This design comes from an exercise in tuning for small area, a short achievable clock period and few clock cycles per item on the open sky130 flow, not from production work. At most, simulation tests tie the RTL to the original design; equivalence was not proved. The series may have gaps, and a smaller design here may also do less where the tests do not look. The RTL of run 2 was laid out without a check of its function.

File: flow/config.mk
export PLATFORM = sky130hd
export DESIGN_NAME = xcorr
export DESIGN_NICKNAME = xcorr
export VERILOG_FILES = /design/flow/design.v
export SDC_FILE = /design/flow/constraint.sdc
export NUM_CORES = 4
export LEC_CHECK = 0
export CAP_MARGIN = 20
export CORE_MARGIN = 2
export CORE_UTILIZATION = 40
export PLACE_DENSITY = 0.6
export SLEW_MARGIN = 20
export SYNTH_MEMORY_MAX_BITS = 16384
File: flow/constraint.sdc
create_clock -name core_clock -period 12.0 [get_ports {clk}]
set_input_delay 2.4000 -clock core_clock [delete_from_list [all_inputs] [get_ports {clk}]]
set_output_delay 2.4000 -clock core_clock [all_outputs]
set_load 0.01 [all_outputs]
File: flow/design.v
module xcorr_sdp_ram #(parameter N = 256,
                       parameter DW = 18,
                       parameter NT = 31)
                      (input clk,
                       input shift,
                       input rot,
                       input [DW-1:0] din,
                       output [NT*DW-1:0] taps);
    reg [N*DW-1:0] mem;
    always @(posedge clk) begin
        if (shift)
            mem <= {mem[(N-1)*DW-1:0], rot ? mem[N*DW-1 -: DW] : din};
    end
    assign taps = mem[NT*DW-1:0];
endmodule
module mic_data_store #(parameter N = 256,
                        parameter AW = 8,
                        parameter NT = 31)
                       (input clk,
                        input rst_n,
                        input signed [17:0]mic_1,
                        input start,
                        input finish_left_or_right,
                        input step,
                        input drain,
                        input rot,
                        output reg p0_v,
                        output reg p1_v,
                        output [NT*18-1:0]taps,
                        output output_done_flag);
    reg start_temp;
    reg start_flag;
    reg done_flag;
    reg [AW-1:0]ada_cnt;
    assign output_done_flag = done_flag;
    always @(posedge clk or negedge rst_n)begin
        if (!rst_n)
            start_temp <= 0;
        else
            start_temp <= start;
    end
    always @(posedge clk or negedge rst_n)begin
        if (!rst_n)begin
            start_flag <= 0;
            done_flag  <= 0;
        end
        else if (!start_temp&start&!start_flag&!done_flag) 
            start_flag <= 1'b1;
        else if (start_flag&finish_left_or_right&(ada_cnt == N-1))
        begin
            start_flag <= 1'b0;
            done_flag  <= 1'b1;
        end
    end
    always @(posedge clk or negedge rst_n)begin
        if (!rst_n)
            ada_cnt <= 0;
        else if (start_flag)
        begin
            if (finish_left_or_right)
                ada_cnt <= ada_cnt+1'b1;
        end
        else
            ada_cnt <= 0;
    end
    wire take = start_flag & finish_left_or_right;
    reg [17:0] p0_d;
    reg [17:0] p1_d;
    wire pop = p0_v & (step | drain | p1_v);
    always @(posedge clk or negedge rst_n)begin
        if (!rst_n)begin
            p0_v <= 0;
            p1_v <= 0;
        end
        else if (pop)begin
            p0_v <= p1_v | take;
            p1_v <= p1_v & take;
        end
        else if (!p0_v)
            p0_v <= take;
        else
            p1_v <= take;
    end
    always @(posedge clk)begin
        p1_d <= mic_1;
        if (pop)
            p0_d <= p1_v ? p1_d : mic_1;
        else if (!p0_v)
            p0_d <= mic_1;
    end
    xcorr_sdp_ram #(.N(N), .DW(18), .NT(NT)) ram_inst(
    .clk(clk),
    .shift(pop | rot),
    .rot(rot),
    .din(p0_d),
    .taps(taps)
    );
endmodule
module xcorr(input clk,
             input rst_n,
             input start_flag,
             input finish_left,
             input finish_right,
             input signed[17:0]mic_1,
             input signed[17:0]mic_2,
             output reg[5:0]sequence_num,
             output reg finished,
             output reg finished_temp1);
    localparam N    = 256;          
    localparam AW   = 8;            
    localparam MAXS = 30;           
    localparam NT   = MAXS+1;       
    localparam AccW = 36+AW;        
    localparam NM   = 8;            
    reg finished_temp;
    always @(posedge clk or negedge rst_n) begin
        if (!rst_n)
        begin
            finished_temp  <= 0;
            finished_temp1 <= 0;
        end
        else
        begin
            finished_temp  <= finished;
            finished_temp1 <= finished_temp;
        end
    end
    wire p0_v1, p1_v1, p0_v2, p1_v2;
    wire done1, done2;
    wire [NT*18-1:0] t1;
    wire [NT*18-1:0] t2;
    reg [2:0] fc;           
    reg issuing;            
    reg [AW:0] kn;          
    reg [AW-1:0] k;         
    reg brk;                
    reg fb;                 
    wire can_start = (!issuing | (fc == 3'd7)) & ((kn == 0) | (fc == 3'd7)) & !kn[AW];
    wire ev_s = !brk & !fb & p0_v1 & p0_v2 & can_start;
    wire ev_f = fb & can_start;
    wire ev   = ev_s | ev_f;
    mic_data_store #(.N(N), .AW(AW), .NT(NT)) mic_data_store_inst1(
    .clk(clk),
    .rst_n(rst_n),
    .mic_1(mic_1),
    .start(start_flag),
    .finish_left_or_right(finish_right),
    .step(ev_s),
    .drain(brk),
    .rot(ev_f),
    .p0_v(p0_v1),
    .p1_v(p1_v1),
    .taps(t1),
    .output_done_flag(done1));
    mic_data_store #(.N(N), .AW(AW), .NT(NT)) mic_data_store_inst2(
    .clk(clk),
    .rst_n(rst_n),
    .mic_1(mic_2),
    .start(start_flag),
    .finish_left_or_right(finish_left),
    .step(ev_s),
    .drain(brk),
    .rot(ev_f),
    .p0_v(p0_v2),
    .p1_v(p1_v2),
    .taps(t2),
    .output_done_flag(done2));
    always @(posedge clk or negedge rst_n) begin
        if (!rst_n)
        begin
            fc      <= 0;
            issuing <= 0;
            kn      <= 0;
            k       <= 0;
            brk     <= 0;
            fb      <= 0;
        end
        else
        begin
            fc <= ev ? 3'd0 : fc+3'd1;
            if (ev)
                issuing <= 1'b1;
            else if (fc == 3'd7)
                issuing <= 1'b0;
            if (ev)
                k <= kn[AW-1:0];
            if (!fb & (p1_v1 | p1_v2) & !ev_s)
                brk <= 1'b1;
            if (brk & !fb & done1 & done2 & !p0_v1 & !p0_v2)
            begin
                fb <= 1'b1;
                kn <= 0;
            end
            else if (ev)
                kn <= kn+1'b1;
        end
    end
    wire first_i = issuing & (k == 0);
    wire last_i  = issuing & (k == N-1);
    reg first_o, first_p, last_o, last_p, last_a;
    always @(posedge clk or negedge rst_n) begin
        if (!rst_n)
        begin
            first_o <= 0;
            first_p <= 0;
            last_o  <= 0;
            last_p  <= 0;
            last_a  <= 0;
        end
        else
        begin
            first_o <= first_i;
            first_p <= first_o;
            last_o  <= last_i;
            last_p  <= last_o;
            last_a  <= last_p;
        end
    end
    wire [NM*AccW-1:0] head;    
    genvar m;
    generate
        for (m = 0; m < NM; m = m+1) begin : mac
            reg signed [17:0] opa;
            reg signed [17:0] opb;
            reg signed [26:0] plo;
            reg signed [26:0] phi;
            reg signed [AccW-1:0] acc [0:7];
            wire signed [9:0] blo = {1'b0, opb[8:0]};
            wire signed [8:0] bhi = opb[17:9];
            reg signed [17:0] a_n;
            reg signed [17:0] b_n;
            integer c, l;
            always @(*) begin
                a_n = 0;
                b_n = 0;
                for (c = 0; c < 8; c = c+1) begin
                    l = 8*c+m;
                    if (fc == c) begin
                        if (l <= MAXS) begin
                            a_n = t2[17:0];
                            b_n = (k >= l) ? t1[18*l +: 18] : 18'd0;
                        end
                        else if (l <= 2*MAXS) begin
                            a_n = t1[17:0];
                            b_n = (k >= l-MAXS) ? t2[18*(l-MAXS) +: 18] : 18'd0;
                        end
                    end
                end
                if (!issuing) begin
                    a_n = 0;
                    b_n = 0;
                end
            end
            always @(posedge clk) begin
                opa <= a_n;
                opb <= b_n;
                plo <= opa * blo;
                phi <= opa * bhi;
                acc[0] <= (first_p ? {AccW{1'b0}} : acc[7])
                          + {{(AccW-27){plo[26]}}, plo}
                          + {{(AccW-36){phi[26]}}, phi, 9'd0};
                acc[1] <= acc[0];
                acc[2] <= acc[1];
                acc[3] <= acc[2];
                acc[4] <= acc[3];
                acc[5] <= acc[4];
                acc[6] <= acc[5];
                acc[7] <= acc[6];
            end
            assign head[m*AccW +: AccW] = acc[0];
        end
    endgenerate
    reg v1, v2, v3;
    reg signed [AccW-1:0] w1 [0:3];
    reg [3:0] i1;
    reg signed [AccW-1:0] w2 [0:1];
    reg [1:0] i2hi;
    reg [1:0] i2lo;
    reg signed [AccW-1:0] w3;
    reg [2:0] i3;
    reg [2:0] grp;
    reg signed [AccW-1:0] best;
    reg [5:0] bidx;
    wire signed [AccW-1:0] h0 = head[0*AccW +: AccW];
    wire signed [AccW-1:0] h1 = head[1*AccW +: AccW];
    wire signed [AccW-1:0] h2 = head[2*AccW +: AccW];
    wire signed [AccW-1:0] h3 = head[3*AccW +: AccW];
    wire signed [AccW-1:0] h4 = head[4*AccW +: AccW];
    wire signed [AccW-1:0] h5 = head[5*AccW +: AccW];
    wire signed [AccW-1:0] h6 = head[6*AccW +: AccW];
    wire signed [AccW-1:0] h7 = head[7*AccW +: AccW];
    wire s10 = h1 > h0;
    wire s11 = h3 > h2;
    wire s12 = h5 > h4;
    wire s13 = h7 > h6;
    wire s20 = w1[1] > w1[0];
    wire s21 = w1[3] > w1[2];
    wire s3  = w2[1] > w2[0];
    wire sb  = w3 > best;
    wire [5:0] nidx = {grp, i3};
    always @(posedge clk) begin
        w1[0] <= s10 ? h1 : h0;
        w1[1] <= s11 ? h3 : h2;
        w1[2] <= s12 ? h5 : h4;
        w1[3] <= s13 ? h7 : h6;
        i1    <= {s13, s12, s11, s10};
        w2[0] <= s20 ? w1[1] : w1[0];
        w2[1] <= s21 ? w1[3] : w1[2];
        i2lo  <= {s21 ? i1[3] : i1[2], s20 ? i1[1] : i1[0]};
        i2hi  <= {s21, s20};
        w3    <= s3 ? w2[1] : w2[0];
        i3    <= s3 ? {1'b1, i2hi[1], i2lo[1]} : {1'b0, i2hi[0], i2lo[0]};
    end
    always @(posedge clk or negedge rst_n) begin
        if (!rst_n)
        begin
            v1           <= 0;
            v2           <= 0;
            v3           <= 0;
            grp          <= 0;
            best         <= 0;
            bidx         <= 0;
            finished     <= 0;
            sequence_num <= 0;
        end
        else
        begin
            v1 <= last_a;
            v2 <= v1;
            v3 <= v2;
            if (ev & (kn == N-1))
            begin
                grp  <= 0;
                best <= 0;
                bidx <= 0;
            end
            else if (v3)
            begin
                grp <= grp+3'd1;
                if (sb)
                begin
                    best <= w3;
                    bidx <= nidx;
                end
                if (grp == 3'd7)
                begin
                    finished     <= 1'b1;
                    sequence_num <= sb ? nidx : bidx;
                end
            end
        end
    end
endmodule
File: flow/run.sh
#!/bin/bash
# synth_recipe.tcl (not shown) runs the flow's synth.tcl, then flattens the netlist and writes it again
# the make line also repeats each setting of config.mk as NAME=value (left out here)
make -C /OpenROAD-flow-scripts/flow DESIGN_CONFIG=/design/flow/config.mk WORK_HOME=/design/flow/orfs CLKGATE_MAP_FILE= SYNTH_SCRIPT=/design/flow/synth_recipe.tcl finish
**Run 1: clock routing**

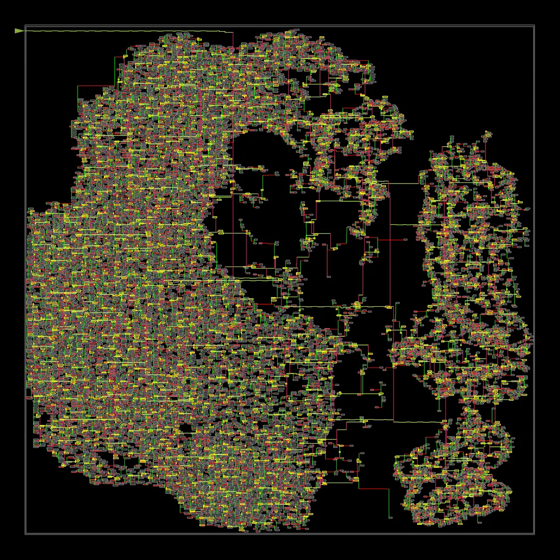
seq_cells: 13.17k
clk_buf instances: 1,717
latest clock arrival within the worst-skew pair: 1280 ps

**Run 1: cells coloured by class**

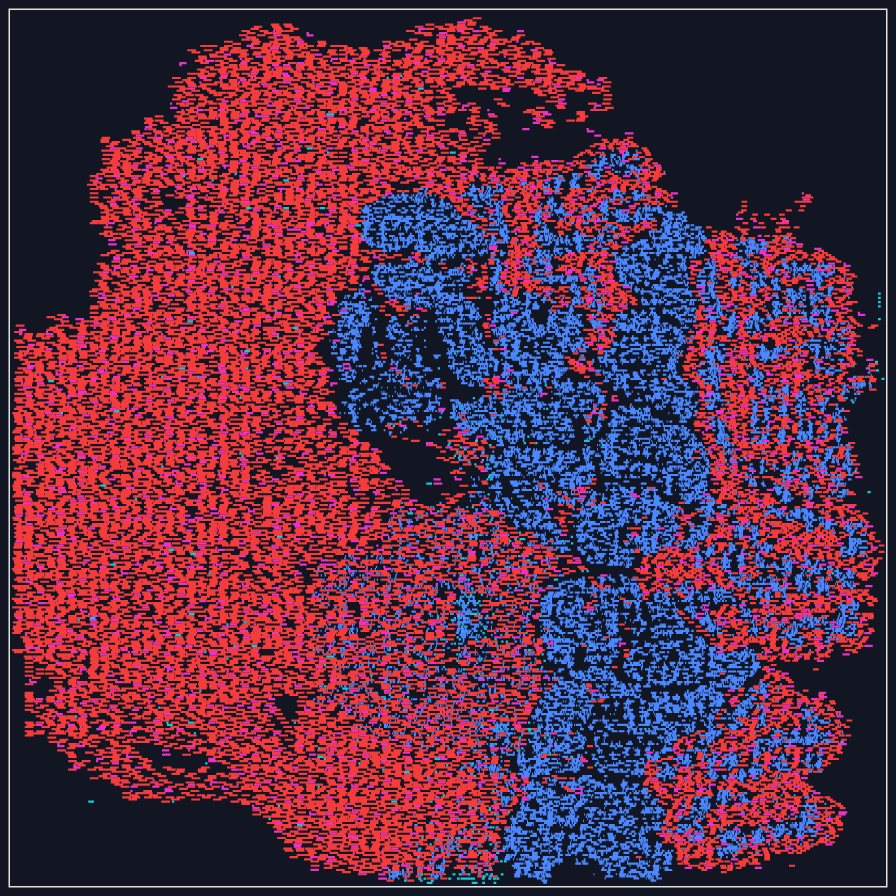
Cyan shows other buffers and delay cells, cells 362, share of their area 0.64%. Red shows flip-flops, cells 13,171, share of their area 66%. Blue shows all other logic, cells 15,846, share of their area 25%. Magenta shows clock drivers and dummy loads, cells 2,381, share of their area 8.1%.
cell area after layout: 560,100 um^2
row cnt: 408
Final Core Density: 45.39%
core area: 1,234,000 um^2

==> flow_summary.json, run 1 <==
{
  "crit_slowest_cell": "a2111oi_0",
  "hpwl_um": 694600,
  "slowest_delay_ps": 680,
  "cts_tree": "yes",
  "grt_first_pass_wirelength_um": 1569000,
  "cts_setup_buffers": 0,
  "die_x_um": 1116,
  "tns_ps": 0,
  "cts_hold_buf": 0,
  "wl_met1_um": 481800,
  "worst_hold_path.endpoint": "mac[4].acc[5][36]$_DFF_P_",
  "initial_core_util_pct": 40.10,
  "cts_root_buf": "clkbuf_16",
  "worstPathRequired_ps": 13090,
  "h-tree-depth": 7,
  "synth_edf_count": 9252,
  "hold_depth": 0,
  "ios": 49,
  "syn_area_um2": 494700,
  "post_dp_cell_area_um2": 516300,
  "critPathLaunchType": "flip-flop",
  "grt_max_degree": 223,
  "drive_gt1_share_pct": 8.747,
  "ys_seq_area_share_pct": 72.13,
  "critPathArrivalTime_ps": 8370,
  "dr.pass1.iters": 8,
  "syn_nets": 33920,
  "hp-start": "mac[4].acc[4][36]$_DFF_P_",
  "die_height_um": 1116,
  "ff2ff_path_depth": 24,
  "cap_violations": 0,
  "first_global_vias": 242600,
  "finalCritPeriodShare_pct": 60.65,
  "fill_cells": 105800,
  "ys_seq_elements": 13170,
  "synth_cell_types": 84,
  "cp-startpoint": "mac[4].opa[1]$_SDFF_PN0_",
  "hp-class": "flip-flop to flip-flop",
  "status": "finished clean",
  "nets": 34900,
  "synth_top_area_share_pct": 56.16,
  "r2r-start": "mac[4].opa[1]$_SDFF_PN0_",
  "synth_top_area_cell": "edfxtp_1",
  "drcViolationCount": 0,
  "clock-sinks": 13170,
  "syn_inst": 29780,
  "skew_ps": 128.7,
  "crit_family": "adder cells",
  "gp_congestion": 0.9213,
  "clkTransAtPathRegs_ps": 60,
  "final_common_cell": "edfxtp_1",
  "crit_path_end_kind": "flip-flop",
  "drtAntennaViolNets": 0,
  "routed-wl-met2_um": 459900,
  "worstMarginPinSlew_ps": 1349,
  "place_ws_ps": 4769,
  "synth_ff_type": "edfxtp_1"
}
Testbench counts for the RTL of run 1, summed over its fixed seeds: cycles 65,952, items 32.
**Run 1: metal 3**

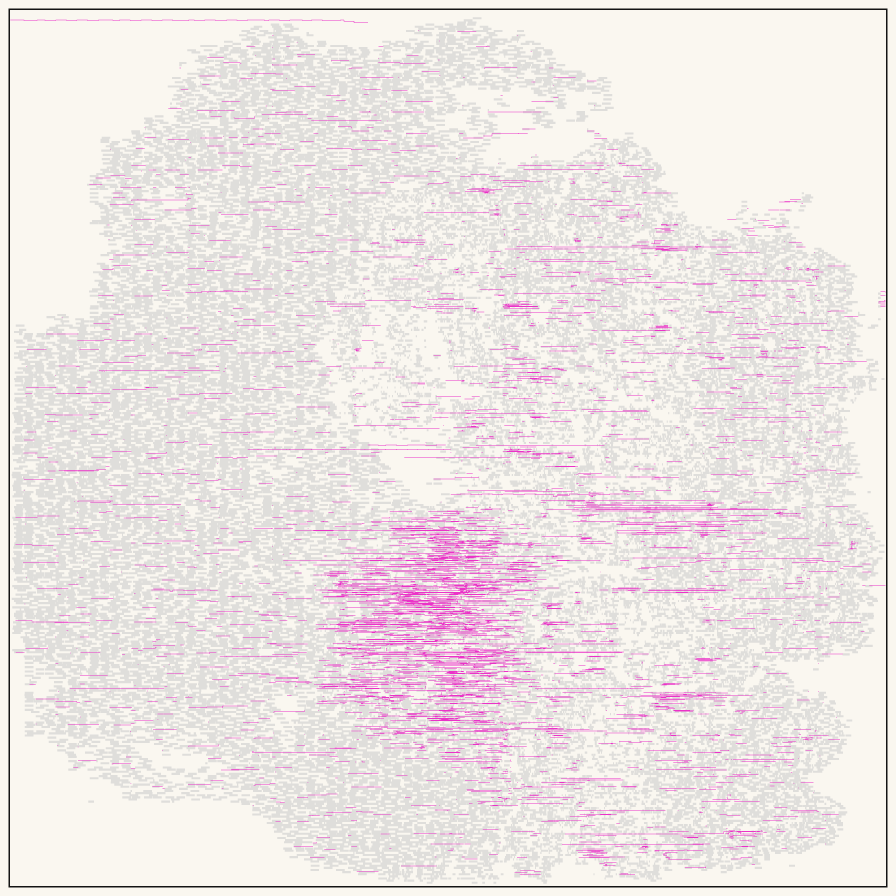
1,690 nets have wire on it. The longest straight run is 244 um. The wires run mostly horizontal. The layer carries 62.2 mm of wire.
DR vias: 235.6k
Post-Route WL: 1,051,000 um
M3 GR Usage: 2.741%

**Run 1: signal wires by layer**

Two of the layers only.
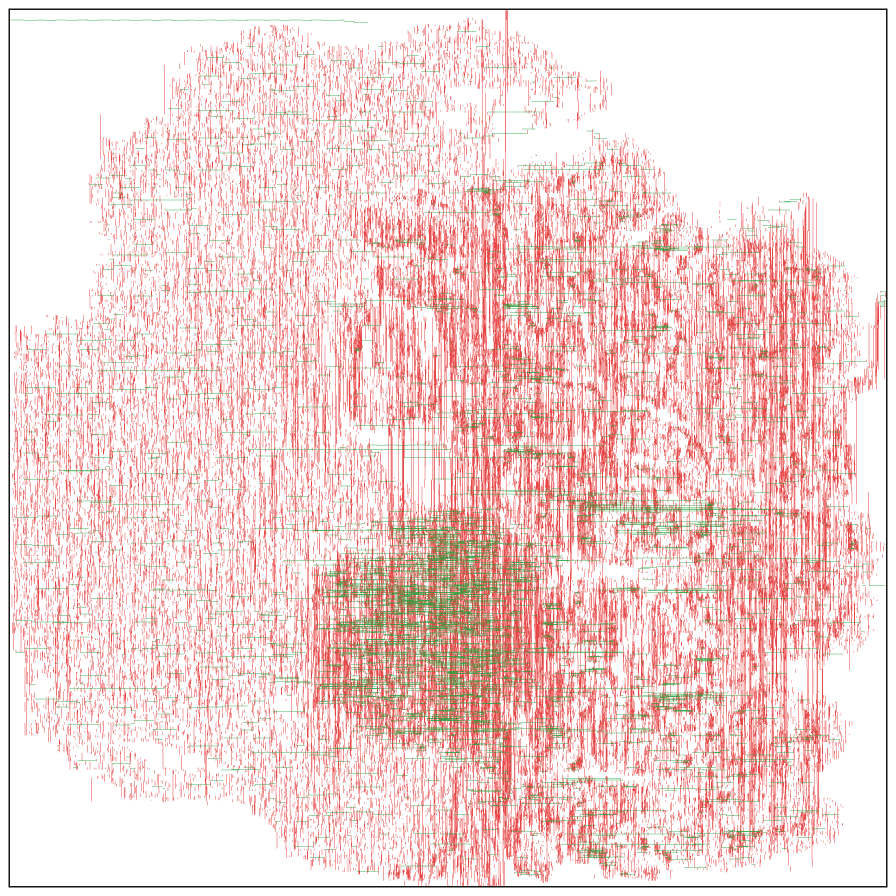
Red shows met2, wire length 460 mm. Green shows met3, wire length 62.2 mm.
Tot GR Track Use: 16.65%
Avg WL per Cell: 21.79 um

[run 1: layout make-up]
type                       count  area share [%]
antenna                       98         0.04379
clock buffer                1717           6.572
clock inverter               664           1.184
inverter                    2481           1.663
multi-input combinational  13370           22.53
sequential                 13170           63.73
tap                        16400           3.664
timing repair buffer         362          0.6117
[run 1: per-layer routing]
| metal | GRT usage [%] | up-vias |
|---|---|---|
| met5 | 0 | - |
| li1 | - | 106200 |
| met2 | 25.00 | 6646 |
| met4 | 6.926 | 14 |
| met1 | 24.17 | 120800 |
| met3 | 2.741 | 2024 |
[run 1: flip-flops by register name, summed over array words and instances, names as in the netlist, 44 cells and up]
signal	flops
mac.phi	216
best	44
w2	88
mic_data_store_inst1.ram_inst.mem	4608
mac.acc	2816
mac.opa	54
w3	44
mac.plo	216
w1	176
mic_data_store_inst2.ram_inst.mem	4608
mac.opb	144
[run 1: cells by family (layout without fill, tap and decap cells)]
group                      count (synthesis)  after routing  synth area share, %
and+or+nand+nor                         5072           5072                5.167
buffers and inverters                   3246           5224                2.466
xor gates and xnor gates                 776            776                1.374
muxes                                    369            369               0.8351
AOI/OAI and AO/OA                       3047           3047                4.001
other                                      0             98                    0
adders and majority gates               4101           4101                14.03
DFF                                    13170          13170                72.13
[run 1: stage by stage]
stage | hold slack (ps)
final | 229.7
after global routing | 232.1
after CTS | 224.7
after detailed placement | 312.1
after global placement | 309.5
after floorplan | 309.6
[run 1: cell usage after synthesis (118+ instances only)]
master    instances
a21oi_1         796
dfrtp_1         118
dfxtp_1        3801
a21o_1          409
edfxtp_1       9252
clkbuf_1        729
mux2_2          350
ha_1           1693
xor2_1          189
and2_1         1470
nor2b_1         532
nand2b_1        145
nor2_1          673
fa_1           2408
inv_1          2480
nand3_1         122
nand2_1        1717
a22oi_1         361
nand4_1         122
o21ai_0         663
xnor2_1         587
[run 1: how the worst max path moves through the flow]
stage	endpoint	slack, ps	cells past startpoint
floorplan	mic_data_store_inst1.ram_inst.mem[0]$_DFFE_PP_	-22020	9
global placement	mac[2].plo[25]$_DFF_P_	4460	23
detailed placement	mac[2].plo[25]$_DFF_P_	4770	23
CTS	mac[2].plo[25]$_DFF_P_	4690	23
global route	mac[2].plo[25]$_DFF_P_	4250	23
finish	mac[3].plo[26]$_DFF_P_	4720	24
**Run 1: register map, names as in the netlist**

The bar under the picture is 200 um long. Other sequential cells in the stronger grey, the rest of the logic in the fainter grey.
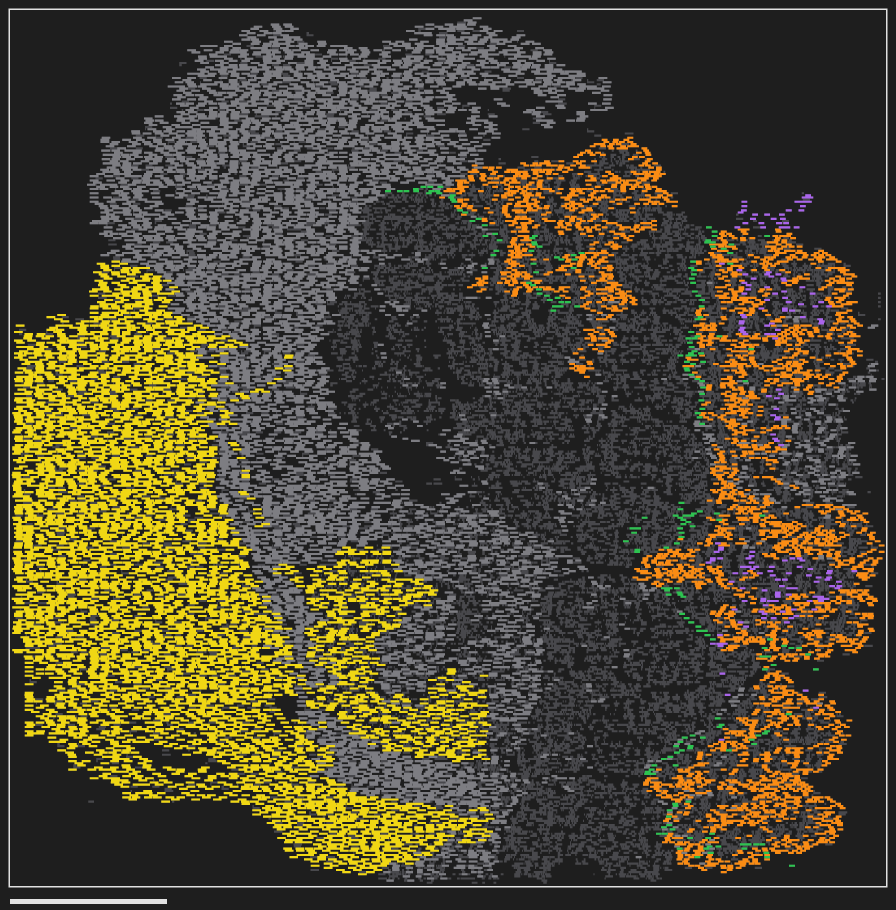

==> run 2: a larger rewrite; changed files in full <==
==> flow/design.v <==
module xcorr_sdp_ram #(parameter AW = 6,
                       parameter DW = 18)
                      (input clk,
                       input we,
                       input [AW-1:0] waddr,
                       input [DW-1:0] din,
                       input [AW-1:0] raddr,
                       output reg [DW-1:0] dout);
    reg [DW-1:0] mem [0:(1<<AW)-1];
    always @(posedge clk) begin
        if (we)
            mem[waddr] <= din;
        dout <= mem[raddr];
    end
endmodule
module mic_data_store #(parameter N = 64,
                        parameter AW = 6)
                       (input clk,
                        input rst_n,
                        input signed [17:0]mic_1,
                        input start,
                        input finish_left_or_right,
                        input [AW-1:0]adb_cnt,
                        output signed [17:0]out_data,
                        output output_done_flag);
    reg start_temp;
    reg start_flag;
    reg done_flag;
    reg [AW-1:0]ada_cnt;
    assign output_done_flag = done_flag;
    always @(posedge clk or negedge rst_n)begin
        if (!rst_n)
            start_temp <= 0;
        else
            start_temp <= start;
    end
    always @(posedge clk or negedge rst_n)begin
        if (!rst_n)begin
            start_flag <= 0;
            done_flag  <= 0;
        end
        else if (!start_temp&start&!start_flag&!done_flag) 
            start_flag <= 1'b1;
        else if (start_flag&finish_left_or_right&(ada_cnt == N-1))
        begin
            start_flag <= 1'b0;
            done_flag  <= 1'b1;
        end
    end
    always @(posedge clk or negedge rst_n)begin
        if (!rst_n)
            ada_cnt <= 0;
        else if (start_flag)
        begin
            if (finish_left_or_right)
                ada_cnt <= ada_cnt+1'b1;
        end
        else
            ada_cnt <= 0;
    end
    xcorr_sdp_ram #(.AW(AW), .DW(18)) ram_inst(
    .clk(clk),
    .we(start_flag&finish_left_or_right),
    .waddr(ada_cnt),
    .din(mic_1),
    .raddr(adb_cnt),
    .dout(out_data)
    );
endmodule
module xcorr(input clk,
             input rst_n,
             input start_flag,
             input finish_left,
             input finish_right,
             input signed[17:0]mic_1,
             input signed[17:0]mic_2,
             output reg[5:0]sequence_num,
             output reg finished,
             output reg finished_temp1);
    localparam N    = 256;          
    localparam AW   = 8;            
    localparam MAXS = 30;           
    localparam AccW = 36+AW;        
    reg finished_temp;
    wire data_ok_1_flag;
    wire data_ok_2_flag;
    wire data_ok_all_flag = data_ok_1_flag & data_ok_2_flag;
    reg [AW-1:0]mic_1_cnt;
    reg [AW-1:0]mic_2_cnt;
    reg [AW:0]remain;
    reg [5:0]shift_index;
    reg rd_valid;
    reg signed[AccW-1:0] mul_add_result;
    reg signed[AccW-1:0] mul_add_max;
    wire signed[17:0]data_out_1;
    wire signed[17:0]data_out_2;
    wire signed[35:0]product = data_out_1*data_out_2;
    wire [5:0]next_index = shift_index+6'd1;
    wire [5:0]next_back  = next_index-MAXS;
    localparam state_0 = 3'd0;   
    localparam state_1 = 3'd1;   
    localparam state_2 = 3'd2;   
    localparam state_3 = 3'd3;   
    localparam state_4 = 3'd4;   
    reg [2:0]state;
    always @(posedge clk or negedge rst_n) begin
        if (!rst_n)
        begin
            finished_temp  <= 0;
            finished_temp1 <= 0;
        end
        else
        begin
            finished_temp  <= finished;
            finished_temp1 <= finished_temp;
        end
    end
    always @(posedge clk or negedge rst_n) begin
        if (!rst_n)
            rd_valid <= 0;
        else
            rd_valid <= (state == state_1);
    end
    always @(posedge clk or negedge rst_n) begin
        if (!rst_n)
        begin
            state          <= state_0;
            mic_1_cnt      <= 0;
            mic_2_cnt      <= 0;
            remain         <= 0;
            shift_index    <= 0;
            finished       <= 0;
            mul_add_max    <= 0;
            mul_add_result <= 0;
            sequence_num   <= 0;
        end
        else
        begin
            if (rd_valid)
                mul_add_result <= mul_add_result+{{(AccW-36){product[35]}},product};
            case (state)
                state_0:
                begin
                    if (data_ok_all_flag)
                    begin
                        mic_1_cnt      <= 0;
                        mic_2_cnt      <= 0;
                        remain         <= N;
                        shift_index    <= 0;
                        mul_add_result <= 0;
                        state          <= state_1;
                    end
                end
                state_1:
                begin
                    mic_1_cnt <= mic_1_cnt+1'b1;
                    mic_2_cnt <= mic_2_cnt+1'b1;
                    remain    <= remain-1'b1;
                    if (remain == 1)
                        state <= state_2;
                end
                state_2:
                    state <= state_3;
                state_3:
                begin
                    if (mul_add_result > mul_add_max)
                    begin
                        mul_add_max  <= mul_add_result;
                        sequence_num <= shift_index;
                    end
                    mul_add_result <= 0;
                    shift_index    <= next_index;
                    if (next_index <= MAXS)
                    begin
                        state     <= state_1;
                        mic_1_cnt <= 0;
                        mic_2_cnt <= next_index;
                        remain    <= N-next_index;
                    end
                    else if (next_index <= 2*MAXS)
                    begin
                        state     <= state_1;
                        mic_1_cnt <= next_back;
                        mic_2_cnt <= 0;
                        remain    <= N-next_back;
                    end
                    else
                        state <= state_4;
                end
                state_4:
                    finished <= 1;
                default:
                    state <= state_0;
            endcase
        end
    end
    mic_data_store #(.N(N), .AW(AW)) mic_data_store_inst1(
    .clk(clk),
    .rst_n(rst_n),
    .mic_1(mic_1),
    .start(start_flag),
    .finish_left_or_right(finish_right),
    .adb_cnt(mic_1_cnt),
    .out_data(data_out_1),
    .output_done_flag(data_ok_1_flag));
    mic_data_store #(.N(N), .AW(AW)) mic_data_store_inst2(
    .clk(clk),
    .rst_n(rst_n),
    .mic_1(mic_2),
    .start(start_flag),
    .finish_left_or_right(finish_left),
    .adb_cnt(mic_2_cnt),
    .out_data(data_out_2),
    .output_done_flag(data_ok_2_flag));
endmodule
**Run 2: register map, names as in the netlist**

The bar under the picture is 200 um long. Other sequential cells in the stronger grey, the rest of the logic in the fainter grey.
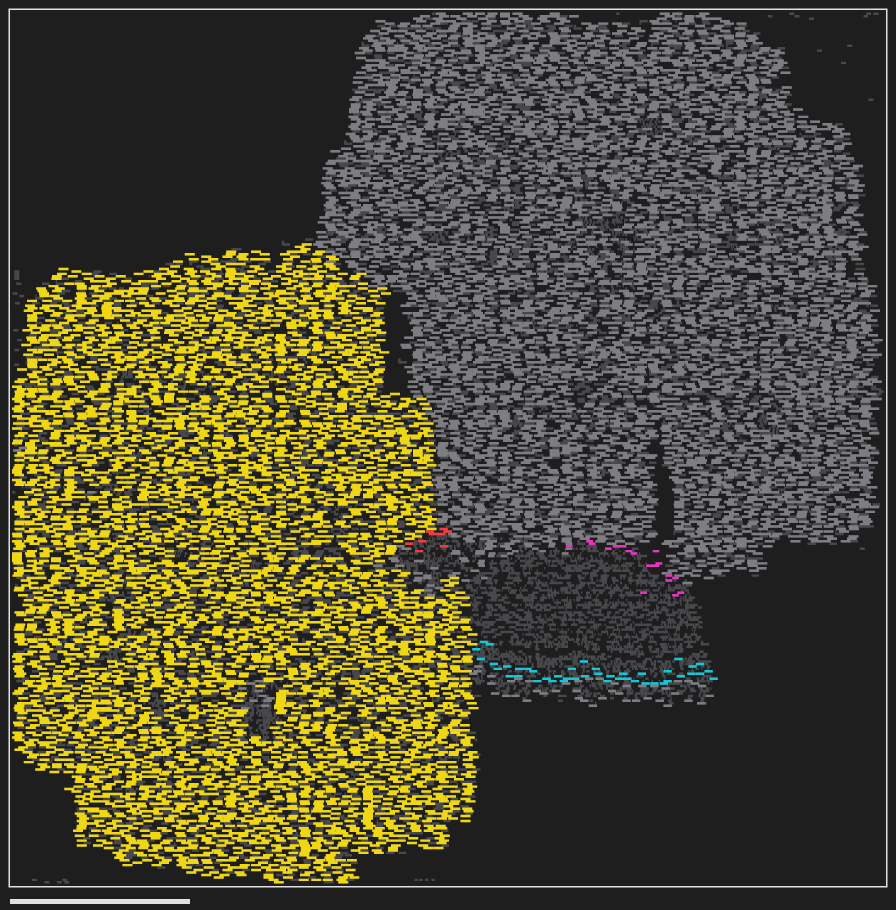
Red shows `remain`, sequential cells 9, where centre. Magenta shows `mic_data_store_inst2.ram_inst.dout`, sequential cells 18. Yellow shows `mic_data_store_inst1.ram_inst.mem`, sequential cells 4,608. Cyan shows `mul_add_result`, sequential cells 44.
Another 4,726 sequential cells are not coloured.
Reg area: 281,300 um^2
Final Core Density: 45.49%
Seq area share: 66.27%

**Run 2: signal wires by layer**

Two of the layers only.
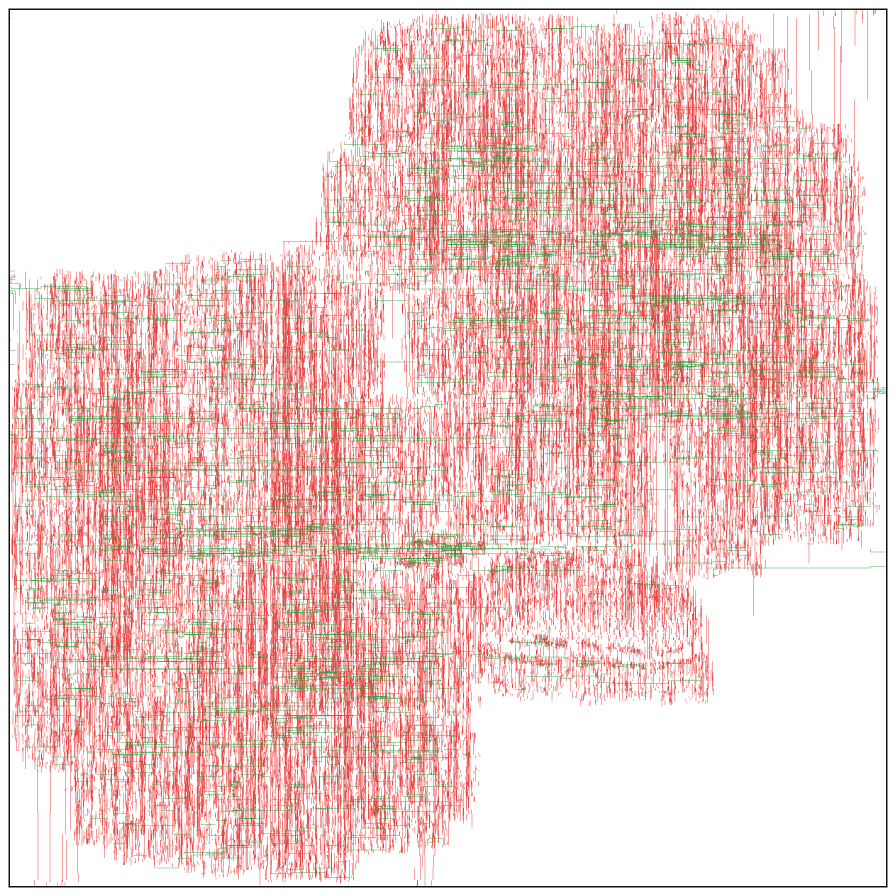
DR vias: 172.6k
Tot GR Track Use: 19.50%

**Run 2: cells coloured by class**

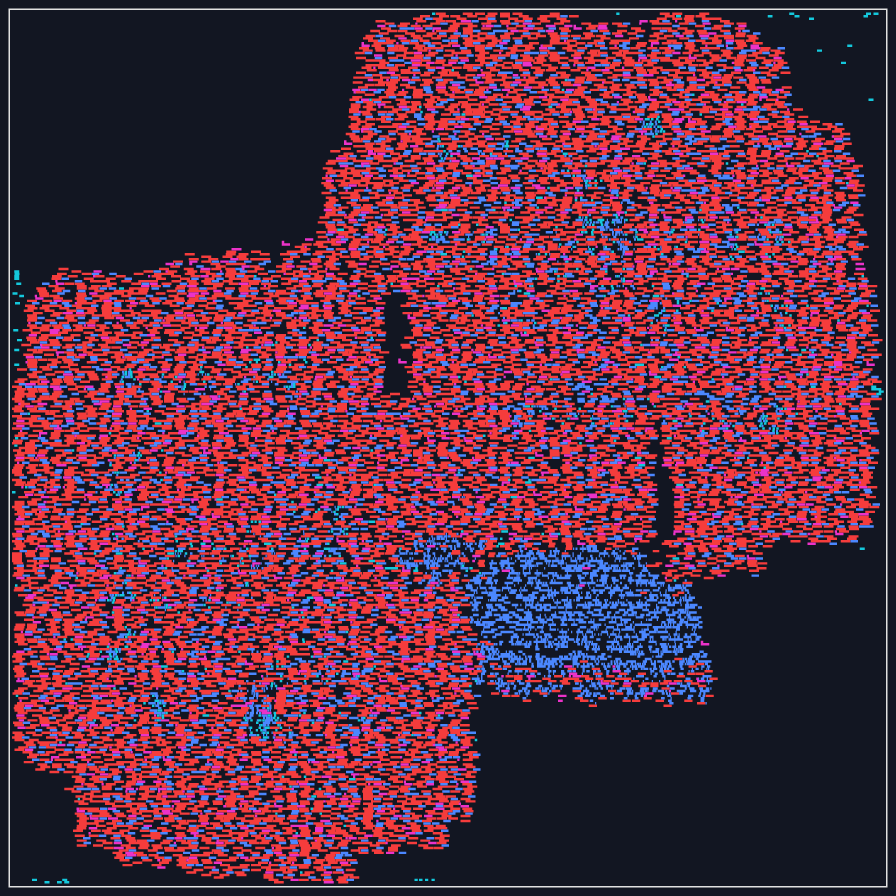
Red shows flip-flops, cells 9,405, share of their area 69%. Blue shows all other logic, cells 5,851, share of their area 22%. Magenta shows clock drivers and dummy loads, cells 1,735, share of their area 7.5%. Cyan shows other buffers and delay cells, cells 691, share of their area 1.5%.
row cnt: 355
core area: 933,200 um^2
cell area after layout: 424,500 um^2

==> run 2 against run 1 <==
Against the previous run:
- clock skew increased by 63 ps
- die area decreased by 24%
- area after synthesis decreased by 24%
- flip-flop and latch count decreased by 3766
- worst setup slack got worse by 2200 ps
- core utilization increased by 0.098 points
- final area decreased by 24%
- first-iteration DRC count decreased by 5.0%
- final cell count decreased by 37%
- critical endpoint is now mul_add_result[43]$_DFF_PN0_
==> flow_summary.json, run 2 <==
{
  "final_common_cell": "edfxtp_1",
  "nets": 17470,
  "drive_gt1_share_pct": 31.07,
  "die_x_um": 971.2,
  "gp_congestion": 0.7929,
  "die_height_um": 971.2,
  "hold_slack_ps": 335.9,
  "synth_ff_type": "edfxtp_1",
  "drcViolationCount": 0,
  "ios": 49,
  "skew_ps": 191.6,
  "top_regs": "mic_data_store_inst1.ram_inst.mem: 4608 flops, mic_data_store_inst2.ram_inst.mem: 4608 flops",
  "status": "finished clean",
  "hp-class": "flip-flop to flip-flop",
  "dr.pass1.iters": 6,
  "cts_setup_buffers": 0,
  "synth_cell_types": 62,
  "fill_cells": 76780,
  "finalCritPeriodShare_pct": 78.87,
  "first_global_vias": 173100,
  "critPathArrivalTime_ps": 10430,
  "cts_tree": "yes",
  "synth_edf_count": 9216,
  "cap_violations": 0,
  "initial_core_util_pct": 40.10,
  "syn_nets": 16670,
  "critPathLaunchType": "flip-flop",
  "wire_per_inst_um": 30.92,
  "post_dp_cell_area_um2": 393800,
  "synth_top_area_cell": "edfxtp_1",
  "clkTransAtPathRegs_ps": 60,
  "routed_wl_um": 934700,
  "slowest_delay_ps": 770,
  "crit_path_end_kind": "flip-flop",
  "yosysMostFrequentCell": "edfxtp_1",
  "clock-sinks": 9405,
  "h-tree-depth": 6
}
[run 2: cell count changes after synthesis, moves of 300 or more]
cell	change
dfxtp_1	-3765
o21ai_0	-578
mux2_2	-300
mux4_2	+3060
nor2b_1	-508
a22oi_1	-359
nand2_1	-1444
xnor2_1	-521
inv_1	-2040
ha_1	-1492
a21oi_1	-709
and2_1	-1274
fa_1	-2078
a21o_1	-351
[run 2: worst max-delay path: cells and delay by family (launching register included)]
kind / cells / cell delay, ps
compound gates: 6 / 1350
simple gates: 7 / 1580
mux: 2 / 400
xor+xnor: 1 / 770
buf+inv: 5 / 480
flops: 1 / 730
fa+ha+maj: 8 / 4050
[run 2: layer usage]
layer / GRT usage [%] / part of all wire [%] / up-vias
met2: 31.28 / 48 / 6832
li1: - / - / 69360
met1: 28.04 / 41 / 95130
met4: 5.225 / 2.8 / 20
met3: 3.212 / 7.5 / 1247
met5: 0 / 0.015 / -
[run 2: layout make-up]
| cell class | count | area (um^2) | share of cell area, % |
|---|---|---|---|
| repair buffers | 691 | 6060 | 1.427 |
| inverters | 440 | 1652 | 0.3891 |
| well taps | 12500 | 15630 | 3.683 |
| clock inverters | 565 | 5537 | 1.304 |
| multi-input cells | 5411 | 89230 | 21.02 |
| flip-flops and latches | 9405 | 281300 | 66.27 |
| clock buffers | 1170 | 24940 | 5.874 |
| diodes | 47 | 117.6 | 0.02771 |
[run 2: logic make-up after synthesis]
kind of cell    synth area share, %
xor+xnor                     0.2200
compound gates               0.5781
simple gates                  1.540
flops                         75.18
mux                           18.69
buf+inv                       1.361
fa+ha+maj                     2.438
[run 2: final timing paths]
kind / startpoint / depth (start not counted) / end / slack, ps
max in group asynchronous: rst_n / 2 / mul_add_max[10]$_DFFE_PN0P_ / 9260
worst min-delay path: finished_temp$_DFF_PN0_ / 0 / finished_temp1$_DFF_PN0_ / 340
worst max register to register: mic_data_store_inst1.ram_inst.dout[17]$_DFF_P_ / 29 / mul_add_result[43]$_DFF_PN0_ / 2540
worst max-delay path: mic_data_store_inst1.ram_inst.dout[17]$_DFF_P_ / 29 / mul_add_result[43]$_DFF_PN0_ / 2540
worst min register to register: finished_temp$_DFF_PN0_ / 0 / finished_temp1$_DFF_PN0_ / 340
min in group asynchronous: rst_n / 1 / mic_data_store_inst2.ada_cnt[4]$_DFFE_PN0P_ / 1180
[run 2: through the flow]
step | cells | setup slack [ps]
final | 30220 | 2535
after global routing | 30200 | 1708
after CTS | 30170 | 2463
after detailed placement | 28440 | 2521
after global placement | 28430 | 2466
after floorplan | 16100 | 3583
**Run 2: clock routing**

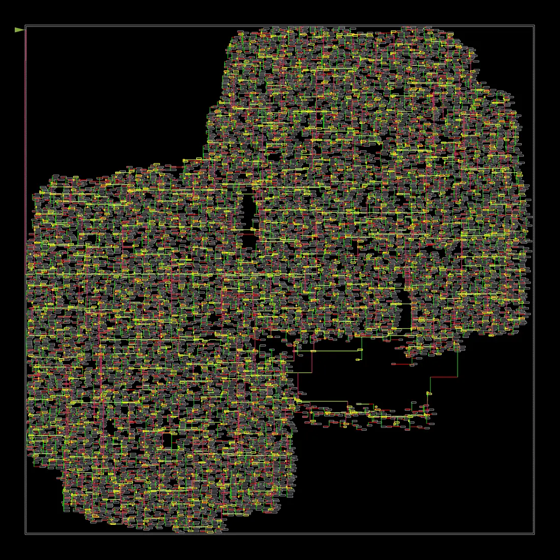

==> run 3: too many edits to list; what changed since run 2 <==
flow/design.v: 215 -> 884 lines; modules unchanged: 0
  xcorr_sdp_ram: edited, 15 -> 15 lines
  xcorr_benc: new, 14 lines
  xcorr_bmul: new, 495 lines
  mic_data_store: edited, 54 -> 83 lines
  xcorr: edited, 146 -> 277 lines
==> module mic_data_store as of run 3 <==
module mic_data_store #(parameter N = 256,
                        parameter AW = 8,
                        parameter NT = 31)
                       (input clk,
                        input rst_n,
                        input signed [17:0]mic_1,
                        input start,
                        input finish_left_or_right,
                        input step,
                        input drain,
                        input rot,
                        output reg p0_v,
                        output reg p1_v,
                        output [NT*18-1:0]taps,
                        output output_done_flag);
    reg start_temp;
    reg start_flag;
    reg done_flag;
    reg [AW-1:0]ada_cnt;
    assign output_done_flag = done_flag;
    always @(posedge clk or negedge rst_n)begin
        if (!rst_n)
            start_temp <= 0;
        else
            start_temp <= start;
    end
    always @(posedge clk or negedge rst_n)begin
        if (!rst_n)begin
            start_flag <= 0;
            done_flag  <= 0;
        end
        else if (!start_temp&start&!start_flag&!done_flag) 
            start_flag <= 1'b1;
        else if (start_flag&finish_left_or_right&(ada_cnt == N-1))
        begin
            start_flag <= 1'b0;
            done_flag  <= 1'b1;
        end
    end
    always @(posedge clk or negedge rst_n)begin
        if (!rst_n)
            ada_cnt <= 0;
        else if (start_flag)
        begin
            if (finish_left_or_right)
                ada_cnt <= ada_cnt+1'b1;
        end
        else
            ada_cnt <= 0;
    end
    wire take = start_flag & finish_left_or_right;
    reg [17:0] p0_d;
    reg [17:0] p1_d;
    wire pop = p0_v & (step | drain | p1_v);
    always @(posedge clk or negedge rst_n)begin
        if (!rst_n)begin
            p0_v <= 0;
            p1_v <= 0;
        end
        else if (pop)begin
            p0_v <= p1_v | take;
            p1_v <= p1_v & take;
        end
        else if (!p0_v)
            p0_v <= take;
        else
            p1_v <= take;
    end
    always @(posedge clk)begin
        p1_d <= mic_1;
        if (pop)
            p0_d <= p1_v ? p1_d : mic_1;
        else if (!p0_v)
            p0_d <= mic_1;
    end
    xcorr_sdp_ram #(.N(N), .DW(18), .NT(NT)) ram_inst(
    .clk(clk),
    .shift(pop | rot),
    .rot(rot),
    .din(p0_d),
    .taps(taps)
    );
endmodule
==> module xcorr as of run 3 <==
module xcorr(input clk,
             input rst_n,
             input start_flag,
             input finish_left,
             input finish_right,
             input signed[17:0]mic_1,
             input signed[17:0]mic_2,
             output reg[5:0]sequence_num,
             output reg finished,
             output reg finished_temp1);
    localparam N    = 256;          
    localparam AW   = 8;            
    localparam MAXS = 30;           
    localparam NT   = MAXS+1;       
    localparam AccW = 36+AW;        
    localparam NM   = 8;            
    reg finished_temp;
    always @(posedge clk or negedge rst_n) begin
        if (!rst_n)
        begin
            finished_temp  <= 0;
            finished_temp1 <= 0;
        end
        else
        begin
            finished_temp  <= finished;
            finished_temp1 <= finished_temp;
        end
    end
    wire p0_v1, p1_v1, p0_v2, p1_v2;
    wire done1, done2;
    wire [NT*18-1:0] t1;
    wire [NT*18-1:0] t2;
    reg [2:0] fc;           
    reg issuing;            
    reg [AW:0] kn;          
    reg [AW-1:0] k;         
    reg brk;                
    reg fb;                 
    wire can_start = (!issuing | (fc == 3'd7)) & ((kn == 0) | (fc == 3'd7)) & !kn[AW];
    wire ev_s = !brk & !fb & p0_v1 & p0_v2 & can_start;
    wire ev_f = fb & can_start;
    wire ev   = ev_s | ev_f;
    mic_data_store #(.N(N), .AW(AW), .NT(NT)) mic_data_store_inst1(
    .clk(clk),
    .rst_n(rst_n),
    .mic_1(mic_1),
    .start(start_flag),
    .finish_left_or_right(finish_right),
    .step(ev_s),
    .drain(brk),
    .rot(ev_f),
    .p0_v(p0_v1),
    .p1_v(p1_v1),
    .taps(t1),
    .output_done_flag(done1));
    mic_data_store #(.N(N), .AW(AW), .NT(NT)) mic_data_store_inst2(
    .clk(clk),
    .rst_n(rst_n),
    .mic_1(mic_2),
    .start(start_flag),
    .finish_left_or_right(finish_left),
    .step(ev_s),
    .drain(brk),
    .rot(ev_f),
    .p0_v(p0_v2),
    .p1_v(p1_v2),
    .taps(t2),
    .output_done_flag(done2));
    always @(posedge clk or negedge rst_n) begin
        if (!rst_n)
        begin
            fc      <= 0;
            issuing <= 0;
            kn      <= 0;
            k       <= 0;
            brk     <= 0;
            fb      <= 0;
        end
        else
        begin
            fc <= ev ? 3'd0 : fc+3'd1;
            if (ev)
                issuing <= 1'b1;
            else if (fc == 3'd7)
                issuing <= 1'b0;
            if (ev)
                k <= kn[AW-1:0];
            if (!fb & (p1_v1 | p1_v2) & !ev_s)
                brk <= 1'b1;
            if (brk & !fb & done1 & done2 & !p0_v1 & !p0_v2)
            begin
                fb <= 1'b1;
                kn <= 0;
            end
            else if (ev)
                kn <= kn+1'b1;
        end
    end
    wire first_i = issuing & (k == 0);
    wire last_i  = issuing & (k == N-1);
    reg first_o, first_p, last_o, last_p, last_a, last_b;
    always @(posedge clk or negedge rst_n) begin
        if (!rst_n)
        begin
            first_o <= 0;
            first_p <= 0;
            last_o  <= 0;
            last_p  <= 0;
            last_a  <= 0;
            last_b  <= 0;
        end
        else
        begin
            first_o <= first_i;
            first_p <= first_o;
            last_o  <= last_i;
            last_p  <= last_o;
            last_a  <= last_p;
            last_b  <= last_a;
        end
    end
    wire [NM*AccW-1:0] head;    
    localparam LW = 22;               
    localparam HW = AccW-LW;
    genvar m;
    generate
        for (m = 0; m < NM; m = m+1) begin : mac
            reg [17:0] opa;
            reg [8:0] bone;
            reg [8:0] btwo;
            reg [8:0] bneg;
            reg [35:0] ps;
            reg [35:0] pc;
            reg [35-LW:0] hs;
            reg [35-LW:0] hc;
            reg [1:0] cy;
            reg [AccW-1:0] acc [0:7];
            wire [35:0] ms;
            wire [35:0] mc;
            wire [8:0] eone;
            wire [8:0] etwo;
            wire [8:0] eneg;
            reg [17:0] a_n;
            reg [17:0] b_n;
            integer c, l;
            always @(*) begin
                a_n = 0;
                b_n = 0;
                for (c = 0; c < 8; c = c+1) begin
                    l = 8*c+m;
                    if (fc == c) begin
                        if (l <= MAXS) begin
                            a_n = t2[17:0];
                            b_n = (k >= l) ? t1[18*l +: 18] : 18'd0;
                        end
                        else if (l <= 2*MAXS) begin
                            a_n = t1[17:0];
                            b_n = (k >= l-MAXS) ? t2[18*(l-MAXS) +: 18] : 18'd0;
                        end
                    end
                end
                if (!issuing) begin
                    a_n = 0;
                    b_n = 0;
                end
            end
            xcorr_benc enc(.b(b_n), .one(eone), .two(etwo), .neg(eneg));
            xcorr_bmul mul(.a(opa), .one(bone), .two(btwo), .neg(bneg), .s(ms), .c(mc));
            wire [AccW-1:0] base = first_p ? {AccW{1'b0}} : acc[7];
            wire [LW+1:0] lo = {2'b00, base[LW-1:0]} + {2'b00, ps[LW-1:0]} + {2'b00, pc[LW-1:0]};
            wire [HW-1:0] hi = acc[0][AccW-1:LW] + {{(HW-36+LW){1'b0}}, hs}
                               + {{(HW-36+LW){1'b0}}, hc} + {{(HW-2){1'b0}}, cy}
                               - {{(HW-36+LW){1'b0}}, 1'b1, {(35-LW){1'b0}}};
            always @(posedge clk) begin
                opa    <= a_n;
                bone   <= eone;
                btwo   <= etwo;
                bneg   <= eneg;
                ps     <= ms;
                pc     <= mc;
                hs     <= ps[35:LW];
                hc     <= pc[35:LW];
                cy     <= lo[LW+1:LW];
                acc[0] <= {base[AccW-1:LW], lo[LW-1:0]};
                acc[1] <= {hi, acc[0][LW-1:0]};
                acc[2] <= acc[1];
                acc[3] <= acc[2];
                acc[4] <= acc[3];
                acc[5] <= acc[4];
                acc[6] <= acc[5];
                acc[7] <= acc[6];
            end
            assign head[m*AccW +: AccW] = acc[1];
        end
    endgenerate
    reg v1, v2, v3;
    reg signed [AccW-1:0] w1 [0:3];
    reg [3:0] i1;
    reg signed [AccW-1:0] w2 [0:1];
    reg [1:0] i2hi;
    reg [1:0] i2lo;
    reg signed [AccW-1:0] w3;
    reg [2:0] i3;
    reg [2:0] grp;
    reg signed [AccW-1:0] best;
    reg [5:0] bidx;
    wire signed [AccW-1:0] h0 = head[0*AccW +: AccW];
    wire signed [AccW-1:0] h1 = head[1*AccW +: AccW];
    wire signed [AccW-1:0] h2 = head[2*AccW +: AccW];
    wire signed [AccW-1:0] h3 = head[3*AccW +: AccW];
    wire signed [AccW-1:0] h4 = head[4*AccW +: AccW];
    wire signed [AccW-1:0] h5 = head[5*AccW +: AccW];
    wire signed [AccW-1:0] h6 = head[6*AccW +: AccW];
    wire signed [AccW-1:0] h7 = head[7*AccW +: AccW];
    wire s10 = h1 > h0;
    wire s11 = h3 > h2;
    wire s12 = h5 > h4;
    wire s13 = h7 > h6;
    wire s20 = w1[1] > w1[0];
    wire s21 = w1[3] > w1[2];
    wire s3  = w2[1] > w2[0];
    wire sb  = w3 > best;
    wire [5:0] nidx = {grp, i3};
    always @(posedge clk) begin
        w1[0] <= s10 ? h1 : h0;
        w1[1] <= s11 ? h3 : h2;
        w1[2] <= s12 ? h5 : h4;
        w1[3] <= s13 ? h7 : h6;
        i1    <= {s13, s12, s11, s10};
        w2[0] <= s20 ? w1[1] : w1[0];
        w2[1] <= s21 ? w1[3] : w1[2];
        i2lo  <= {s21 ? i1[3] : i1[2], s20 ? i1[1] : i1[0]};
        i2hi  <= {s21, s20};
        w3    <= s3 ? w2[1] : w2[0];
        i3    <= s3 ? {1'b1, i2hi[1], i2lo[1]} : {1'b0, i2hi[0], i2lo[0]};
    end
    always @(posedge clk or negedge rst_n) begin
        if (!rst_n)
        begin
            v1           <= 0;
            v2           <= 0;
            v3           <= 0;
            grp          <= 0;
            best         <= 0;
            bidx         <= 0;
            finished     <= 0;
            sequence_num <= 0;
        end
        else
        begin
            v1 <= last_b;
            v2 <= v1;
            v3 <= v2;
            if (ev & (kn == N-1))
            begin
                grp  <= 0;
                best <= 0;
                bidx <= 0;
            end
            else if (v3)
            begin
                grp <= grp+3'd1;
                if (sb)
                begin
                    best <= w3;
                    bidx <= nidx;
                end
                if (grp == 3'd7)
                begin
                    finished     <= 1'b1;
                    sequence_num <= sb ? nidx : bidx;
                end
            end
        end
    end
endmodule
==> module xcorr_benc as of run 3 <==
module xcorr_benc(input [17:0] b,
                  output [8:0] one,
                  output [8:0] two,
                  output [8:0] neg);
    wire [18:0] bx = {b, 1'b0};
    genvar j;
    generate
        for (j = 0; j < 9; j = j+1) begin : dig
            assign one[j] = bx[2*j+1] ^ bx[2*j];
            assign two[j] = (bx[2*j+2] & ~bx[2*j+1] & ~bx[2*j]) | (~bx[2*j+2] & bx[2*j+1] & bx[2*j]);
            assign neg[j] = bx[2*j+2];
        end
    endgenerate
endmodule
==> module xcorr_sdp_ram as of run 3 <==
module xcorr_sdp_ram #(parameter N = 256,
                       parameter DW = 18,
                       parameter NT = 31)
                      (input clk,
                       input shift,
                       input rot,
                       input [DW-1:0] din,
                       output [NT*DW-1:0] taps);
    reg [N*DW-1:0] mem;
    always @(posedge clk) begin
        if (shift)
            mem <= {mem[(N-1)*DW-1:0], rot ? mem[N*DW-1 -: DW] : din};
    end
    assign taps = mem[NT*DW-1:0];
endmodule
**Run 3: clock routing**

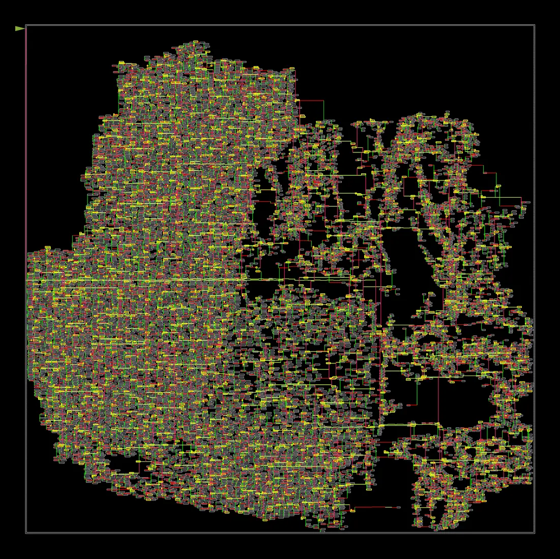
seq_cells: 13.59k

**Run 3: metal 3**

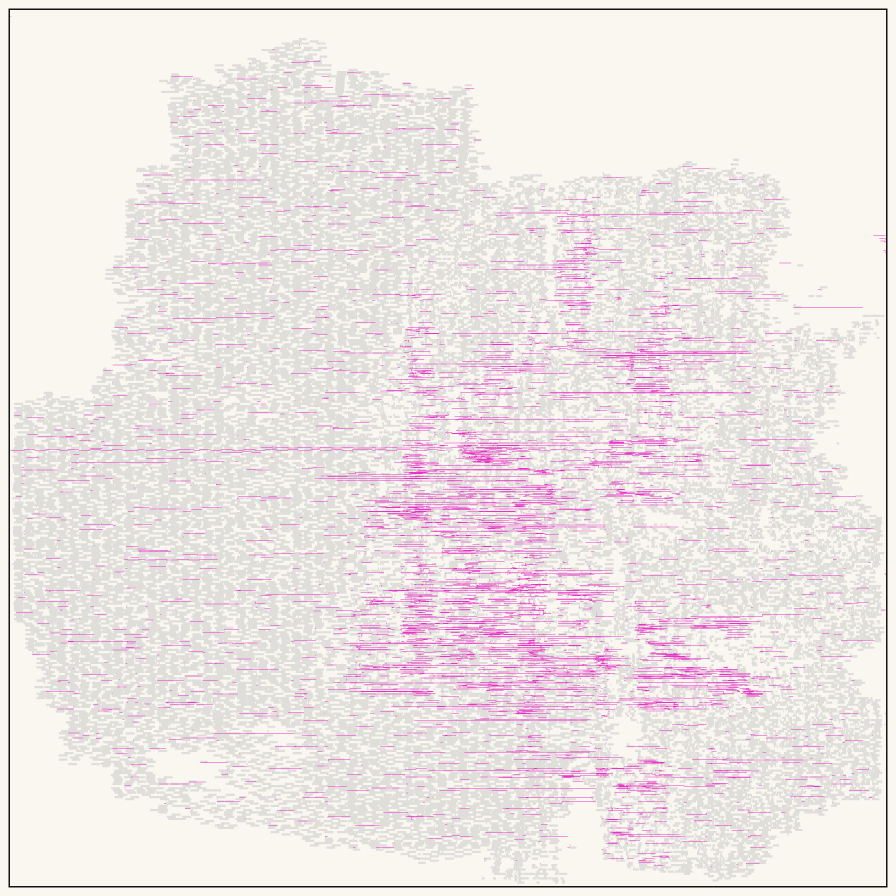
Post-Route WL: 960,100 um
M3 GR Usage: 3.036%
DR vias: 214.7k

==> run 3 against run 2 <==
Against the previous run:
- hold slack lost 53 ps
- sequential share of layout area grew 2.5 points
- critical path depth shrank 21
- fmax grew 48%
- still clean on timing, DRC and antenna
- clock skew shrank 61 ps
- synthesized cell count grew 63%
==> flow_summary.json, run 3 <==
{
  "r2r-start": "fc[2]$_DFF_PN0_",
  "drtAntennaViolNets": 0,
  "tns_ps": 0,
  "gp_congestion": 0.8907,
  "clk_latency_ps": 1290,
  "rows": 397,
  "skew_ps": 130.7,
  "cts_hold_buf": 0,
  "syn_inst": 26240,
  "ff2ff_path_depth": 8,
  "rr_endpoint": "mic_data_store_inst2.ram_inst.mem[1871]$_DFFE_PP_",
  "syn_nets": 28540,
  "drive_gt1_share_pct": 10.19,
  "h-tree-depth": 7,
  "cap_violations": 0,
  "cts_root_buf": "clkbuf_16",
  "critPathArrivalTime_ps": 7240,
  "syn_area_um2": 467100,
  "nets": 29350,
  "status": "finished clean",
  "grt_first_pass_wirelength_um": 1415000,
  "drcViolationCount": 0,
  "final_common_cell": "edfxtp_1",
  "synth_ff_type": "edfxtp_1",
  "hpwl_um": 602900,
  "finalCritPeriodShare_pct": 53.38,
  "clkTransAtPathRegs_ps": 60,
  "worstMarginPinSlew_ps": 1334,
  "cp-startpoint": "fc[2]$_DFF_PN0_",
  "die_height_um": 1085,
  "coreArea_um2": 1166000,
  "ys_seq_area_share_pct": 78.19,
  "ios": 49,
  "place_ws_ps": 5613,
  "worstPathRequired_ps": 12830,
  "clock-sinks": 13590,
  "yosys-top-cells-count": "edfxtp_1 (9,252), dfxtp_1 (4,217), inv_1 (1,715)",
  "dr.pass1.iters": 8,
  "synth_top_area_cell": "edfxtp_1",
  "grt_max_degree": 211,
  "critPathLaunchType": "flip-flop",
  "hp-class": "flip-flop to flip-flop",
  "ys_seq_elements": 13590,
  "yosysMostFrequentCell": "edfxtp_1",
  "synth_cell_types": 98,
  "cts_setup_buffers": 0,
  "setup_ws_ps": 5594
}
Testbench counts for the RTL of run 3, summed over its fixed seeds: cycles 65,984, items 32.
**Run 3: signal wires by layer**

Two of the layers only.
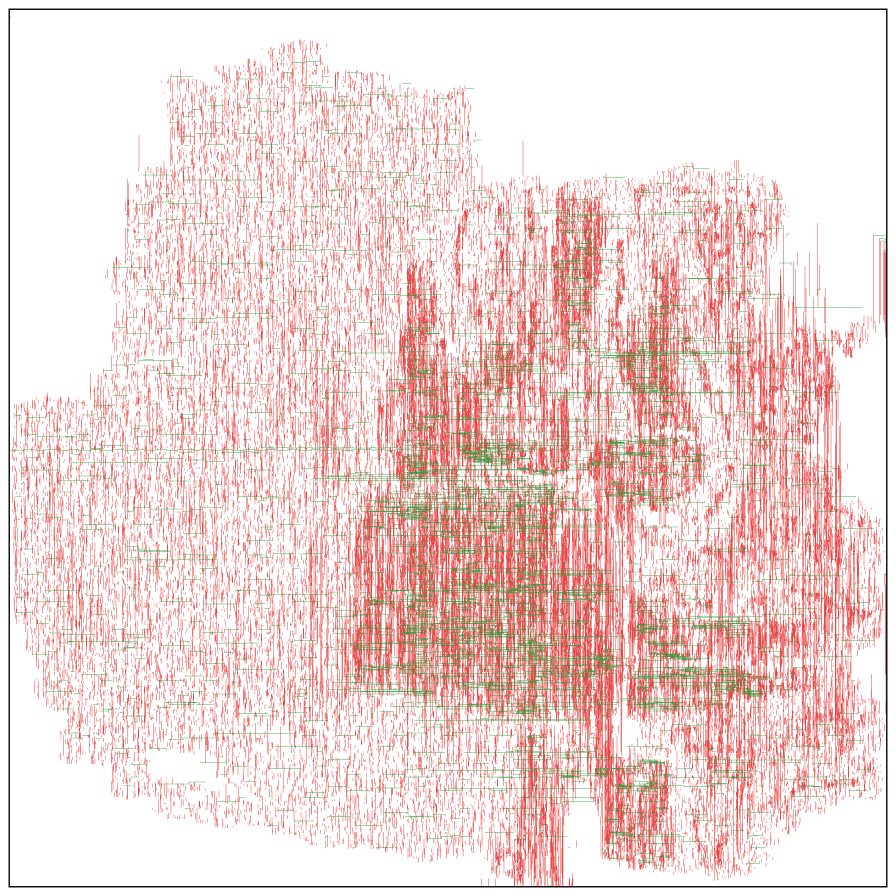
Green shows met3, wire length 62.1 mm. Red shows met2, wire length 426 mm.
Avg WL per Cell: 21.99 um
Tot GR Track Use: 15.88%

-- run 3: cell types whose count changed in the layout (fill, tap and decap cells not counted), moves of 874 or more --
cell | previous run | this run
dfxtp_1 | 36 | 4180
a22oi_1 | 2 | 1400
xnor2_1 | 66 | 1131
ha_1 | 201 | 1075
inv_1 | 440 | 1713
mux4_2 | 3060 | 0
-- run 3: cells by family (layout without fill, tap and decap cells) --
| group | count (synthesis) | count (layout) | synth area share [%] |
|---|---|---|---|
| xor+xnor | 1754 | 1754 | 3.289 |
| flops | 13590 | 13590 | 78.19 |
| simple gates | 2094 | 2094 | 2.252 |
| other cells | 0 | 49 | 0 |
| fa+ha+maj | 2253 | 2253 | 7.925 |
| buf+inv | 2746 | 4564 | 2.229 |
| mux | 461 | 461 | 1.094 |
| compound gates | 3345 | 3345 | 5.017 |
-- run 3: final cells by class --
cell class / count / area [um^2]
antenna: 49 / 122.6
clock buffer: 1775 / 37700
clock inverter: 630 / 6132
fill: 98980 / 635200
inverter: 1724 / 6471
multi-input combinational: 9907 / 91970
sequential: 13590 / 365300
tap: 15560 / 19470
timing repair buffer: 435 / 4008
-- run 3: metal layers --
metal | global-route usage [%] | vias to the layer above | wire length (um)
li1 | - | 96530 | -
met1 | 22.38 | 109100 | 425400
met2 | 23.99 | 6770 | 425600
met3 | 3.036 | 2281 | 62140
met4 | 7.283 | 18 | 46740
met5 | 0 | - | 157
-- run 3: worst max-delay path, cell delays in order, from the launching register on --
cell and delay [ps]:
dfrtp_1 770, ha_2 620, a21oi_1 140, nor2_1 240
and2_2 870, nand2b_4 840, buf_4 550, buf_12 630
buf_4 890
-- run 3: worst min-delay path by stage --
stage / start / end / slack, ps / cells after the start
2_1_floorplan: mac[0].acc[0][0]$_DFF_P_ / mac[0].acc[1][0]$_DFF_P_ / 310 / 0
3_3_place_gp: mac[5].acc[2][35]$_DFF_P_ / mac[5].acc[3][35]$_DFF_P_ / 310 / 0
3_5_place_dp: mac[0].acc[5][29]$_DFF_P_ / mac[0].acc[6][29]$_DFF_P_ / 310 / 0
4_1_cts: mac[5].acc[3][38]$_DFF_P_ / mac[5].acc[4][38]$_DFF_P_ / 280 / 0
5_1_grt: mac[5].acc[3][38]$_DFF_P_ / mac[5].acc[4][38]$_DFF_P_ / 280 / 0
6_report: mac[5].acc[3][38]$_DFF_P_ / mac[5].acc[4][38]$_DFF_P_ / 280 / 0
-- run 3: through the flow --
stage | util (%) | cell area [um^2] | hold WS, ps | cells
4_1_cts | 45.52 | 530900 | 276.8 | 43620
3_5_place_dp | 41.76 | 487100 | 312.1 | 41210
2_1_floorplan | - | 467100 | 309.6 | 26240
5_1_grt | 45.54 | 531100 | 282.3 | 43650
6_report | 45.54 | 531200 | 282.7 | 43670
3_3_place_gp | 41.76 | 487000 | 309.5 | 41210
**Run 3: cells coloured by class**

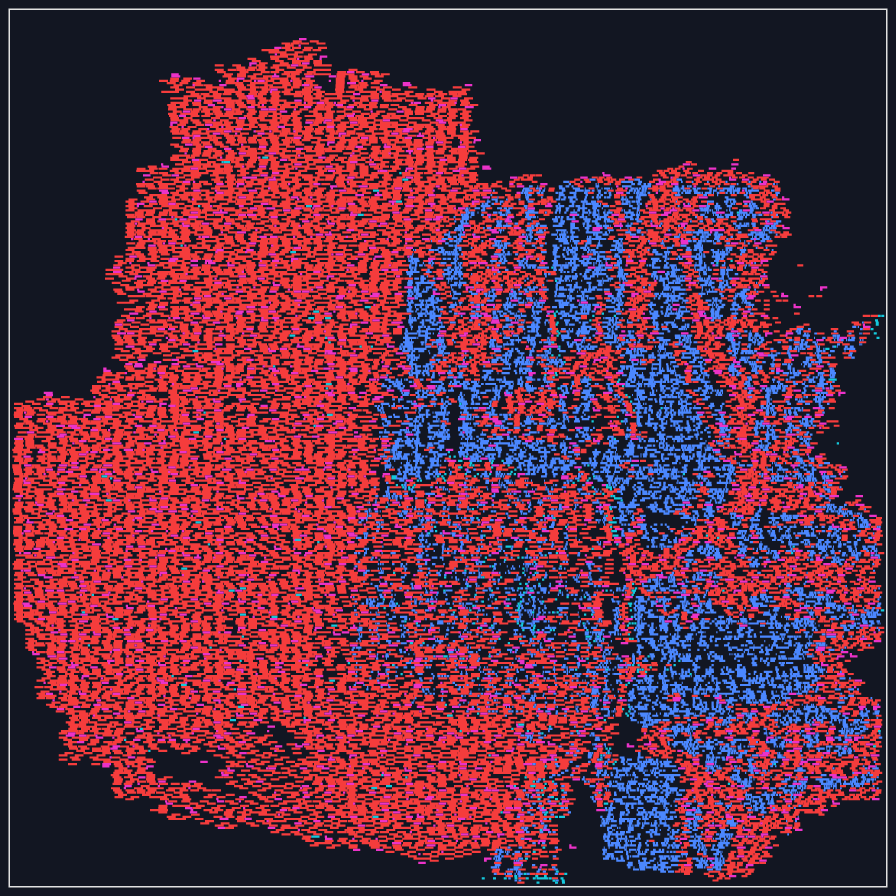

==> run 4: changes to the inputs <==
--- a/flow/config.mk
+++ b/flow/config.mk
@@ -9,4 +9,5 @@
 export CORE_MARGIN = 2
-export CORE_UTILIZATION = 40
-export PLACE_DENSITY = 0.6
+export CORE_UTILIZATION = 50
+export CTS_CLUSTER_SIZE = 30
+export PLACE_DENSITY = 0.7
 export SLEW_MARGIN = 20
**Run 4: cells coloured by class**

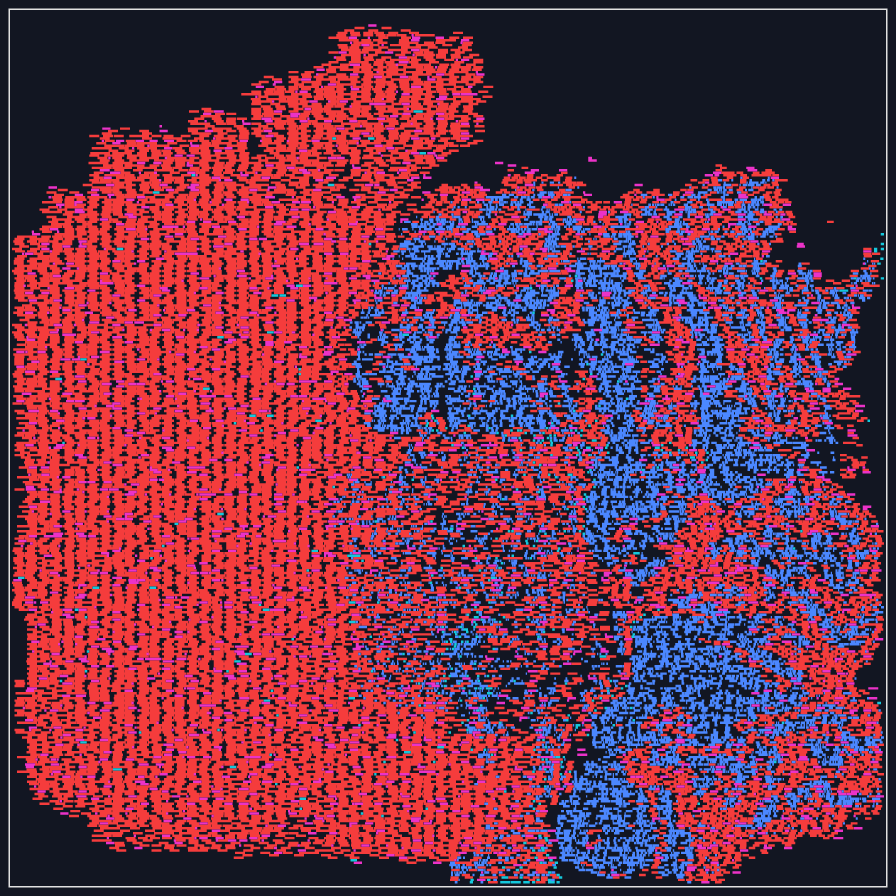
Magenta shows clock drivers and dummy loads, cells 2,348, share of their area 8.4%. Blue shows all other logic, cells 11,631, share of their area 19%. Red shows flip-flops, cells 13,588, share of their area 72%. Cyan shows other buffers and delay cells, cells 420, share of their area 0.75%.
Final Core Density: 56.43%
cell area after layout: 526,300 um^2
core area: 932,800 um^2
Seq area share: 69.40%

**Run 4: clock routing**

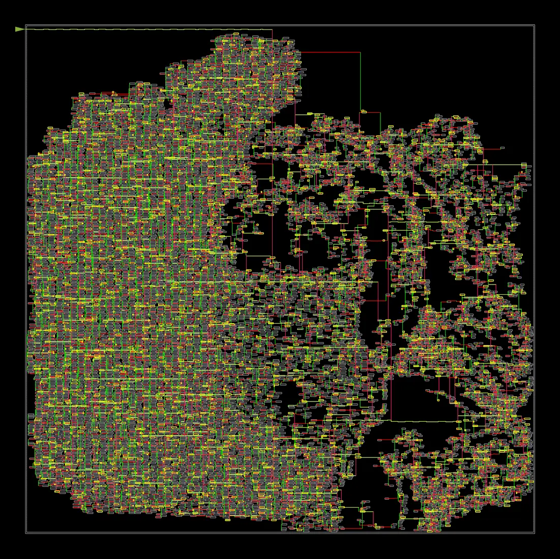
clk_buf instances: 1,647
clk_skew: 93.75 ps
clock sinks: 13.59k
Num CTS Buffers: 1,309

**Run 4: metal 3**

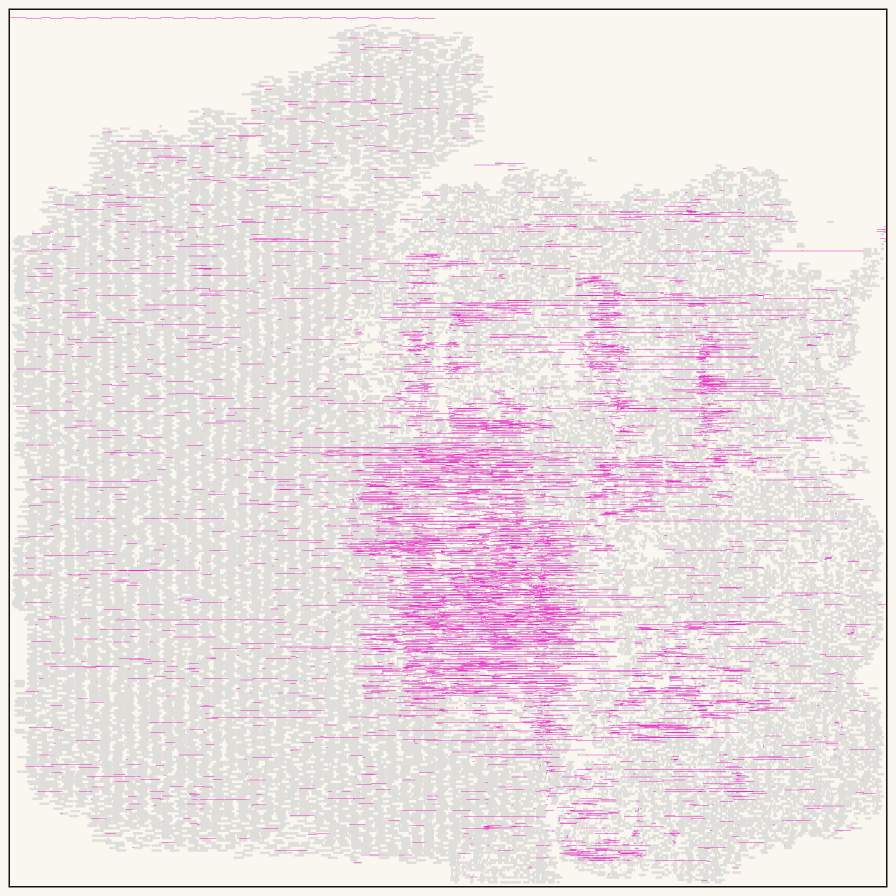
The layer holds 8.5% of the routed length. The longest straight run is 259 um. 1,896 nets have wire on it. The wires run mostly horizontal. The layer carries 82.1 mm of wire.
Post-Route WL: 972,300 um
DR vias: 217.1k
M3 GR Usage: 4.676%

==> run 4 against run 3 <==
Against the previous run:
- global-route usage up 4.4 points
- final cell count is 7.4% lower
- fmax rose by 7.6%
- largest cell class unchanged
==> flow_summary.json, run 4 <==
{
  "syn_nets": 28540,
  "wire_per_inst_um": 24.05,
  "initial_core_util_pct": 50.07,
  "drive_gt1_share_pct": 10.06,
  "tns_ps": 0,
  "fill_cells": 69360,
  "crit_cells": 16,
  "drtAntennaViolNets": 0,
  "dp_cells": 37950,
  "r2r-start": "first_p$_DFF_PN0_",
  "synth_top_area_share_pct": 59.48,
  "grtUsageTotal_pct": 20.26,
  "grt_max_degree": 235,
  "finalCritPeriodShare_pct": 49.63,
  "final_common_cell": "edfxtp_1",
  "yosys-top-cells-count": "edfxtp_1 (9,252), dfxtp_1 (4,217), inv_1 (1,715)",
  "syn_area_um2": 467100,
  "hpwl_um": 590400,
  "cts_root_buf": "clkbuf_16",
  "dr.pass1.iters": 10,
  "cts_setup_buffers": 0,
  "synth_ff_type": "edfxtp_1",
  "top_regs": "mic_data_store_inst1.ram_inst.mem: 4608 flops, mic_data_store_inst2.ram_inst.mem: 4608 flops, mac.acc: 2816 flops",
  "status": "finished clean",
  "clk_latency_ps": 1140,
  "crit_path_cell_trace": "buf_12 -> buf_4 -> nor2b_1 -> ha_1 -> ha_1 -> fa_1 -> a21o_1 -> a21oi_1 -> nor2b_1 -> o21a_1 -> o41ai_1 -> o21a_1 -> o221ai_1 -> o21ai_0 -> a21oi_1 -> xor2_1",
  "r2r_slack_ps": 6040,
  "syn_inst": 26240,
  "critPathArrivalTime_ps": 6910,
  "ys_seq_elements": 13590
}
[run 4: cell counts after synthesis]
Identical to the previous run, type by type.
[run 4: logic make-up after synthesis]
| family | Yosys count | synth area share, % |
|---|---|---|
| flops | 13590 | 78.19 |
| compound gates | 3345 | 5.017 |
| buf+inv | 2746 | 2.229 |
| fa+ha+maj | 2253 | 7.925 |
| simple gates | 2094 | 2.252 |
| xor+xnor | 1754 | 3.289 |
| mux | 461 | 1.094 |
[run 4: metrics by stage]
step,util [%],setup slack (ps),hold slack (ps),cell area [um^2]
floorplan,-,-22060,309.6,467100
global route,56.41,5635,294.2,526200
detailed placement,51.76,6060,312.1,482800
global placement,51.76,5908,309.7,482800
finish,56.43,6044,287.8,526300
CTS,56.38,5981,283.0,525900
[run 4: worst reg2reg max path, cell delays in order, from the launching register on]
cell      delay (ps)
dfrtp_4          830
buf_12           490
buf_4           1000
nor2b_1          170
ha_1             320
ha_1             220
fa_1             460
a21o_1           180
a21oi_1          240
nor2b_1           90
o21a_1           190
o41ai_1          520
o21a_1           350
o221ai_1         190
o21ai_0          270
a21oi_1          120
xor2_1           150
[run 4: worst min-delay path by stage]
stage | startpoint | end | slack, ps | cells past startpoint
after floorplan | mac[0].acc[0][0]$_DFF_P_ | mac[0].acc[1][0]$_DFF_P_ | 310 | 0
after global placement | mac[7].acc[3][16]$_DFF_P_ | mac[7].acc[4][16]$_DFF_P_ | 310 | 0
after detailed placement | mac[0].acc[6][3]$_DFF_P_ | mac[0].acc[7][3]$_DFF_P_ | 310 | 0
after CTS | mac[2].acc[0][0]$_DFF_P_ | mac[2].acc[1][0]$_DFF_P_ | 280 | 0
after global routing | mac[2].acc[0][0]$_DFF_P_ | mac[2].acc[1][0]$_DFF_P_ | 290 | 0
final | mac[0].acc[2][16]$_DFF_P_ | mac[0].acc[3][16]$_DFF_P_ | 290 | 0
[run 4: metal layers]
metal	global-route usage, %	wire, um	up-vias
met5	0	204	-
met4	9.126	45220	30
met3	4.676	82130	2283
met2	29.95	429600	8741
met1	28.93	415200	109800
li1	-	-	96300
[run 4: layout make-up]
class / count / area, um^2 / area share (%)
Clock buffer: 1647 / 35360 / 6.718
Timing Repair Buffer: 420 / 3854 / 0.7322
Clock inverter: 701 / 7721 / 1.467
Inverter: 1724 / 6471 / 1.229
Sequential cell: 13590 / 365300 / 69.40
Tap cell: 12320 / 15410 / 2.928
Multi-Input combinational cell: 9907 / 91950 / 17.47
Antenna cell: 119 / 297.8 / 0.05658
**Run 4: register map, names as in the netlist**

The bar under the picture is 200 um long. Other sequential cells in the stronger grey, the rest of the logic in the fainter grey.
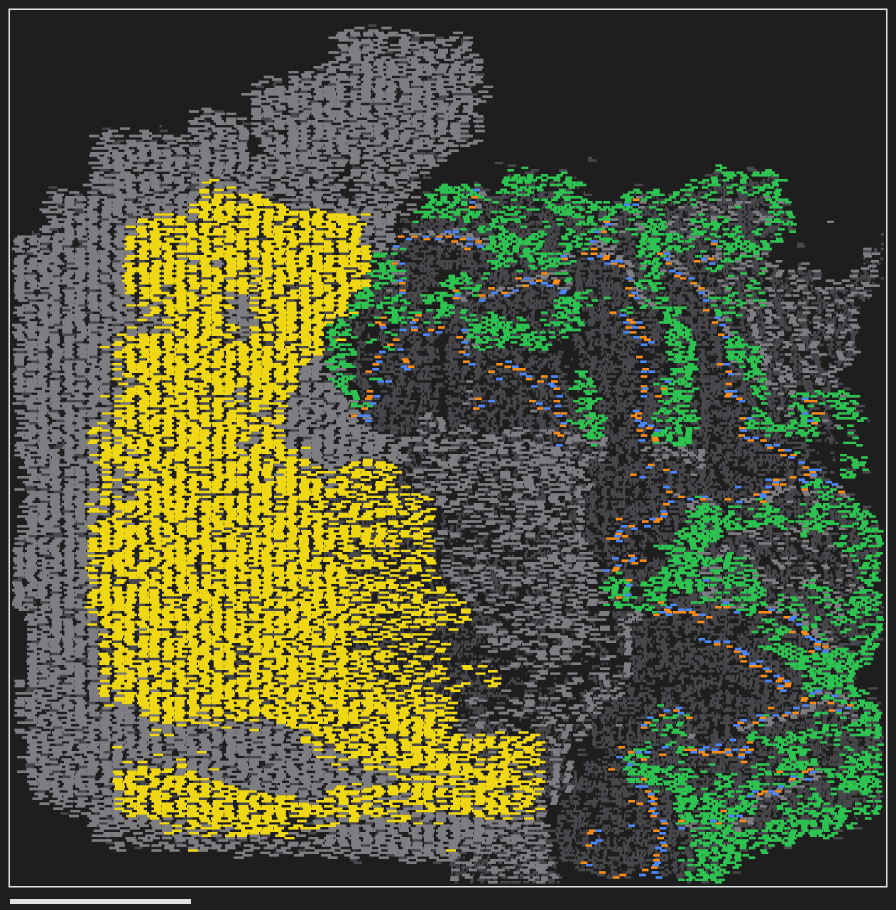

==> run 5: changes to the inputs <==
--- a/flow/design.v
+++ b/flow/design.v
@@ -599,7 +599,22 @@
     end
+    reg sh_r;
+    reg rot_r;
+    reg [17:0] din_r;
+    always @(posedge clk or negedge rst_n)begin
+        if (!rst_n)begin
+            sh_r  <= 0;
+            rot_r <= 0;
+        end
+        else begin
+            sh_r  <= pop | rot;
+            rot_r <= rot;
+        end
+    end
+    always @(posedge clk)
+        din_r <= p0_d;
     xcorr_sdp_ram #(.N(N), .DW(18), .NT(NT)) ram_inst(
     .clk(clk),
-    .shift(pop | rot),
-    .rot(rot),
-    .din(p0_d),
+    .shift(sh_r),
+    .rot(rot_r),
+    .din(din_r),
     .taps(taps)
@@ -706,5 +721,7 @@
     end
-    wire first_i = issuing & (k == 0);
-    wire last_i  = issuing & (k == N-1);
-    reg first_o, first_p, last_o, last_p, last_a, last_b;
+    reg [7:0] oh;
+    reg [AW-1:0] ki;
+    reg first_step;         
+    reg last_o, last_p, last_a, last_b;
+    wire last_i = (oh != 0) & (ki == N-1);
     always @(posedge clk or negedge rst_n) begin
@@ -712,8 +729,9 @@
         begin
-            first_o <= 0;
-            first_p <= 0;
-            last_o  <= 0;
-            last_p  <= 0;
-            last_a  <= 0;
-            last_b  <= 0;
+            oh         <= 0;
+            ki         <= 0;
+            first_step <= 0;
+            last_o     <= 0;
+            last_p     <= 0;
+            last_a     <= 0;
+            last_b     <= 0;
         end
@@ -721,10 +739,21 @@
         begin
-            first_o <= first_i;
-            first_p <= first_o;
-            last_o  <= last_i;
-            last_p  <= last_o;
-            last_a  <= last_p;
-            last_b  <= last_a;
+            oh <= issuing ? (8'd1 << fc) : 8'd0;
+            ki <= k;
+            if (ev)
+                first_step <= (kn == 0);
+            else if (fc == 3'd7)
+                first_step <= 1'b0;
+            last_o <= last_i;
+            last_p <= last_o;
+            last_a <= last_p;
+            last_b <= last_a;
         end
     end
+    wire [MAXS:0] kge;
+    genvar g;
+    generate
+        for (g = 0; g <= MAXS; g = g+1) begin : kg
+            assign kge[g] = (ki >= g);
+        end
+    endgenerate
     wire [NM*AccW-1:0] head;    
@@ -758,16 +787,10 @@
                     l = 8*c+m;
-                    if (fc == c) begin
-                        if (l <= MAXS) begin
-                            a_n = t2[17:0];
-                            b_n = (k >= l) ? t1[18*l +: 18] : 18'd0;
-                        end
-                        else if (l <= 2*MAXS) begin
-                            a_n = t1[17:0];
-                            b_n = (k >= l-MAXS) ? t2[18*(l-MAXS) +: 18] : 18'd0;
-                        end
+                    if (l <= MAXS) begin
+                        a_n = a_n | (t2[17:0] & {18{oh[c]}});
+                        b_n = b_n | (t1[18*l +: 18] & {18{oh[c] & kge[l]}});
+                    end
+                    else if (l <= 2*MAXS) begin
+                        a_n = a_n | (t1[17:0] & {18{oh[c]}});
+                        b_n = b_n | (t2[18*(l-MAXS) +: 18] & {18{oh[c] & kge[l-MAXS]}});
                     end
-                end
-                if (!issuing) begin
-                    a_n = 0;
-                    b_n = 0;
                 end
@@ -776,4 +799,3 @@
             xcorr_bmul mul(.a(opa), .one(bone), .two(btwo), .neg(bneg), .s(ms), .c(mc));
-            wire [AccW-1:0] base = first_p ? {AccW{1'b0}} : acc[7];
-            wire [LW+1:0] lo = {2'b00, base[LW-1:0]} + {2'b00, ps[LW-1:0]} + {2'b00, pc[LW-1:0]};
+            wire [LW+1:0] lo = {2'b00, acc[7][LW-1:0]} + {2'b00, ps[LW-1:0]} + {2'b00, pc[LW-1:0]};
             wire [HW-1:0] hi = acc[0][AccW-1:LW] + {{(HW-36+LW){1'b0}}, hs}
@@ -791,3 +813,3 @@
                 cy     <= lo[LW+1:LW];
-                acc[0] <= {base[AccW-1:LW], lo[LW-1:0]};
+                acc[0] <= {acc[7][AccW-1:LW], lo[LW-1:0]};
                 acc[1] <= {hi, acc[0][LW-1:0]};
@@ -796,3 +818,3 @@
                 acc[4] <= acc[3];
-                acc[5] <= acc[4];
+                acc[5] <= acc[4] & {AccW{~first_step}};
                 acc[6] <= acc[5];
==> flow/flow/run.sh (new file) <==
#!/bin/bash
# The standard ORFS layout, with repair_timing aiming for a larger setup
# slack than the default 0, so that paths well inside the clock period are
# still sped up. Constraints and clock period are the design's.
set -euo pipefail
bash standard.sh SETUP_SLACK_MARGIN=7.8 TNS_END_PERCENT=10 finish > standard.log 2>&1
==> flow/standard.sh (new file) <==
#!/bin/bash
# synth_recipe.tcl (not shown) runs the flow's synth.tcl, then flattens the netlist and writes it again
# the make line also repeats each setting of config.mk as NAME=value (left out here)
make -C /OpenROAD-flow-scripts/flow DESIGN_CONFIG=/design/flow/config.mk WORK_HOME=/design/flow/orfs CLKGATE_MAP_FILE= SYNTH_SCRIPT=/design/flow/synth_recipe.tcl "${@:-finish}"
--- a/flow/config.mk
+++ b/flow/config.mk
@@ -9,5 +9,4 @@
 export CORE_MARGIN = 2
-export CORE_UTILIZATION = 50
-export CTS_CLUSTER_SIZE = 30
-export PLACE_DENSITY = 0.7
+export CORE_UTILIZATION = 40
+export PLACE_DENSITY = 0.6
 export SLEW_MARGIN = 20
removed: flow/run.sh
**Run 5: register map, names as in the netlist**

The bar under the picture is 200 um long. Other sequential cells in the stronger grey, the rest of the logic in the fainter grey.
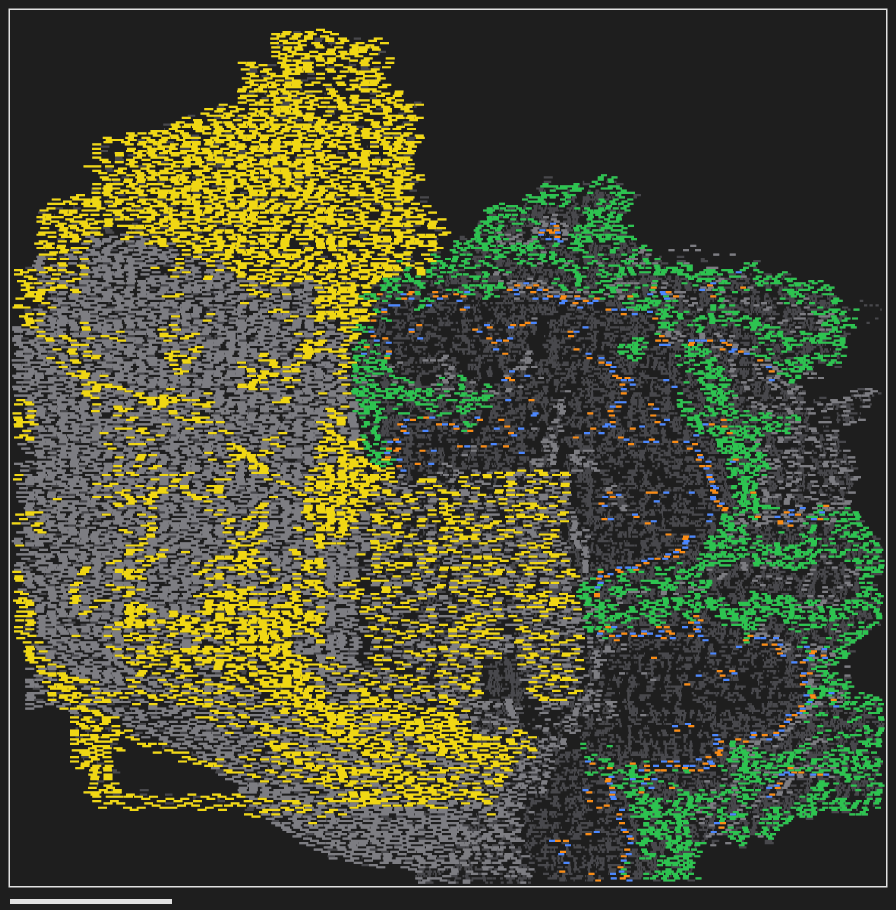
Reg area: 366,500 um^2
Seq area share: 69.22%
Final Core Density: 45.76%

**Run 5: clock routing**

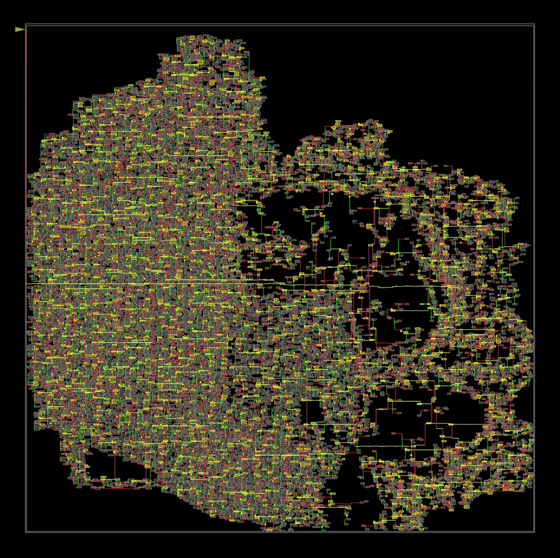
clock sinks: 13.64k
clk_skew: 123.3 ps

==> run 5 against run 4 <==
Against the previous run:
- core utilization shrank 11 points
- non-clock buffer count shrank 16
- highest routed layer unchanged
==> flow_summary.json, run 5 <==
{
  "status": "finished clean",
  "nets": 28630,
  "rows": 395,
  "critPathLaunchType": "flip-flop",
  "synth_cell_types": 84,
  "dr.pass1.iters": 8,
  "worstMarginPinSlew_ps": 1312,
  "clkTransAtPathRegs_ps": 70,
  "finalCritPeriodShare_pct": 35.13,
  "grt_first_pass_wirelength_um": 1408000,
  "gp_congestion": 0.8647,
  "cts_tree": "yes",
  "tns_ps": 0,
  "final_cells": 42910,
  "top_regs": "mic_data_store_inst1.ram_inst.mem: 4608 flops, mic_data_store_inst2.ram_inst.mem: 4608 flops, mac.acc: 2816 flops",
  "coreArea_um2": 1157000,
  "grt_max_degree": 215,
  "r2r_slack_ps": 7780,
  "hpwl_um": 581600,
  "synth_top_area_share_pct": 59.86,
  "cap_violations": 0,
  "die_height_um": 1081,
  "ios": 49,
  "synth_edf_count": 9252,
  "syn_inst": 25460,
  "final_common_cell": "edfxtp_1",
  "ys_seq_area_share_pct": 78.95,
  "first_global_vias": 213100,
  "crit_path_end_kind": "flip-flop",
  "ff2ff_path_depth": 10,
  "worstPathRequired_ps": 13130,
  "synth_top_area_cell": "edfxtp_1",
  "multi_input_area_um2": 88120,
  "h-tree-depth": 7
}
Testbench counts for the RTL of run 5, summed over its fixed seeds: cycles 66,016, items 32.
**Run 5: signal wires by layer**

Two of the layers only.
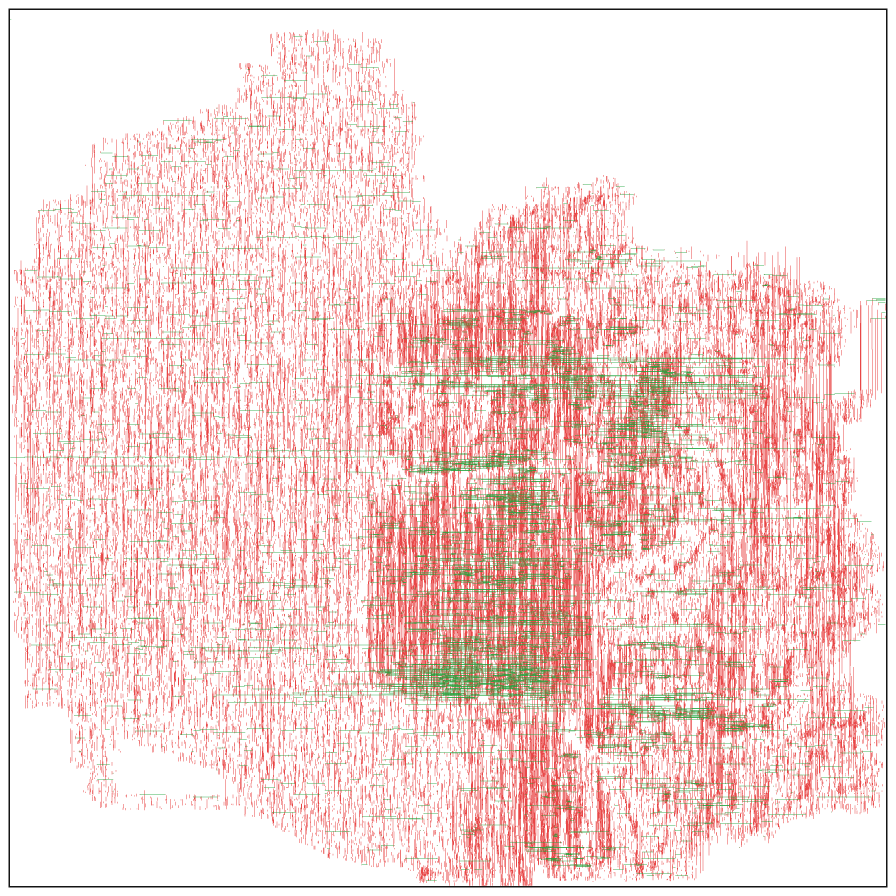
Green shows met3, wire length 66.4 mm. Red shows met2, wire length 418 mm.
Tot GR Track Use: 16.02%
DR vias: 209.7k
Post-Route WL: 958,300 um
Avg WL per Cell: 22.33 um

-- run 5: cell types whose count changed after synthesis, moves of 36 or more --
| cell | delta |
|---|---|
| a21oi_1 | -321 |
| dfxtp_1 | +36 |
| o21ai_0 | -43 |
| inv_1 | +42 |
| a221o_1 | -36 |
| a221oi_1 | -85 |
| a222oi_1 | +148 |
| nand2b_1 | -59 |
| nand3_1 | +77 |
| clkbuf_1 | -79 |
| mux2_2 | +95 |
| mux2_1 | -85 |
| nor2_1 | -187 |
| nand2_1 | -108 |
-- run 5: final cells by class --
type / instances / area share, %
sequential: 13640 / 69.22
multi-input combinational: 9109 / 16.64
clock buffer: 1766 / 7.149
tap: 15480 / 3.659
clock inverter: 708 / 1.314
inverter: 1765 / 1.251
timing repair buffer: 404 / 0.7477
antenna: 30 / 0.01418
-- run 5: path summary, 6_finish.rpt --
path / startpoint / to
setup / recovery: mac[2].opa[15]$_DFF_P_ / mac[1].pc[19]$_DFF_P_
hold / removal: mac[0].acc[2][26]$_DFF_P_ / mac[0].acc[3][26]$_DFF_P_
setup reg to reg: mac[2].opa[15]$_DFF_P_ / mac[1].pc[19]$_DFF_P_
hold reg to reg: mac[0].acc[2][26]$_DFF_P_ / mac[0].acc[3][26]$_DFF_P_
max in group asynchronous: rst_n / sequence_num[1]$_DFFE_PN0P_
min in group asynchronous: rst_n / last_o$_DFF_PN0_
-- run 5: timing repair --
item	CTS	global route
hold buffers	0	0
pin swaps	8	20
gates resized for setup	90	73
setup buffers	6	13
endpoints found under the setup margin	206	990
-- run 5: kinds of logic (layout without fill, tap and decap cells) --
family | after synthesis | in the layout | synth area share (%)
DFF | 13640 | 13640 | 78.95
xor gates and xnor gates | 1752 | 1752 | 3.306
buffers and inverters | 2709 | 4643 | 2.220
and+or+nand+nor | 1782 | 1782 | 1.973
other | 0 | 30 | 0
AOI/OAI and AO/OA | 2880 | 2880 | 4.518
muxes | 442 | 442 | 1.062
adders and majority gates | 2253 | 2253 | 7.976
-- run 5: stage by stage --
step           hold WS (ps)  cell area (um^2)  util [%]
2_1_floorplan         309.6            464100         -
3_3_place_gp          309.7            483800     41.82
3_5_place_dp          312.1            483900     41.82
4_1_cts               240.6            528900     45.72
5_1_grt               249.7            529400     45.76
6_report              258.2            529400     45.76
-- run 5: critical path: stages, from the launching register on --
cell     delay [ps]
dfxtp_4         620
buf_8           420
a22oi_1         170
xnor2_1         320
fa_1            490
fa_1            520
inv_1            60
fa_1            400
fa_1            540
inv_1            70
fa_1            470
-- run 5: routing by layer --
| metal | track usage (%) | up-vias | routed length (um) |
|---|---|---|---|
| met5 | 0 | - | 60 |
| met4 | 7.336 | 8 | 48490 |
| met3 | 3.544 | 2195 | 66400 |
| met2 | 23.91 | 6505 | 417900 |
| met1 | 22.51 | 107000 | 425500 |
| li1 | - | 93960 | - |
**Run 5: metal 3**

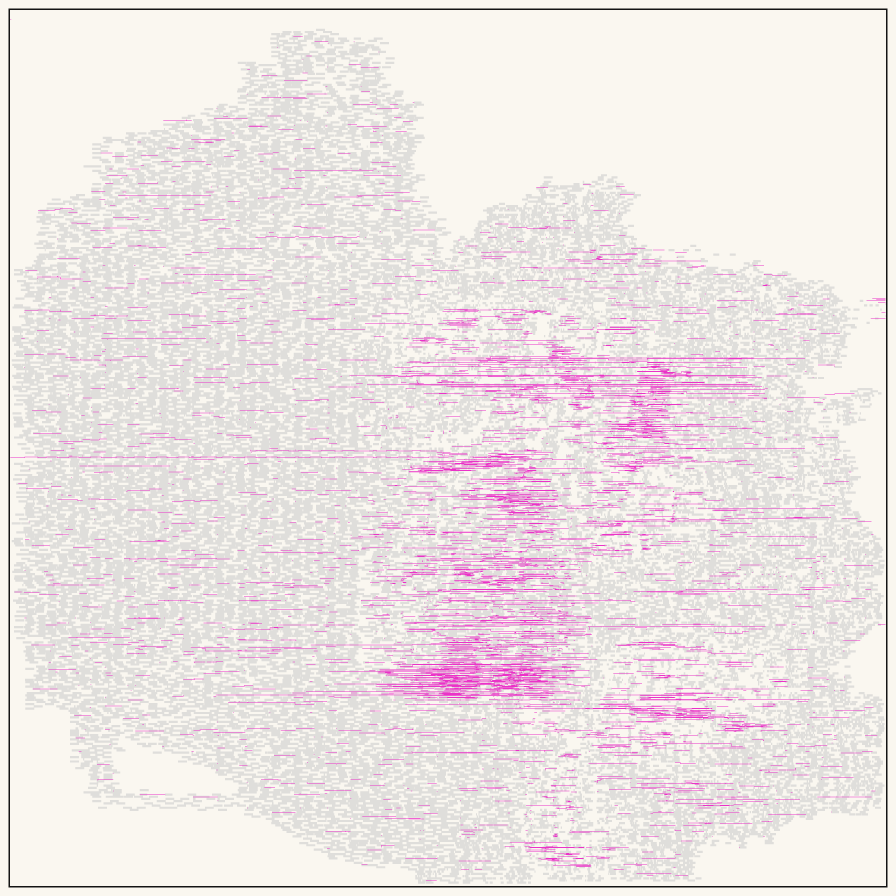

==> run 6: changes to the inputs <==
--- a/flow/design.v
+++ b/flow/design.v
@@ -770,4 +770,3 @@
             reg [35:0] pc;
-            reg [35-LW:0] hs;
-            reg [35-LW:0] hc;
+            reg [HW-1:0] hsum;
             reg [1:0] cy;
@@ -800,5 +799,6 @@
             wire [LW+1:0] lo = {2'b00, acc[7][LW-1:0]} + {2'b00, ps[LW-1:0]} + {2'b00, pc[LW-1:0]};
-            wire [HW-1:0] hi = acc[0][AccW-1:LW] + {{(HW-36+LW){1'b0}}, hs}
-                               + {{(HW-36+LW){1'b0}}, hc} + {{(HW-2){1'b0}}, cy}
-                               - {{(HW-36+LW){1'b0}}, 1'b1, {(35-LW){1'b0}}};
+            wire [HW-1:0] hsum_n = {{(HW-36+LW){1'b0}}, ps[35:LW]}
+                                   + {{(HW-36+LW){1'b0}}, pc[35:LW]}
+                                   - {{(HW-36+LW){1'b0}}, 1'b1, {(35-LW){1'b0}}};
+            wire [HW-1:0] hi = acc[0][AccW-1:LW] + hsum + {{(HW-2){1'b0}}, cy};
             always @(posedge clk) begin
@@ -810,4 +810,3 @@
                 pc     <= mc;
-                hs     <= ps[35:LW];
-                hc     <= pc[35:LW];
+                hsum   <= hsum_n;
                 cy     <= lo[LW+1:LW];
==> flow/flow/run.sh (replaced) <==
#!/bin/bash
# The standard ORFS layout, with three changes to how it is made:
# - repair_timing aims for a larger setup slack than the default 0, so
#   that paths well inside the clock period are still sped up;
# - clock tree synthesis adds no dummy loads;
# - the port buffers are buf_4 cells rather than the default delay cells.
# Constraints and clock period are the design's.
set -euo pipefail
bash standard.sh SETUP_SLACK_MARGIN=8.2 TNS_END_PERCENT=10 \
    "CTS_ARGS=-sink_clustering_enable -repair_clock_nets -dont_use_dummy_load" \
    "BUFFER_PORTS_ARGS=-buffer_cell sky130_fd_sc_hd__buf_4" \
    finish > standard.log 2>&1
--- a/flow/config.mk
+++ b/flow/config.mk
@@ -9,4 +9,4 @@
 export CORE_MARGIN = 2
-export CORE_UTILIZATION = 40
-export PLACE_DENSITY = 0.6
+export CORE_UTILIZATION = 50
+export PLACE_DENSITY = 0.7
 export SLEW_MARGIN = 20
**Run 6: metal 3**

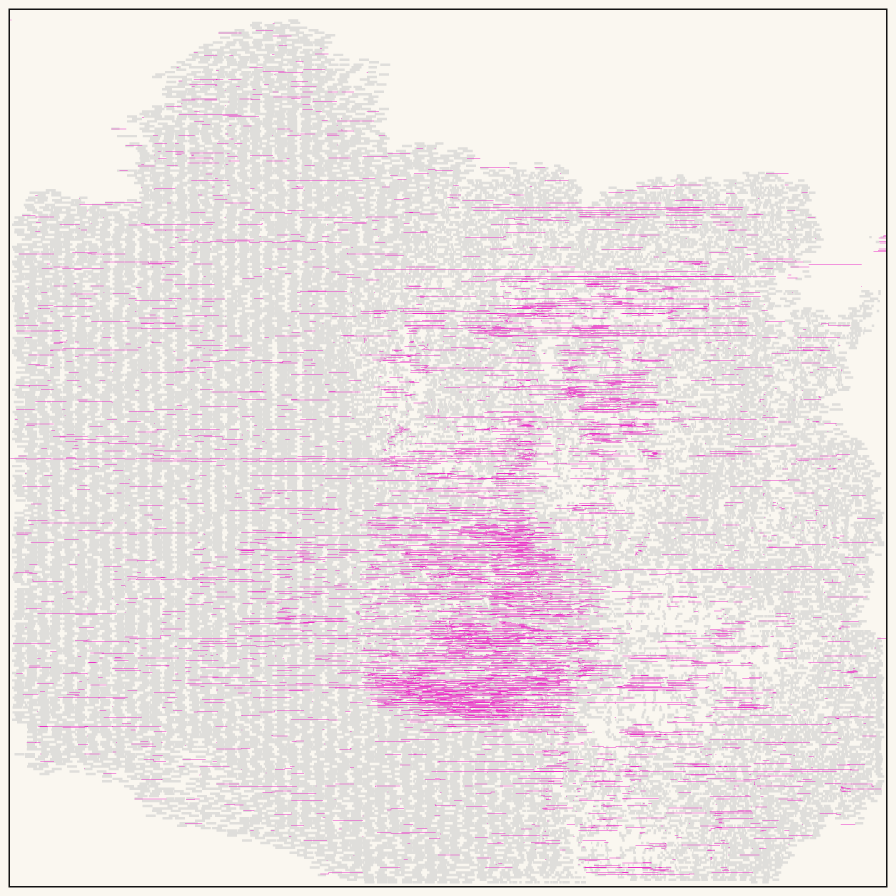
The wires run mostly horizontal. The longest straight run is 322 um. The layer carries 76.1 mm of wire. 1,679 nets have wire on it. The layer holds 7.8% of the routed length.
Post-Route WL: 975,800 um
M3 GR Usage: 4.356%

**Run 6: cells coloured by class**

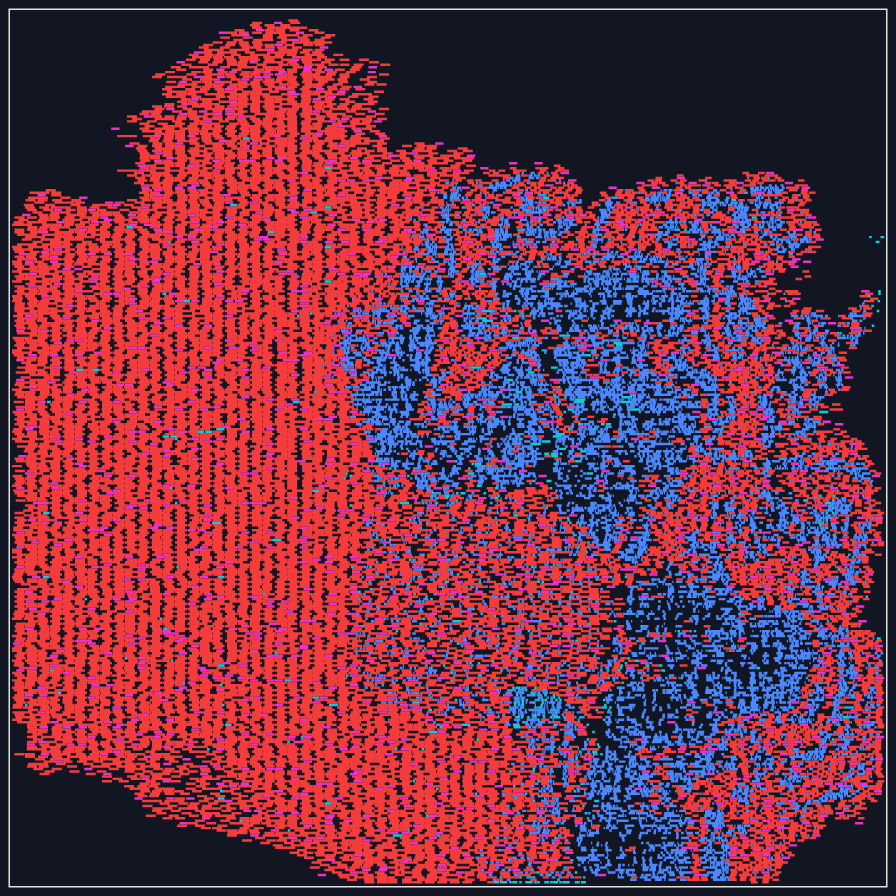
Seq area share: 70.92%
Final Core Density: 55.62%
row cnt: 353
core area: 924,900 um^2

==> run 6 against run 5 <==
Against the previous run:
- register-to-register slack better by 160 ps
- final area down 2.8%
- fmax up 4.1%
- synthesized cell count up 0.99%
- area after synthesis about the same
- highest routed layer unchanged
- clock skew up 41 ps
- via count up 0.75%
- flip-flop and latch count down 88
- routed wire length up 1.8%
- first-iteration DRC count up 11%
- critical endpoint is now mac[5].btwo[6]$_DFF_P_
==> flow_summary.json, run 6 <==
{
  "status": "finished clean",
  "crit_family": "simple AND/OR/NAND/NOR gates",
  "syn_nets": 28010,
  "clock-sinks": 13550,
  "h-tree-depth": 7,
  "tns_ps": 0,
  "path_buf_inv": 1,
  "worstPathRequired_ps": 12880,
  "post_dp_cell_area_um2": 479800,
  "synth_top_area_cell": "edfxtp_1",
  "wire_per_inst_um": 25.16,
  "gp_congestion": 0.8920,
  "initial_core_util_pct": 50.19,
  "critPathArrivalTime_ps": 4940,
  "critPathLaunchType": "flip-flop",
  "dr.pass1.iters": 9,
  "fin_area_um2": 514400,
  "synth_top_area_share_pct": 59.85,
  "grtUsageTotal_pct": 20.21,
  "ys_seq_elements": 13550,
  "place_ws_ps": 6964,
  "crit_path_end_kind": "flip-flop",
  "crit_top_cell": "o21ai_0",
  "hpwl_um": 571800,
  "ios": 49,
  "drive_gt1_share_pct": 9.038,
  "cts_root_buf": "clkbuf_16",
  "synth_edf_count": 9252,
  "cts_buffers": 1309,
  "dp_cells": 37390,
  "yosys-top-cells-count": "edfxtp_1 (9,252), dfxtp_1 (4,165), inv_1 (1,602)",
  "synth_ff_type": "edfxtp_1"
}
Testbench counts for the RTL of run 6, summed over its fixed seeds: cycles 66,016, items 32.
**Run 6: clock routing**

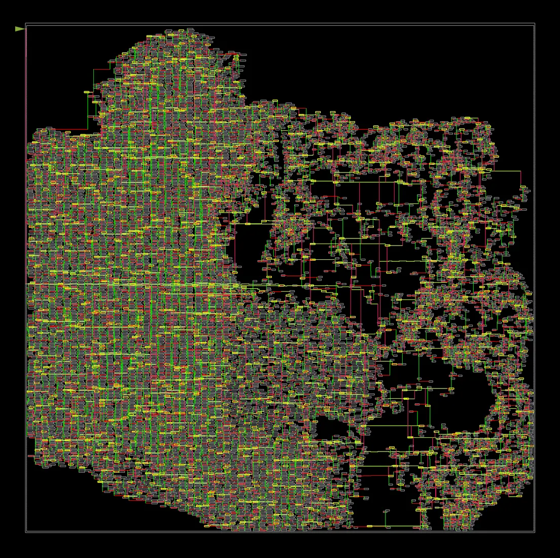
latest clock arrival within the worst-skew pair: 1170 ps
clk_skew: 163.9 ps
clk_buf instances: 1,309

==> run 6: cell types whose count changed in the layout (fill, tap and decap cells not counted), moves of 118 or more <==
cell,change
dfxtp_1,-152
clkinv_1,-202
clkinv_2,-239
clkbuf_16,-123
clkbuf_1,-259
inv_1,-155
bufinv_16,-118
==> run 6: cells by family (layout without fill, tap and decap cells) <==
kind of cell / count (synthesis) / in the layout / share of synthesized area (%)
AOI/OAI and AO/OA: 3097 / 3097 / 4.815
xor gates and xnor gates: 1810 / 1810 / 3.415
adders and majority gates: 2261 / 2261 / 7.853
buffers and inverters: 2549 / 3345 / 2.077
DFF: 13550 / 13550 / 78.55
muxes: 448 / 450 / 1.108
other: 0 / 34 / 0
and+or+nand+nor: 1993 / 1993 / 2.186
==> run 6: worst reg2reg max path: stages (launching register included) <==
cell and delay [ps]:
dfrtp_1 730, a21oi_1 140, o21ai_0 210, and2_2 890
nor2b_4 300, buf_4 510, a22oi_1 200, nand3_1 620
nand2b_1 210, o21ai_0 90
==> run 6: metrics by stage <==
step	util [%]	hold WS (ps)
2_1_floorplan	-	309.6
3_3_place_gp	51.87	309.7
3_5_place_dp	51.88	312.1
4_1_cts	55.53	223.2
5_1_grt	55.62	225.0
6_report	55.62	233.2
==> run 6: routing by layer <==
layer  vias up  routed length [um]  part of all wire, %  GRT usage, %
met5         -                  57               0.0058             0
met4        10               50010                  5.1         9.344
met3      2121               76060                  7.8         4.356
met2      7860              438500                   45         30.61
met1    107300              411100                   42         28.28
li1      94010                   -                    -             -
==> run 6: final cells by class <==
type / instances / area (um^2) / area share, %
sequential: 13550 / 364900 / 70.92
multi-input combinational: 9611 / 90800 / 17.65
clock buffer: 1309 / 32760 / 6.367
tap: 12250 / 15320 / 2.979
inverter: 1610 / 6043 / 1.175
timing repair buffer: 426 / 4581 / 0.8904
antenna: 34 / 85.08 / 0.01654
==> run 6: path summary, 6_finish.rpt <==
path | startpoint | end | slack [ps] | cells past startpoint
worst min-delay path | mac[4].acc[2][8]$_DFF_P_ | mac[4].acc[3][8]$_DFF_P_ | 230 | 0
worst max register to register | ki[2]$_DFF_PN0_ | mac[5].btwo[6]$_DFF_P_ | 7950 | 9
worst max-delay path | ki[2]$_DFF_PN0_ | mac[5].btwo[6]$_DFF_P_ | 7950 | 9
worst min register to register | mac[4].acc[2][8]$_DFF_P_ | mac[4].acc[3][8]$_DFF_P_ | 230 | 0
min in group asynchronous | rst_n | last_o$_DFF_PN0_ | 1330 | 1
max in group asynchronous | rst_n | sequence_num[0]$_DFFE_PN0P_ | 9500 | 3
==> run 6: what timing repair did <==
action	in CTS	in global routing
pin swaps	0	5
setup endpoints to repair	1414	3820
buffers inserted	13	19
resized for setup	141	121
hold buffers	0	0
gates cloned	13	3

-- separate check: timing with driven ports --
In the flow no input, the clock included, has a driving cell. The finished layouts below were timed again as built, in two steps.
Step 1: set_driving_cell puts a clkbuf_16 on clk and a buf_2 on each other input, an assumption about the parent block.
Step 2, shift: input delay + t, output delay - t, t = (earliest + latest rising clock arrival at the registers) / 2. This alone moves slack from input paths to output paths.
Slacks: ideal / step 1 / step 2; pairs: ideal / step 1.
run | t, ns | setup slack, ns | worst slew at a driven data input, ns | cell pins on the clock port's net
run 1 | 1.381 | 4.722 / 4.722 / 4.722 | 0.48 | 1
run 2 | 1.240 | 2.535 / 2.535 / 2.535 | 0.18 | 1
run 3 | 1.373 | 5.594 / 5.594 / 5.594 | 0.15 | 1
run 4 | 1.244 | 6.044 / 6.044 / 6.044 | 0.09 | 1
run 5 | 1.370 | 7.784 / 7.654 / 7.784 | 0.06 | 1
run 6 | 1.224 | 7.948 / 7.872 / 7.948 | 0.11 | 1
After both steps every run listed still meets setup and hold.
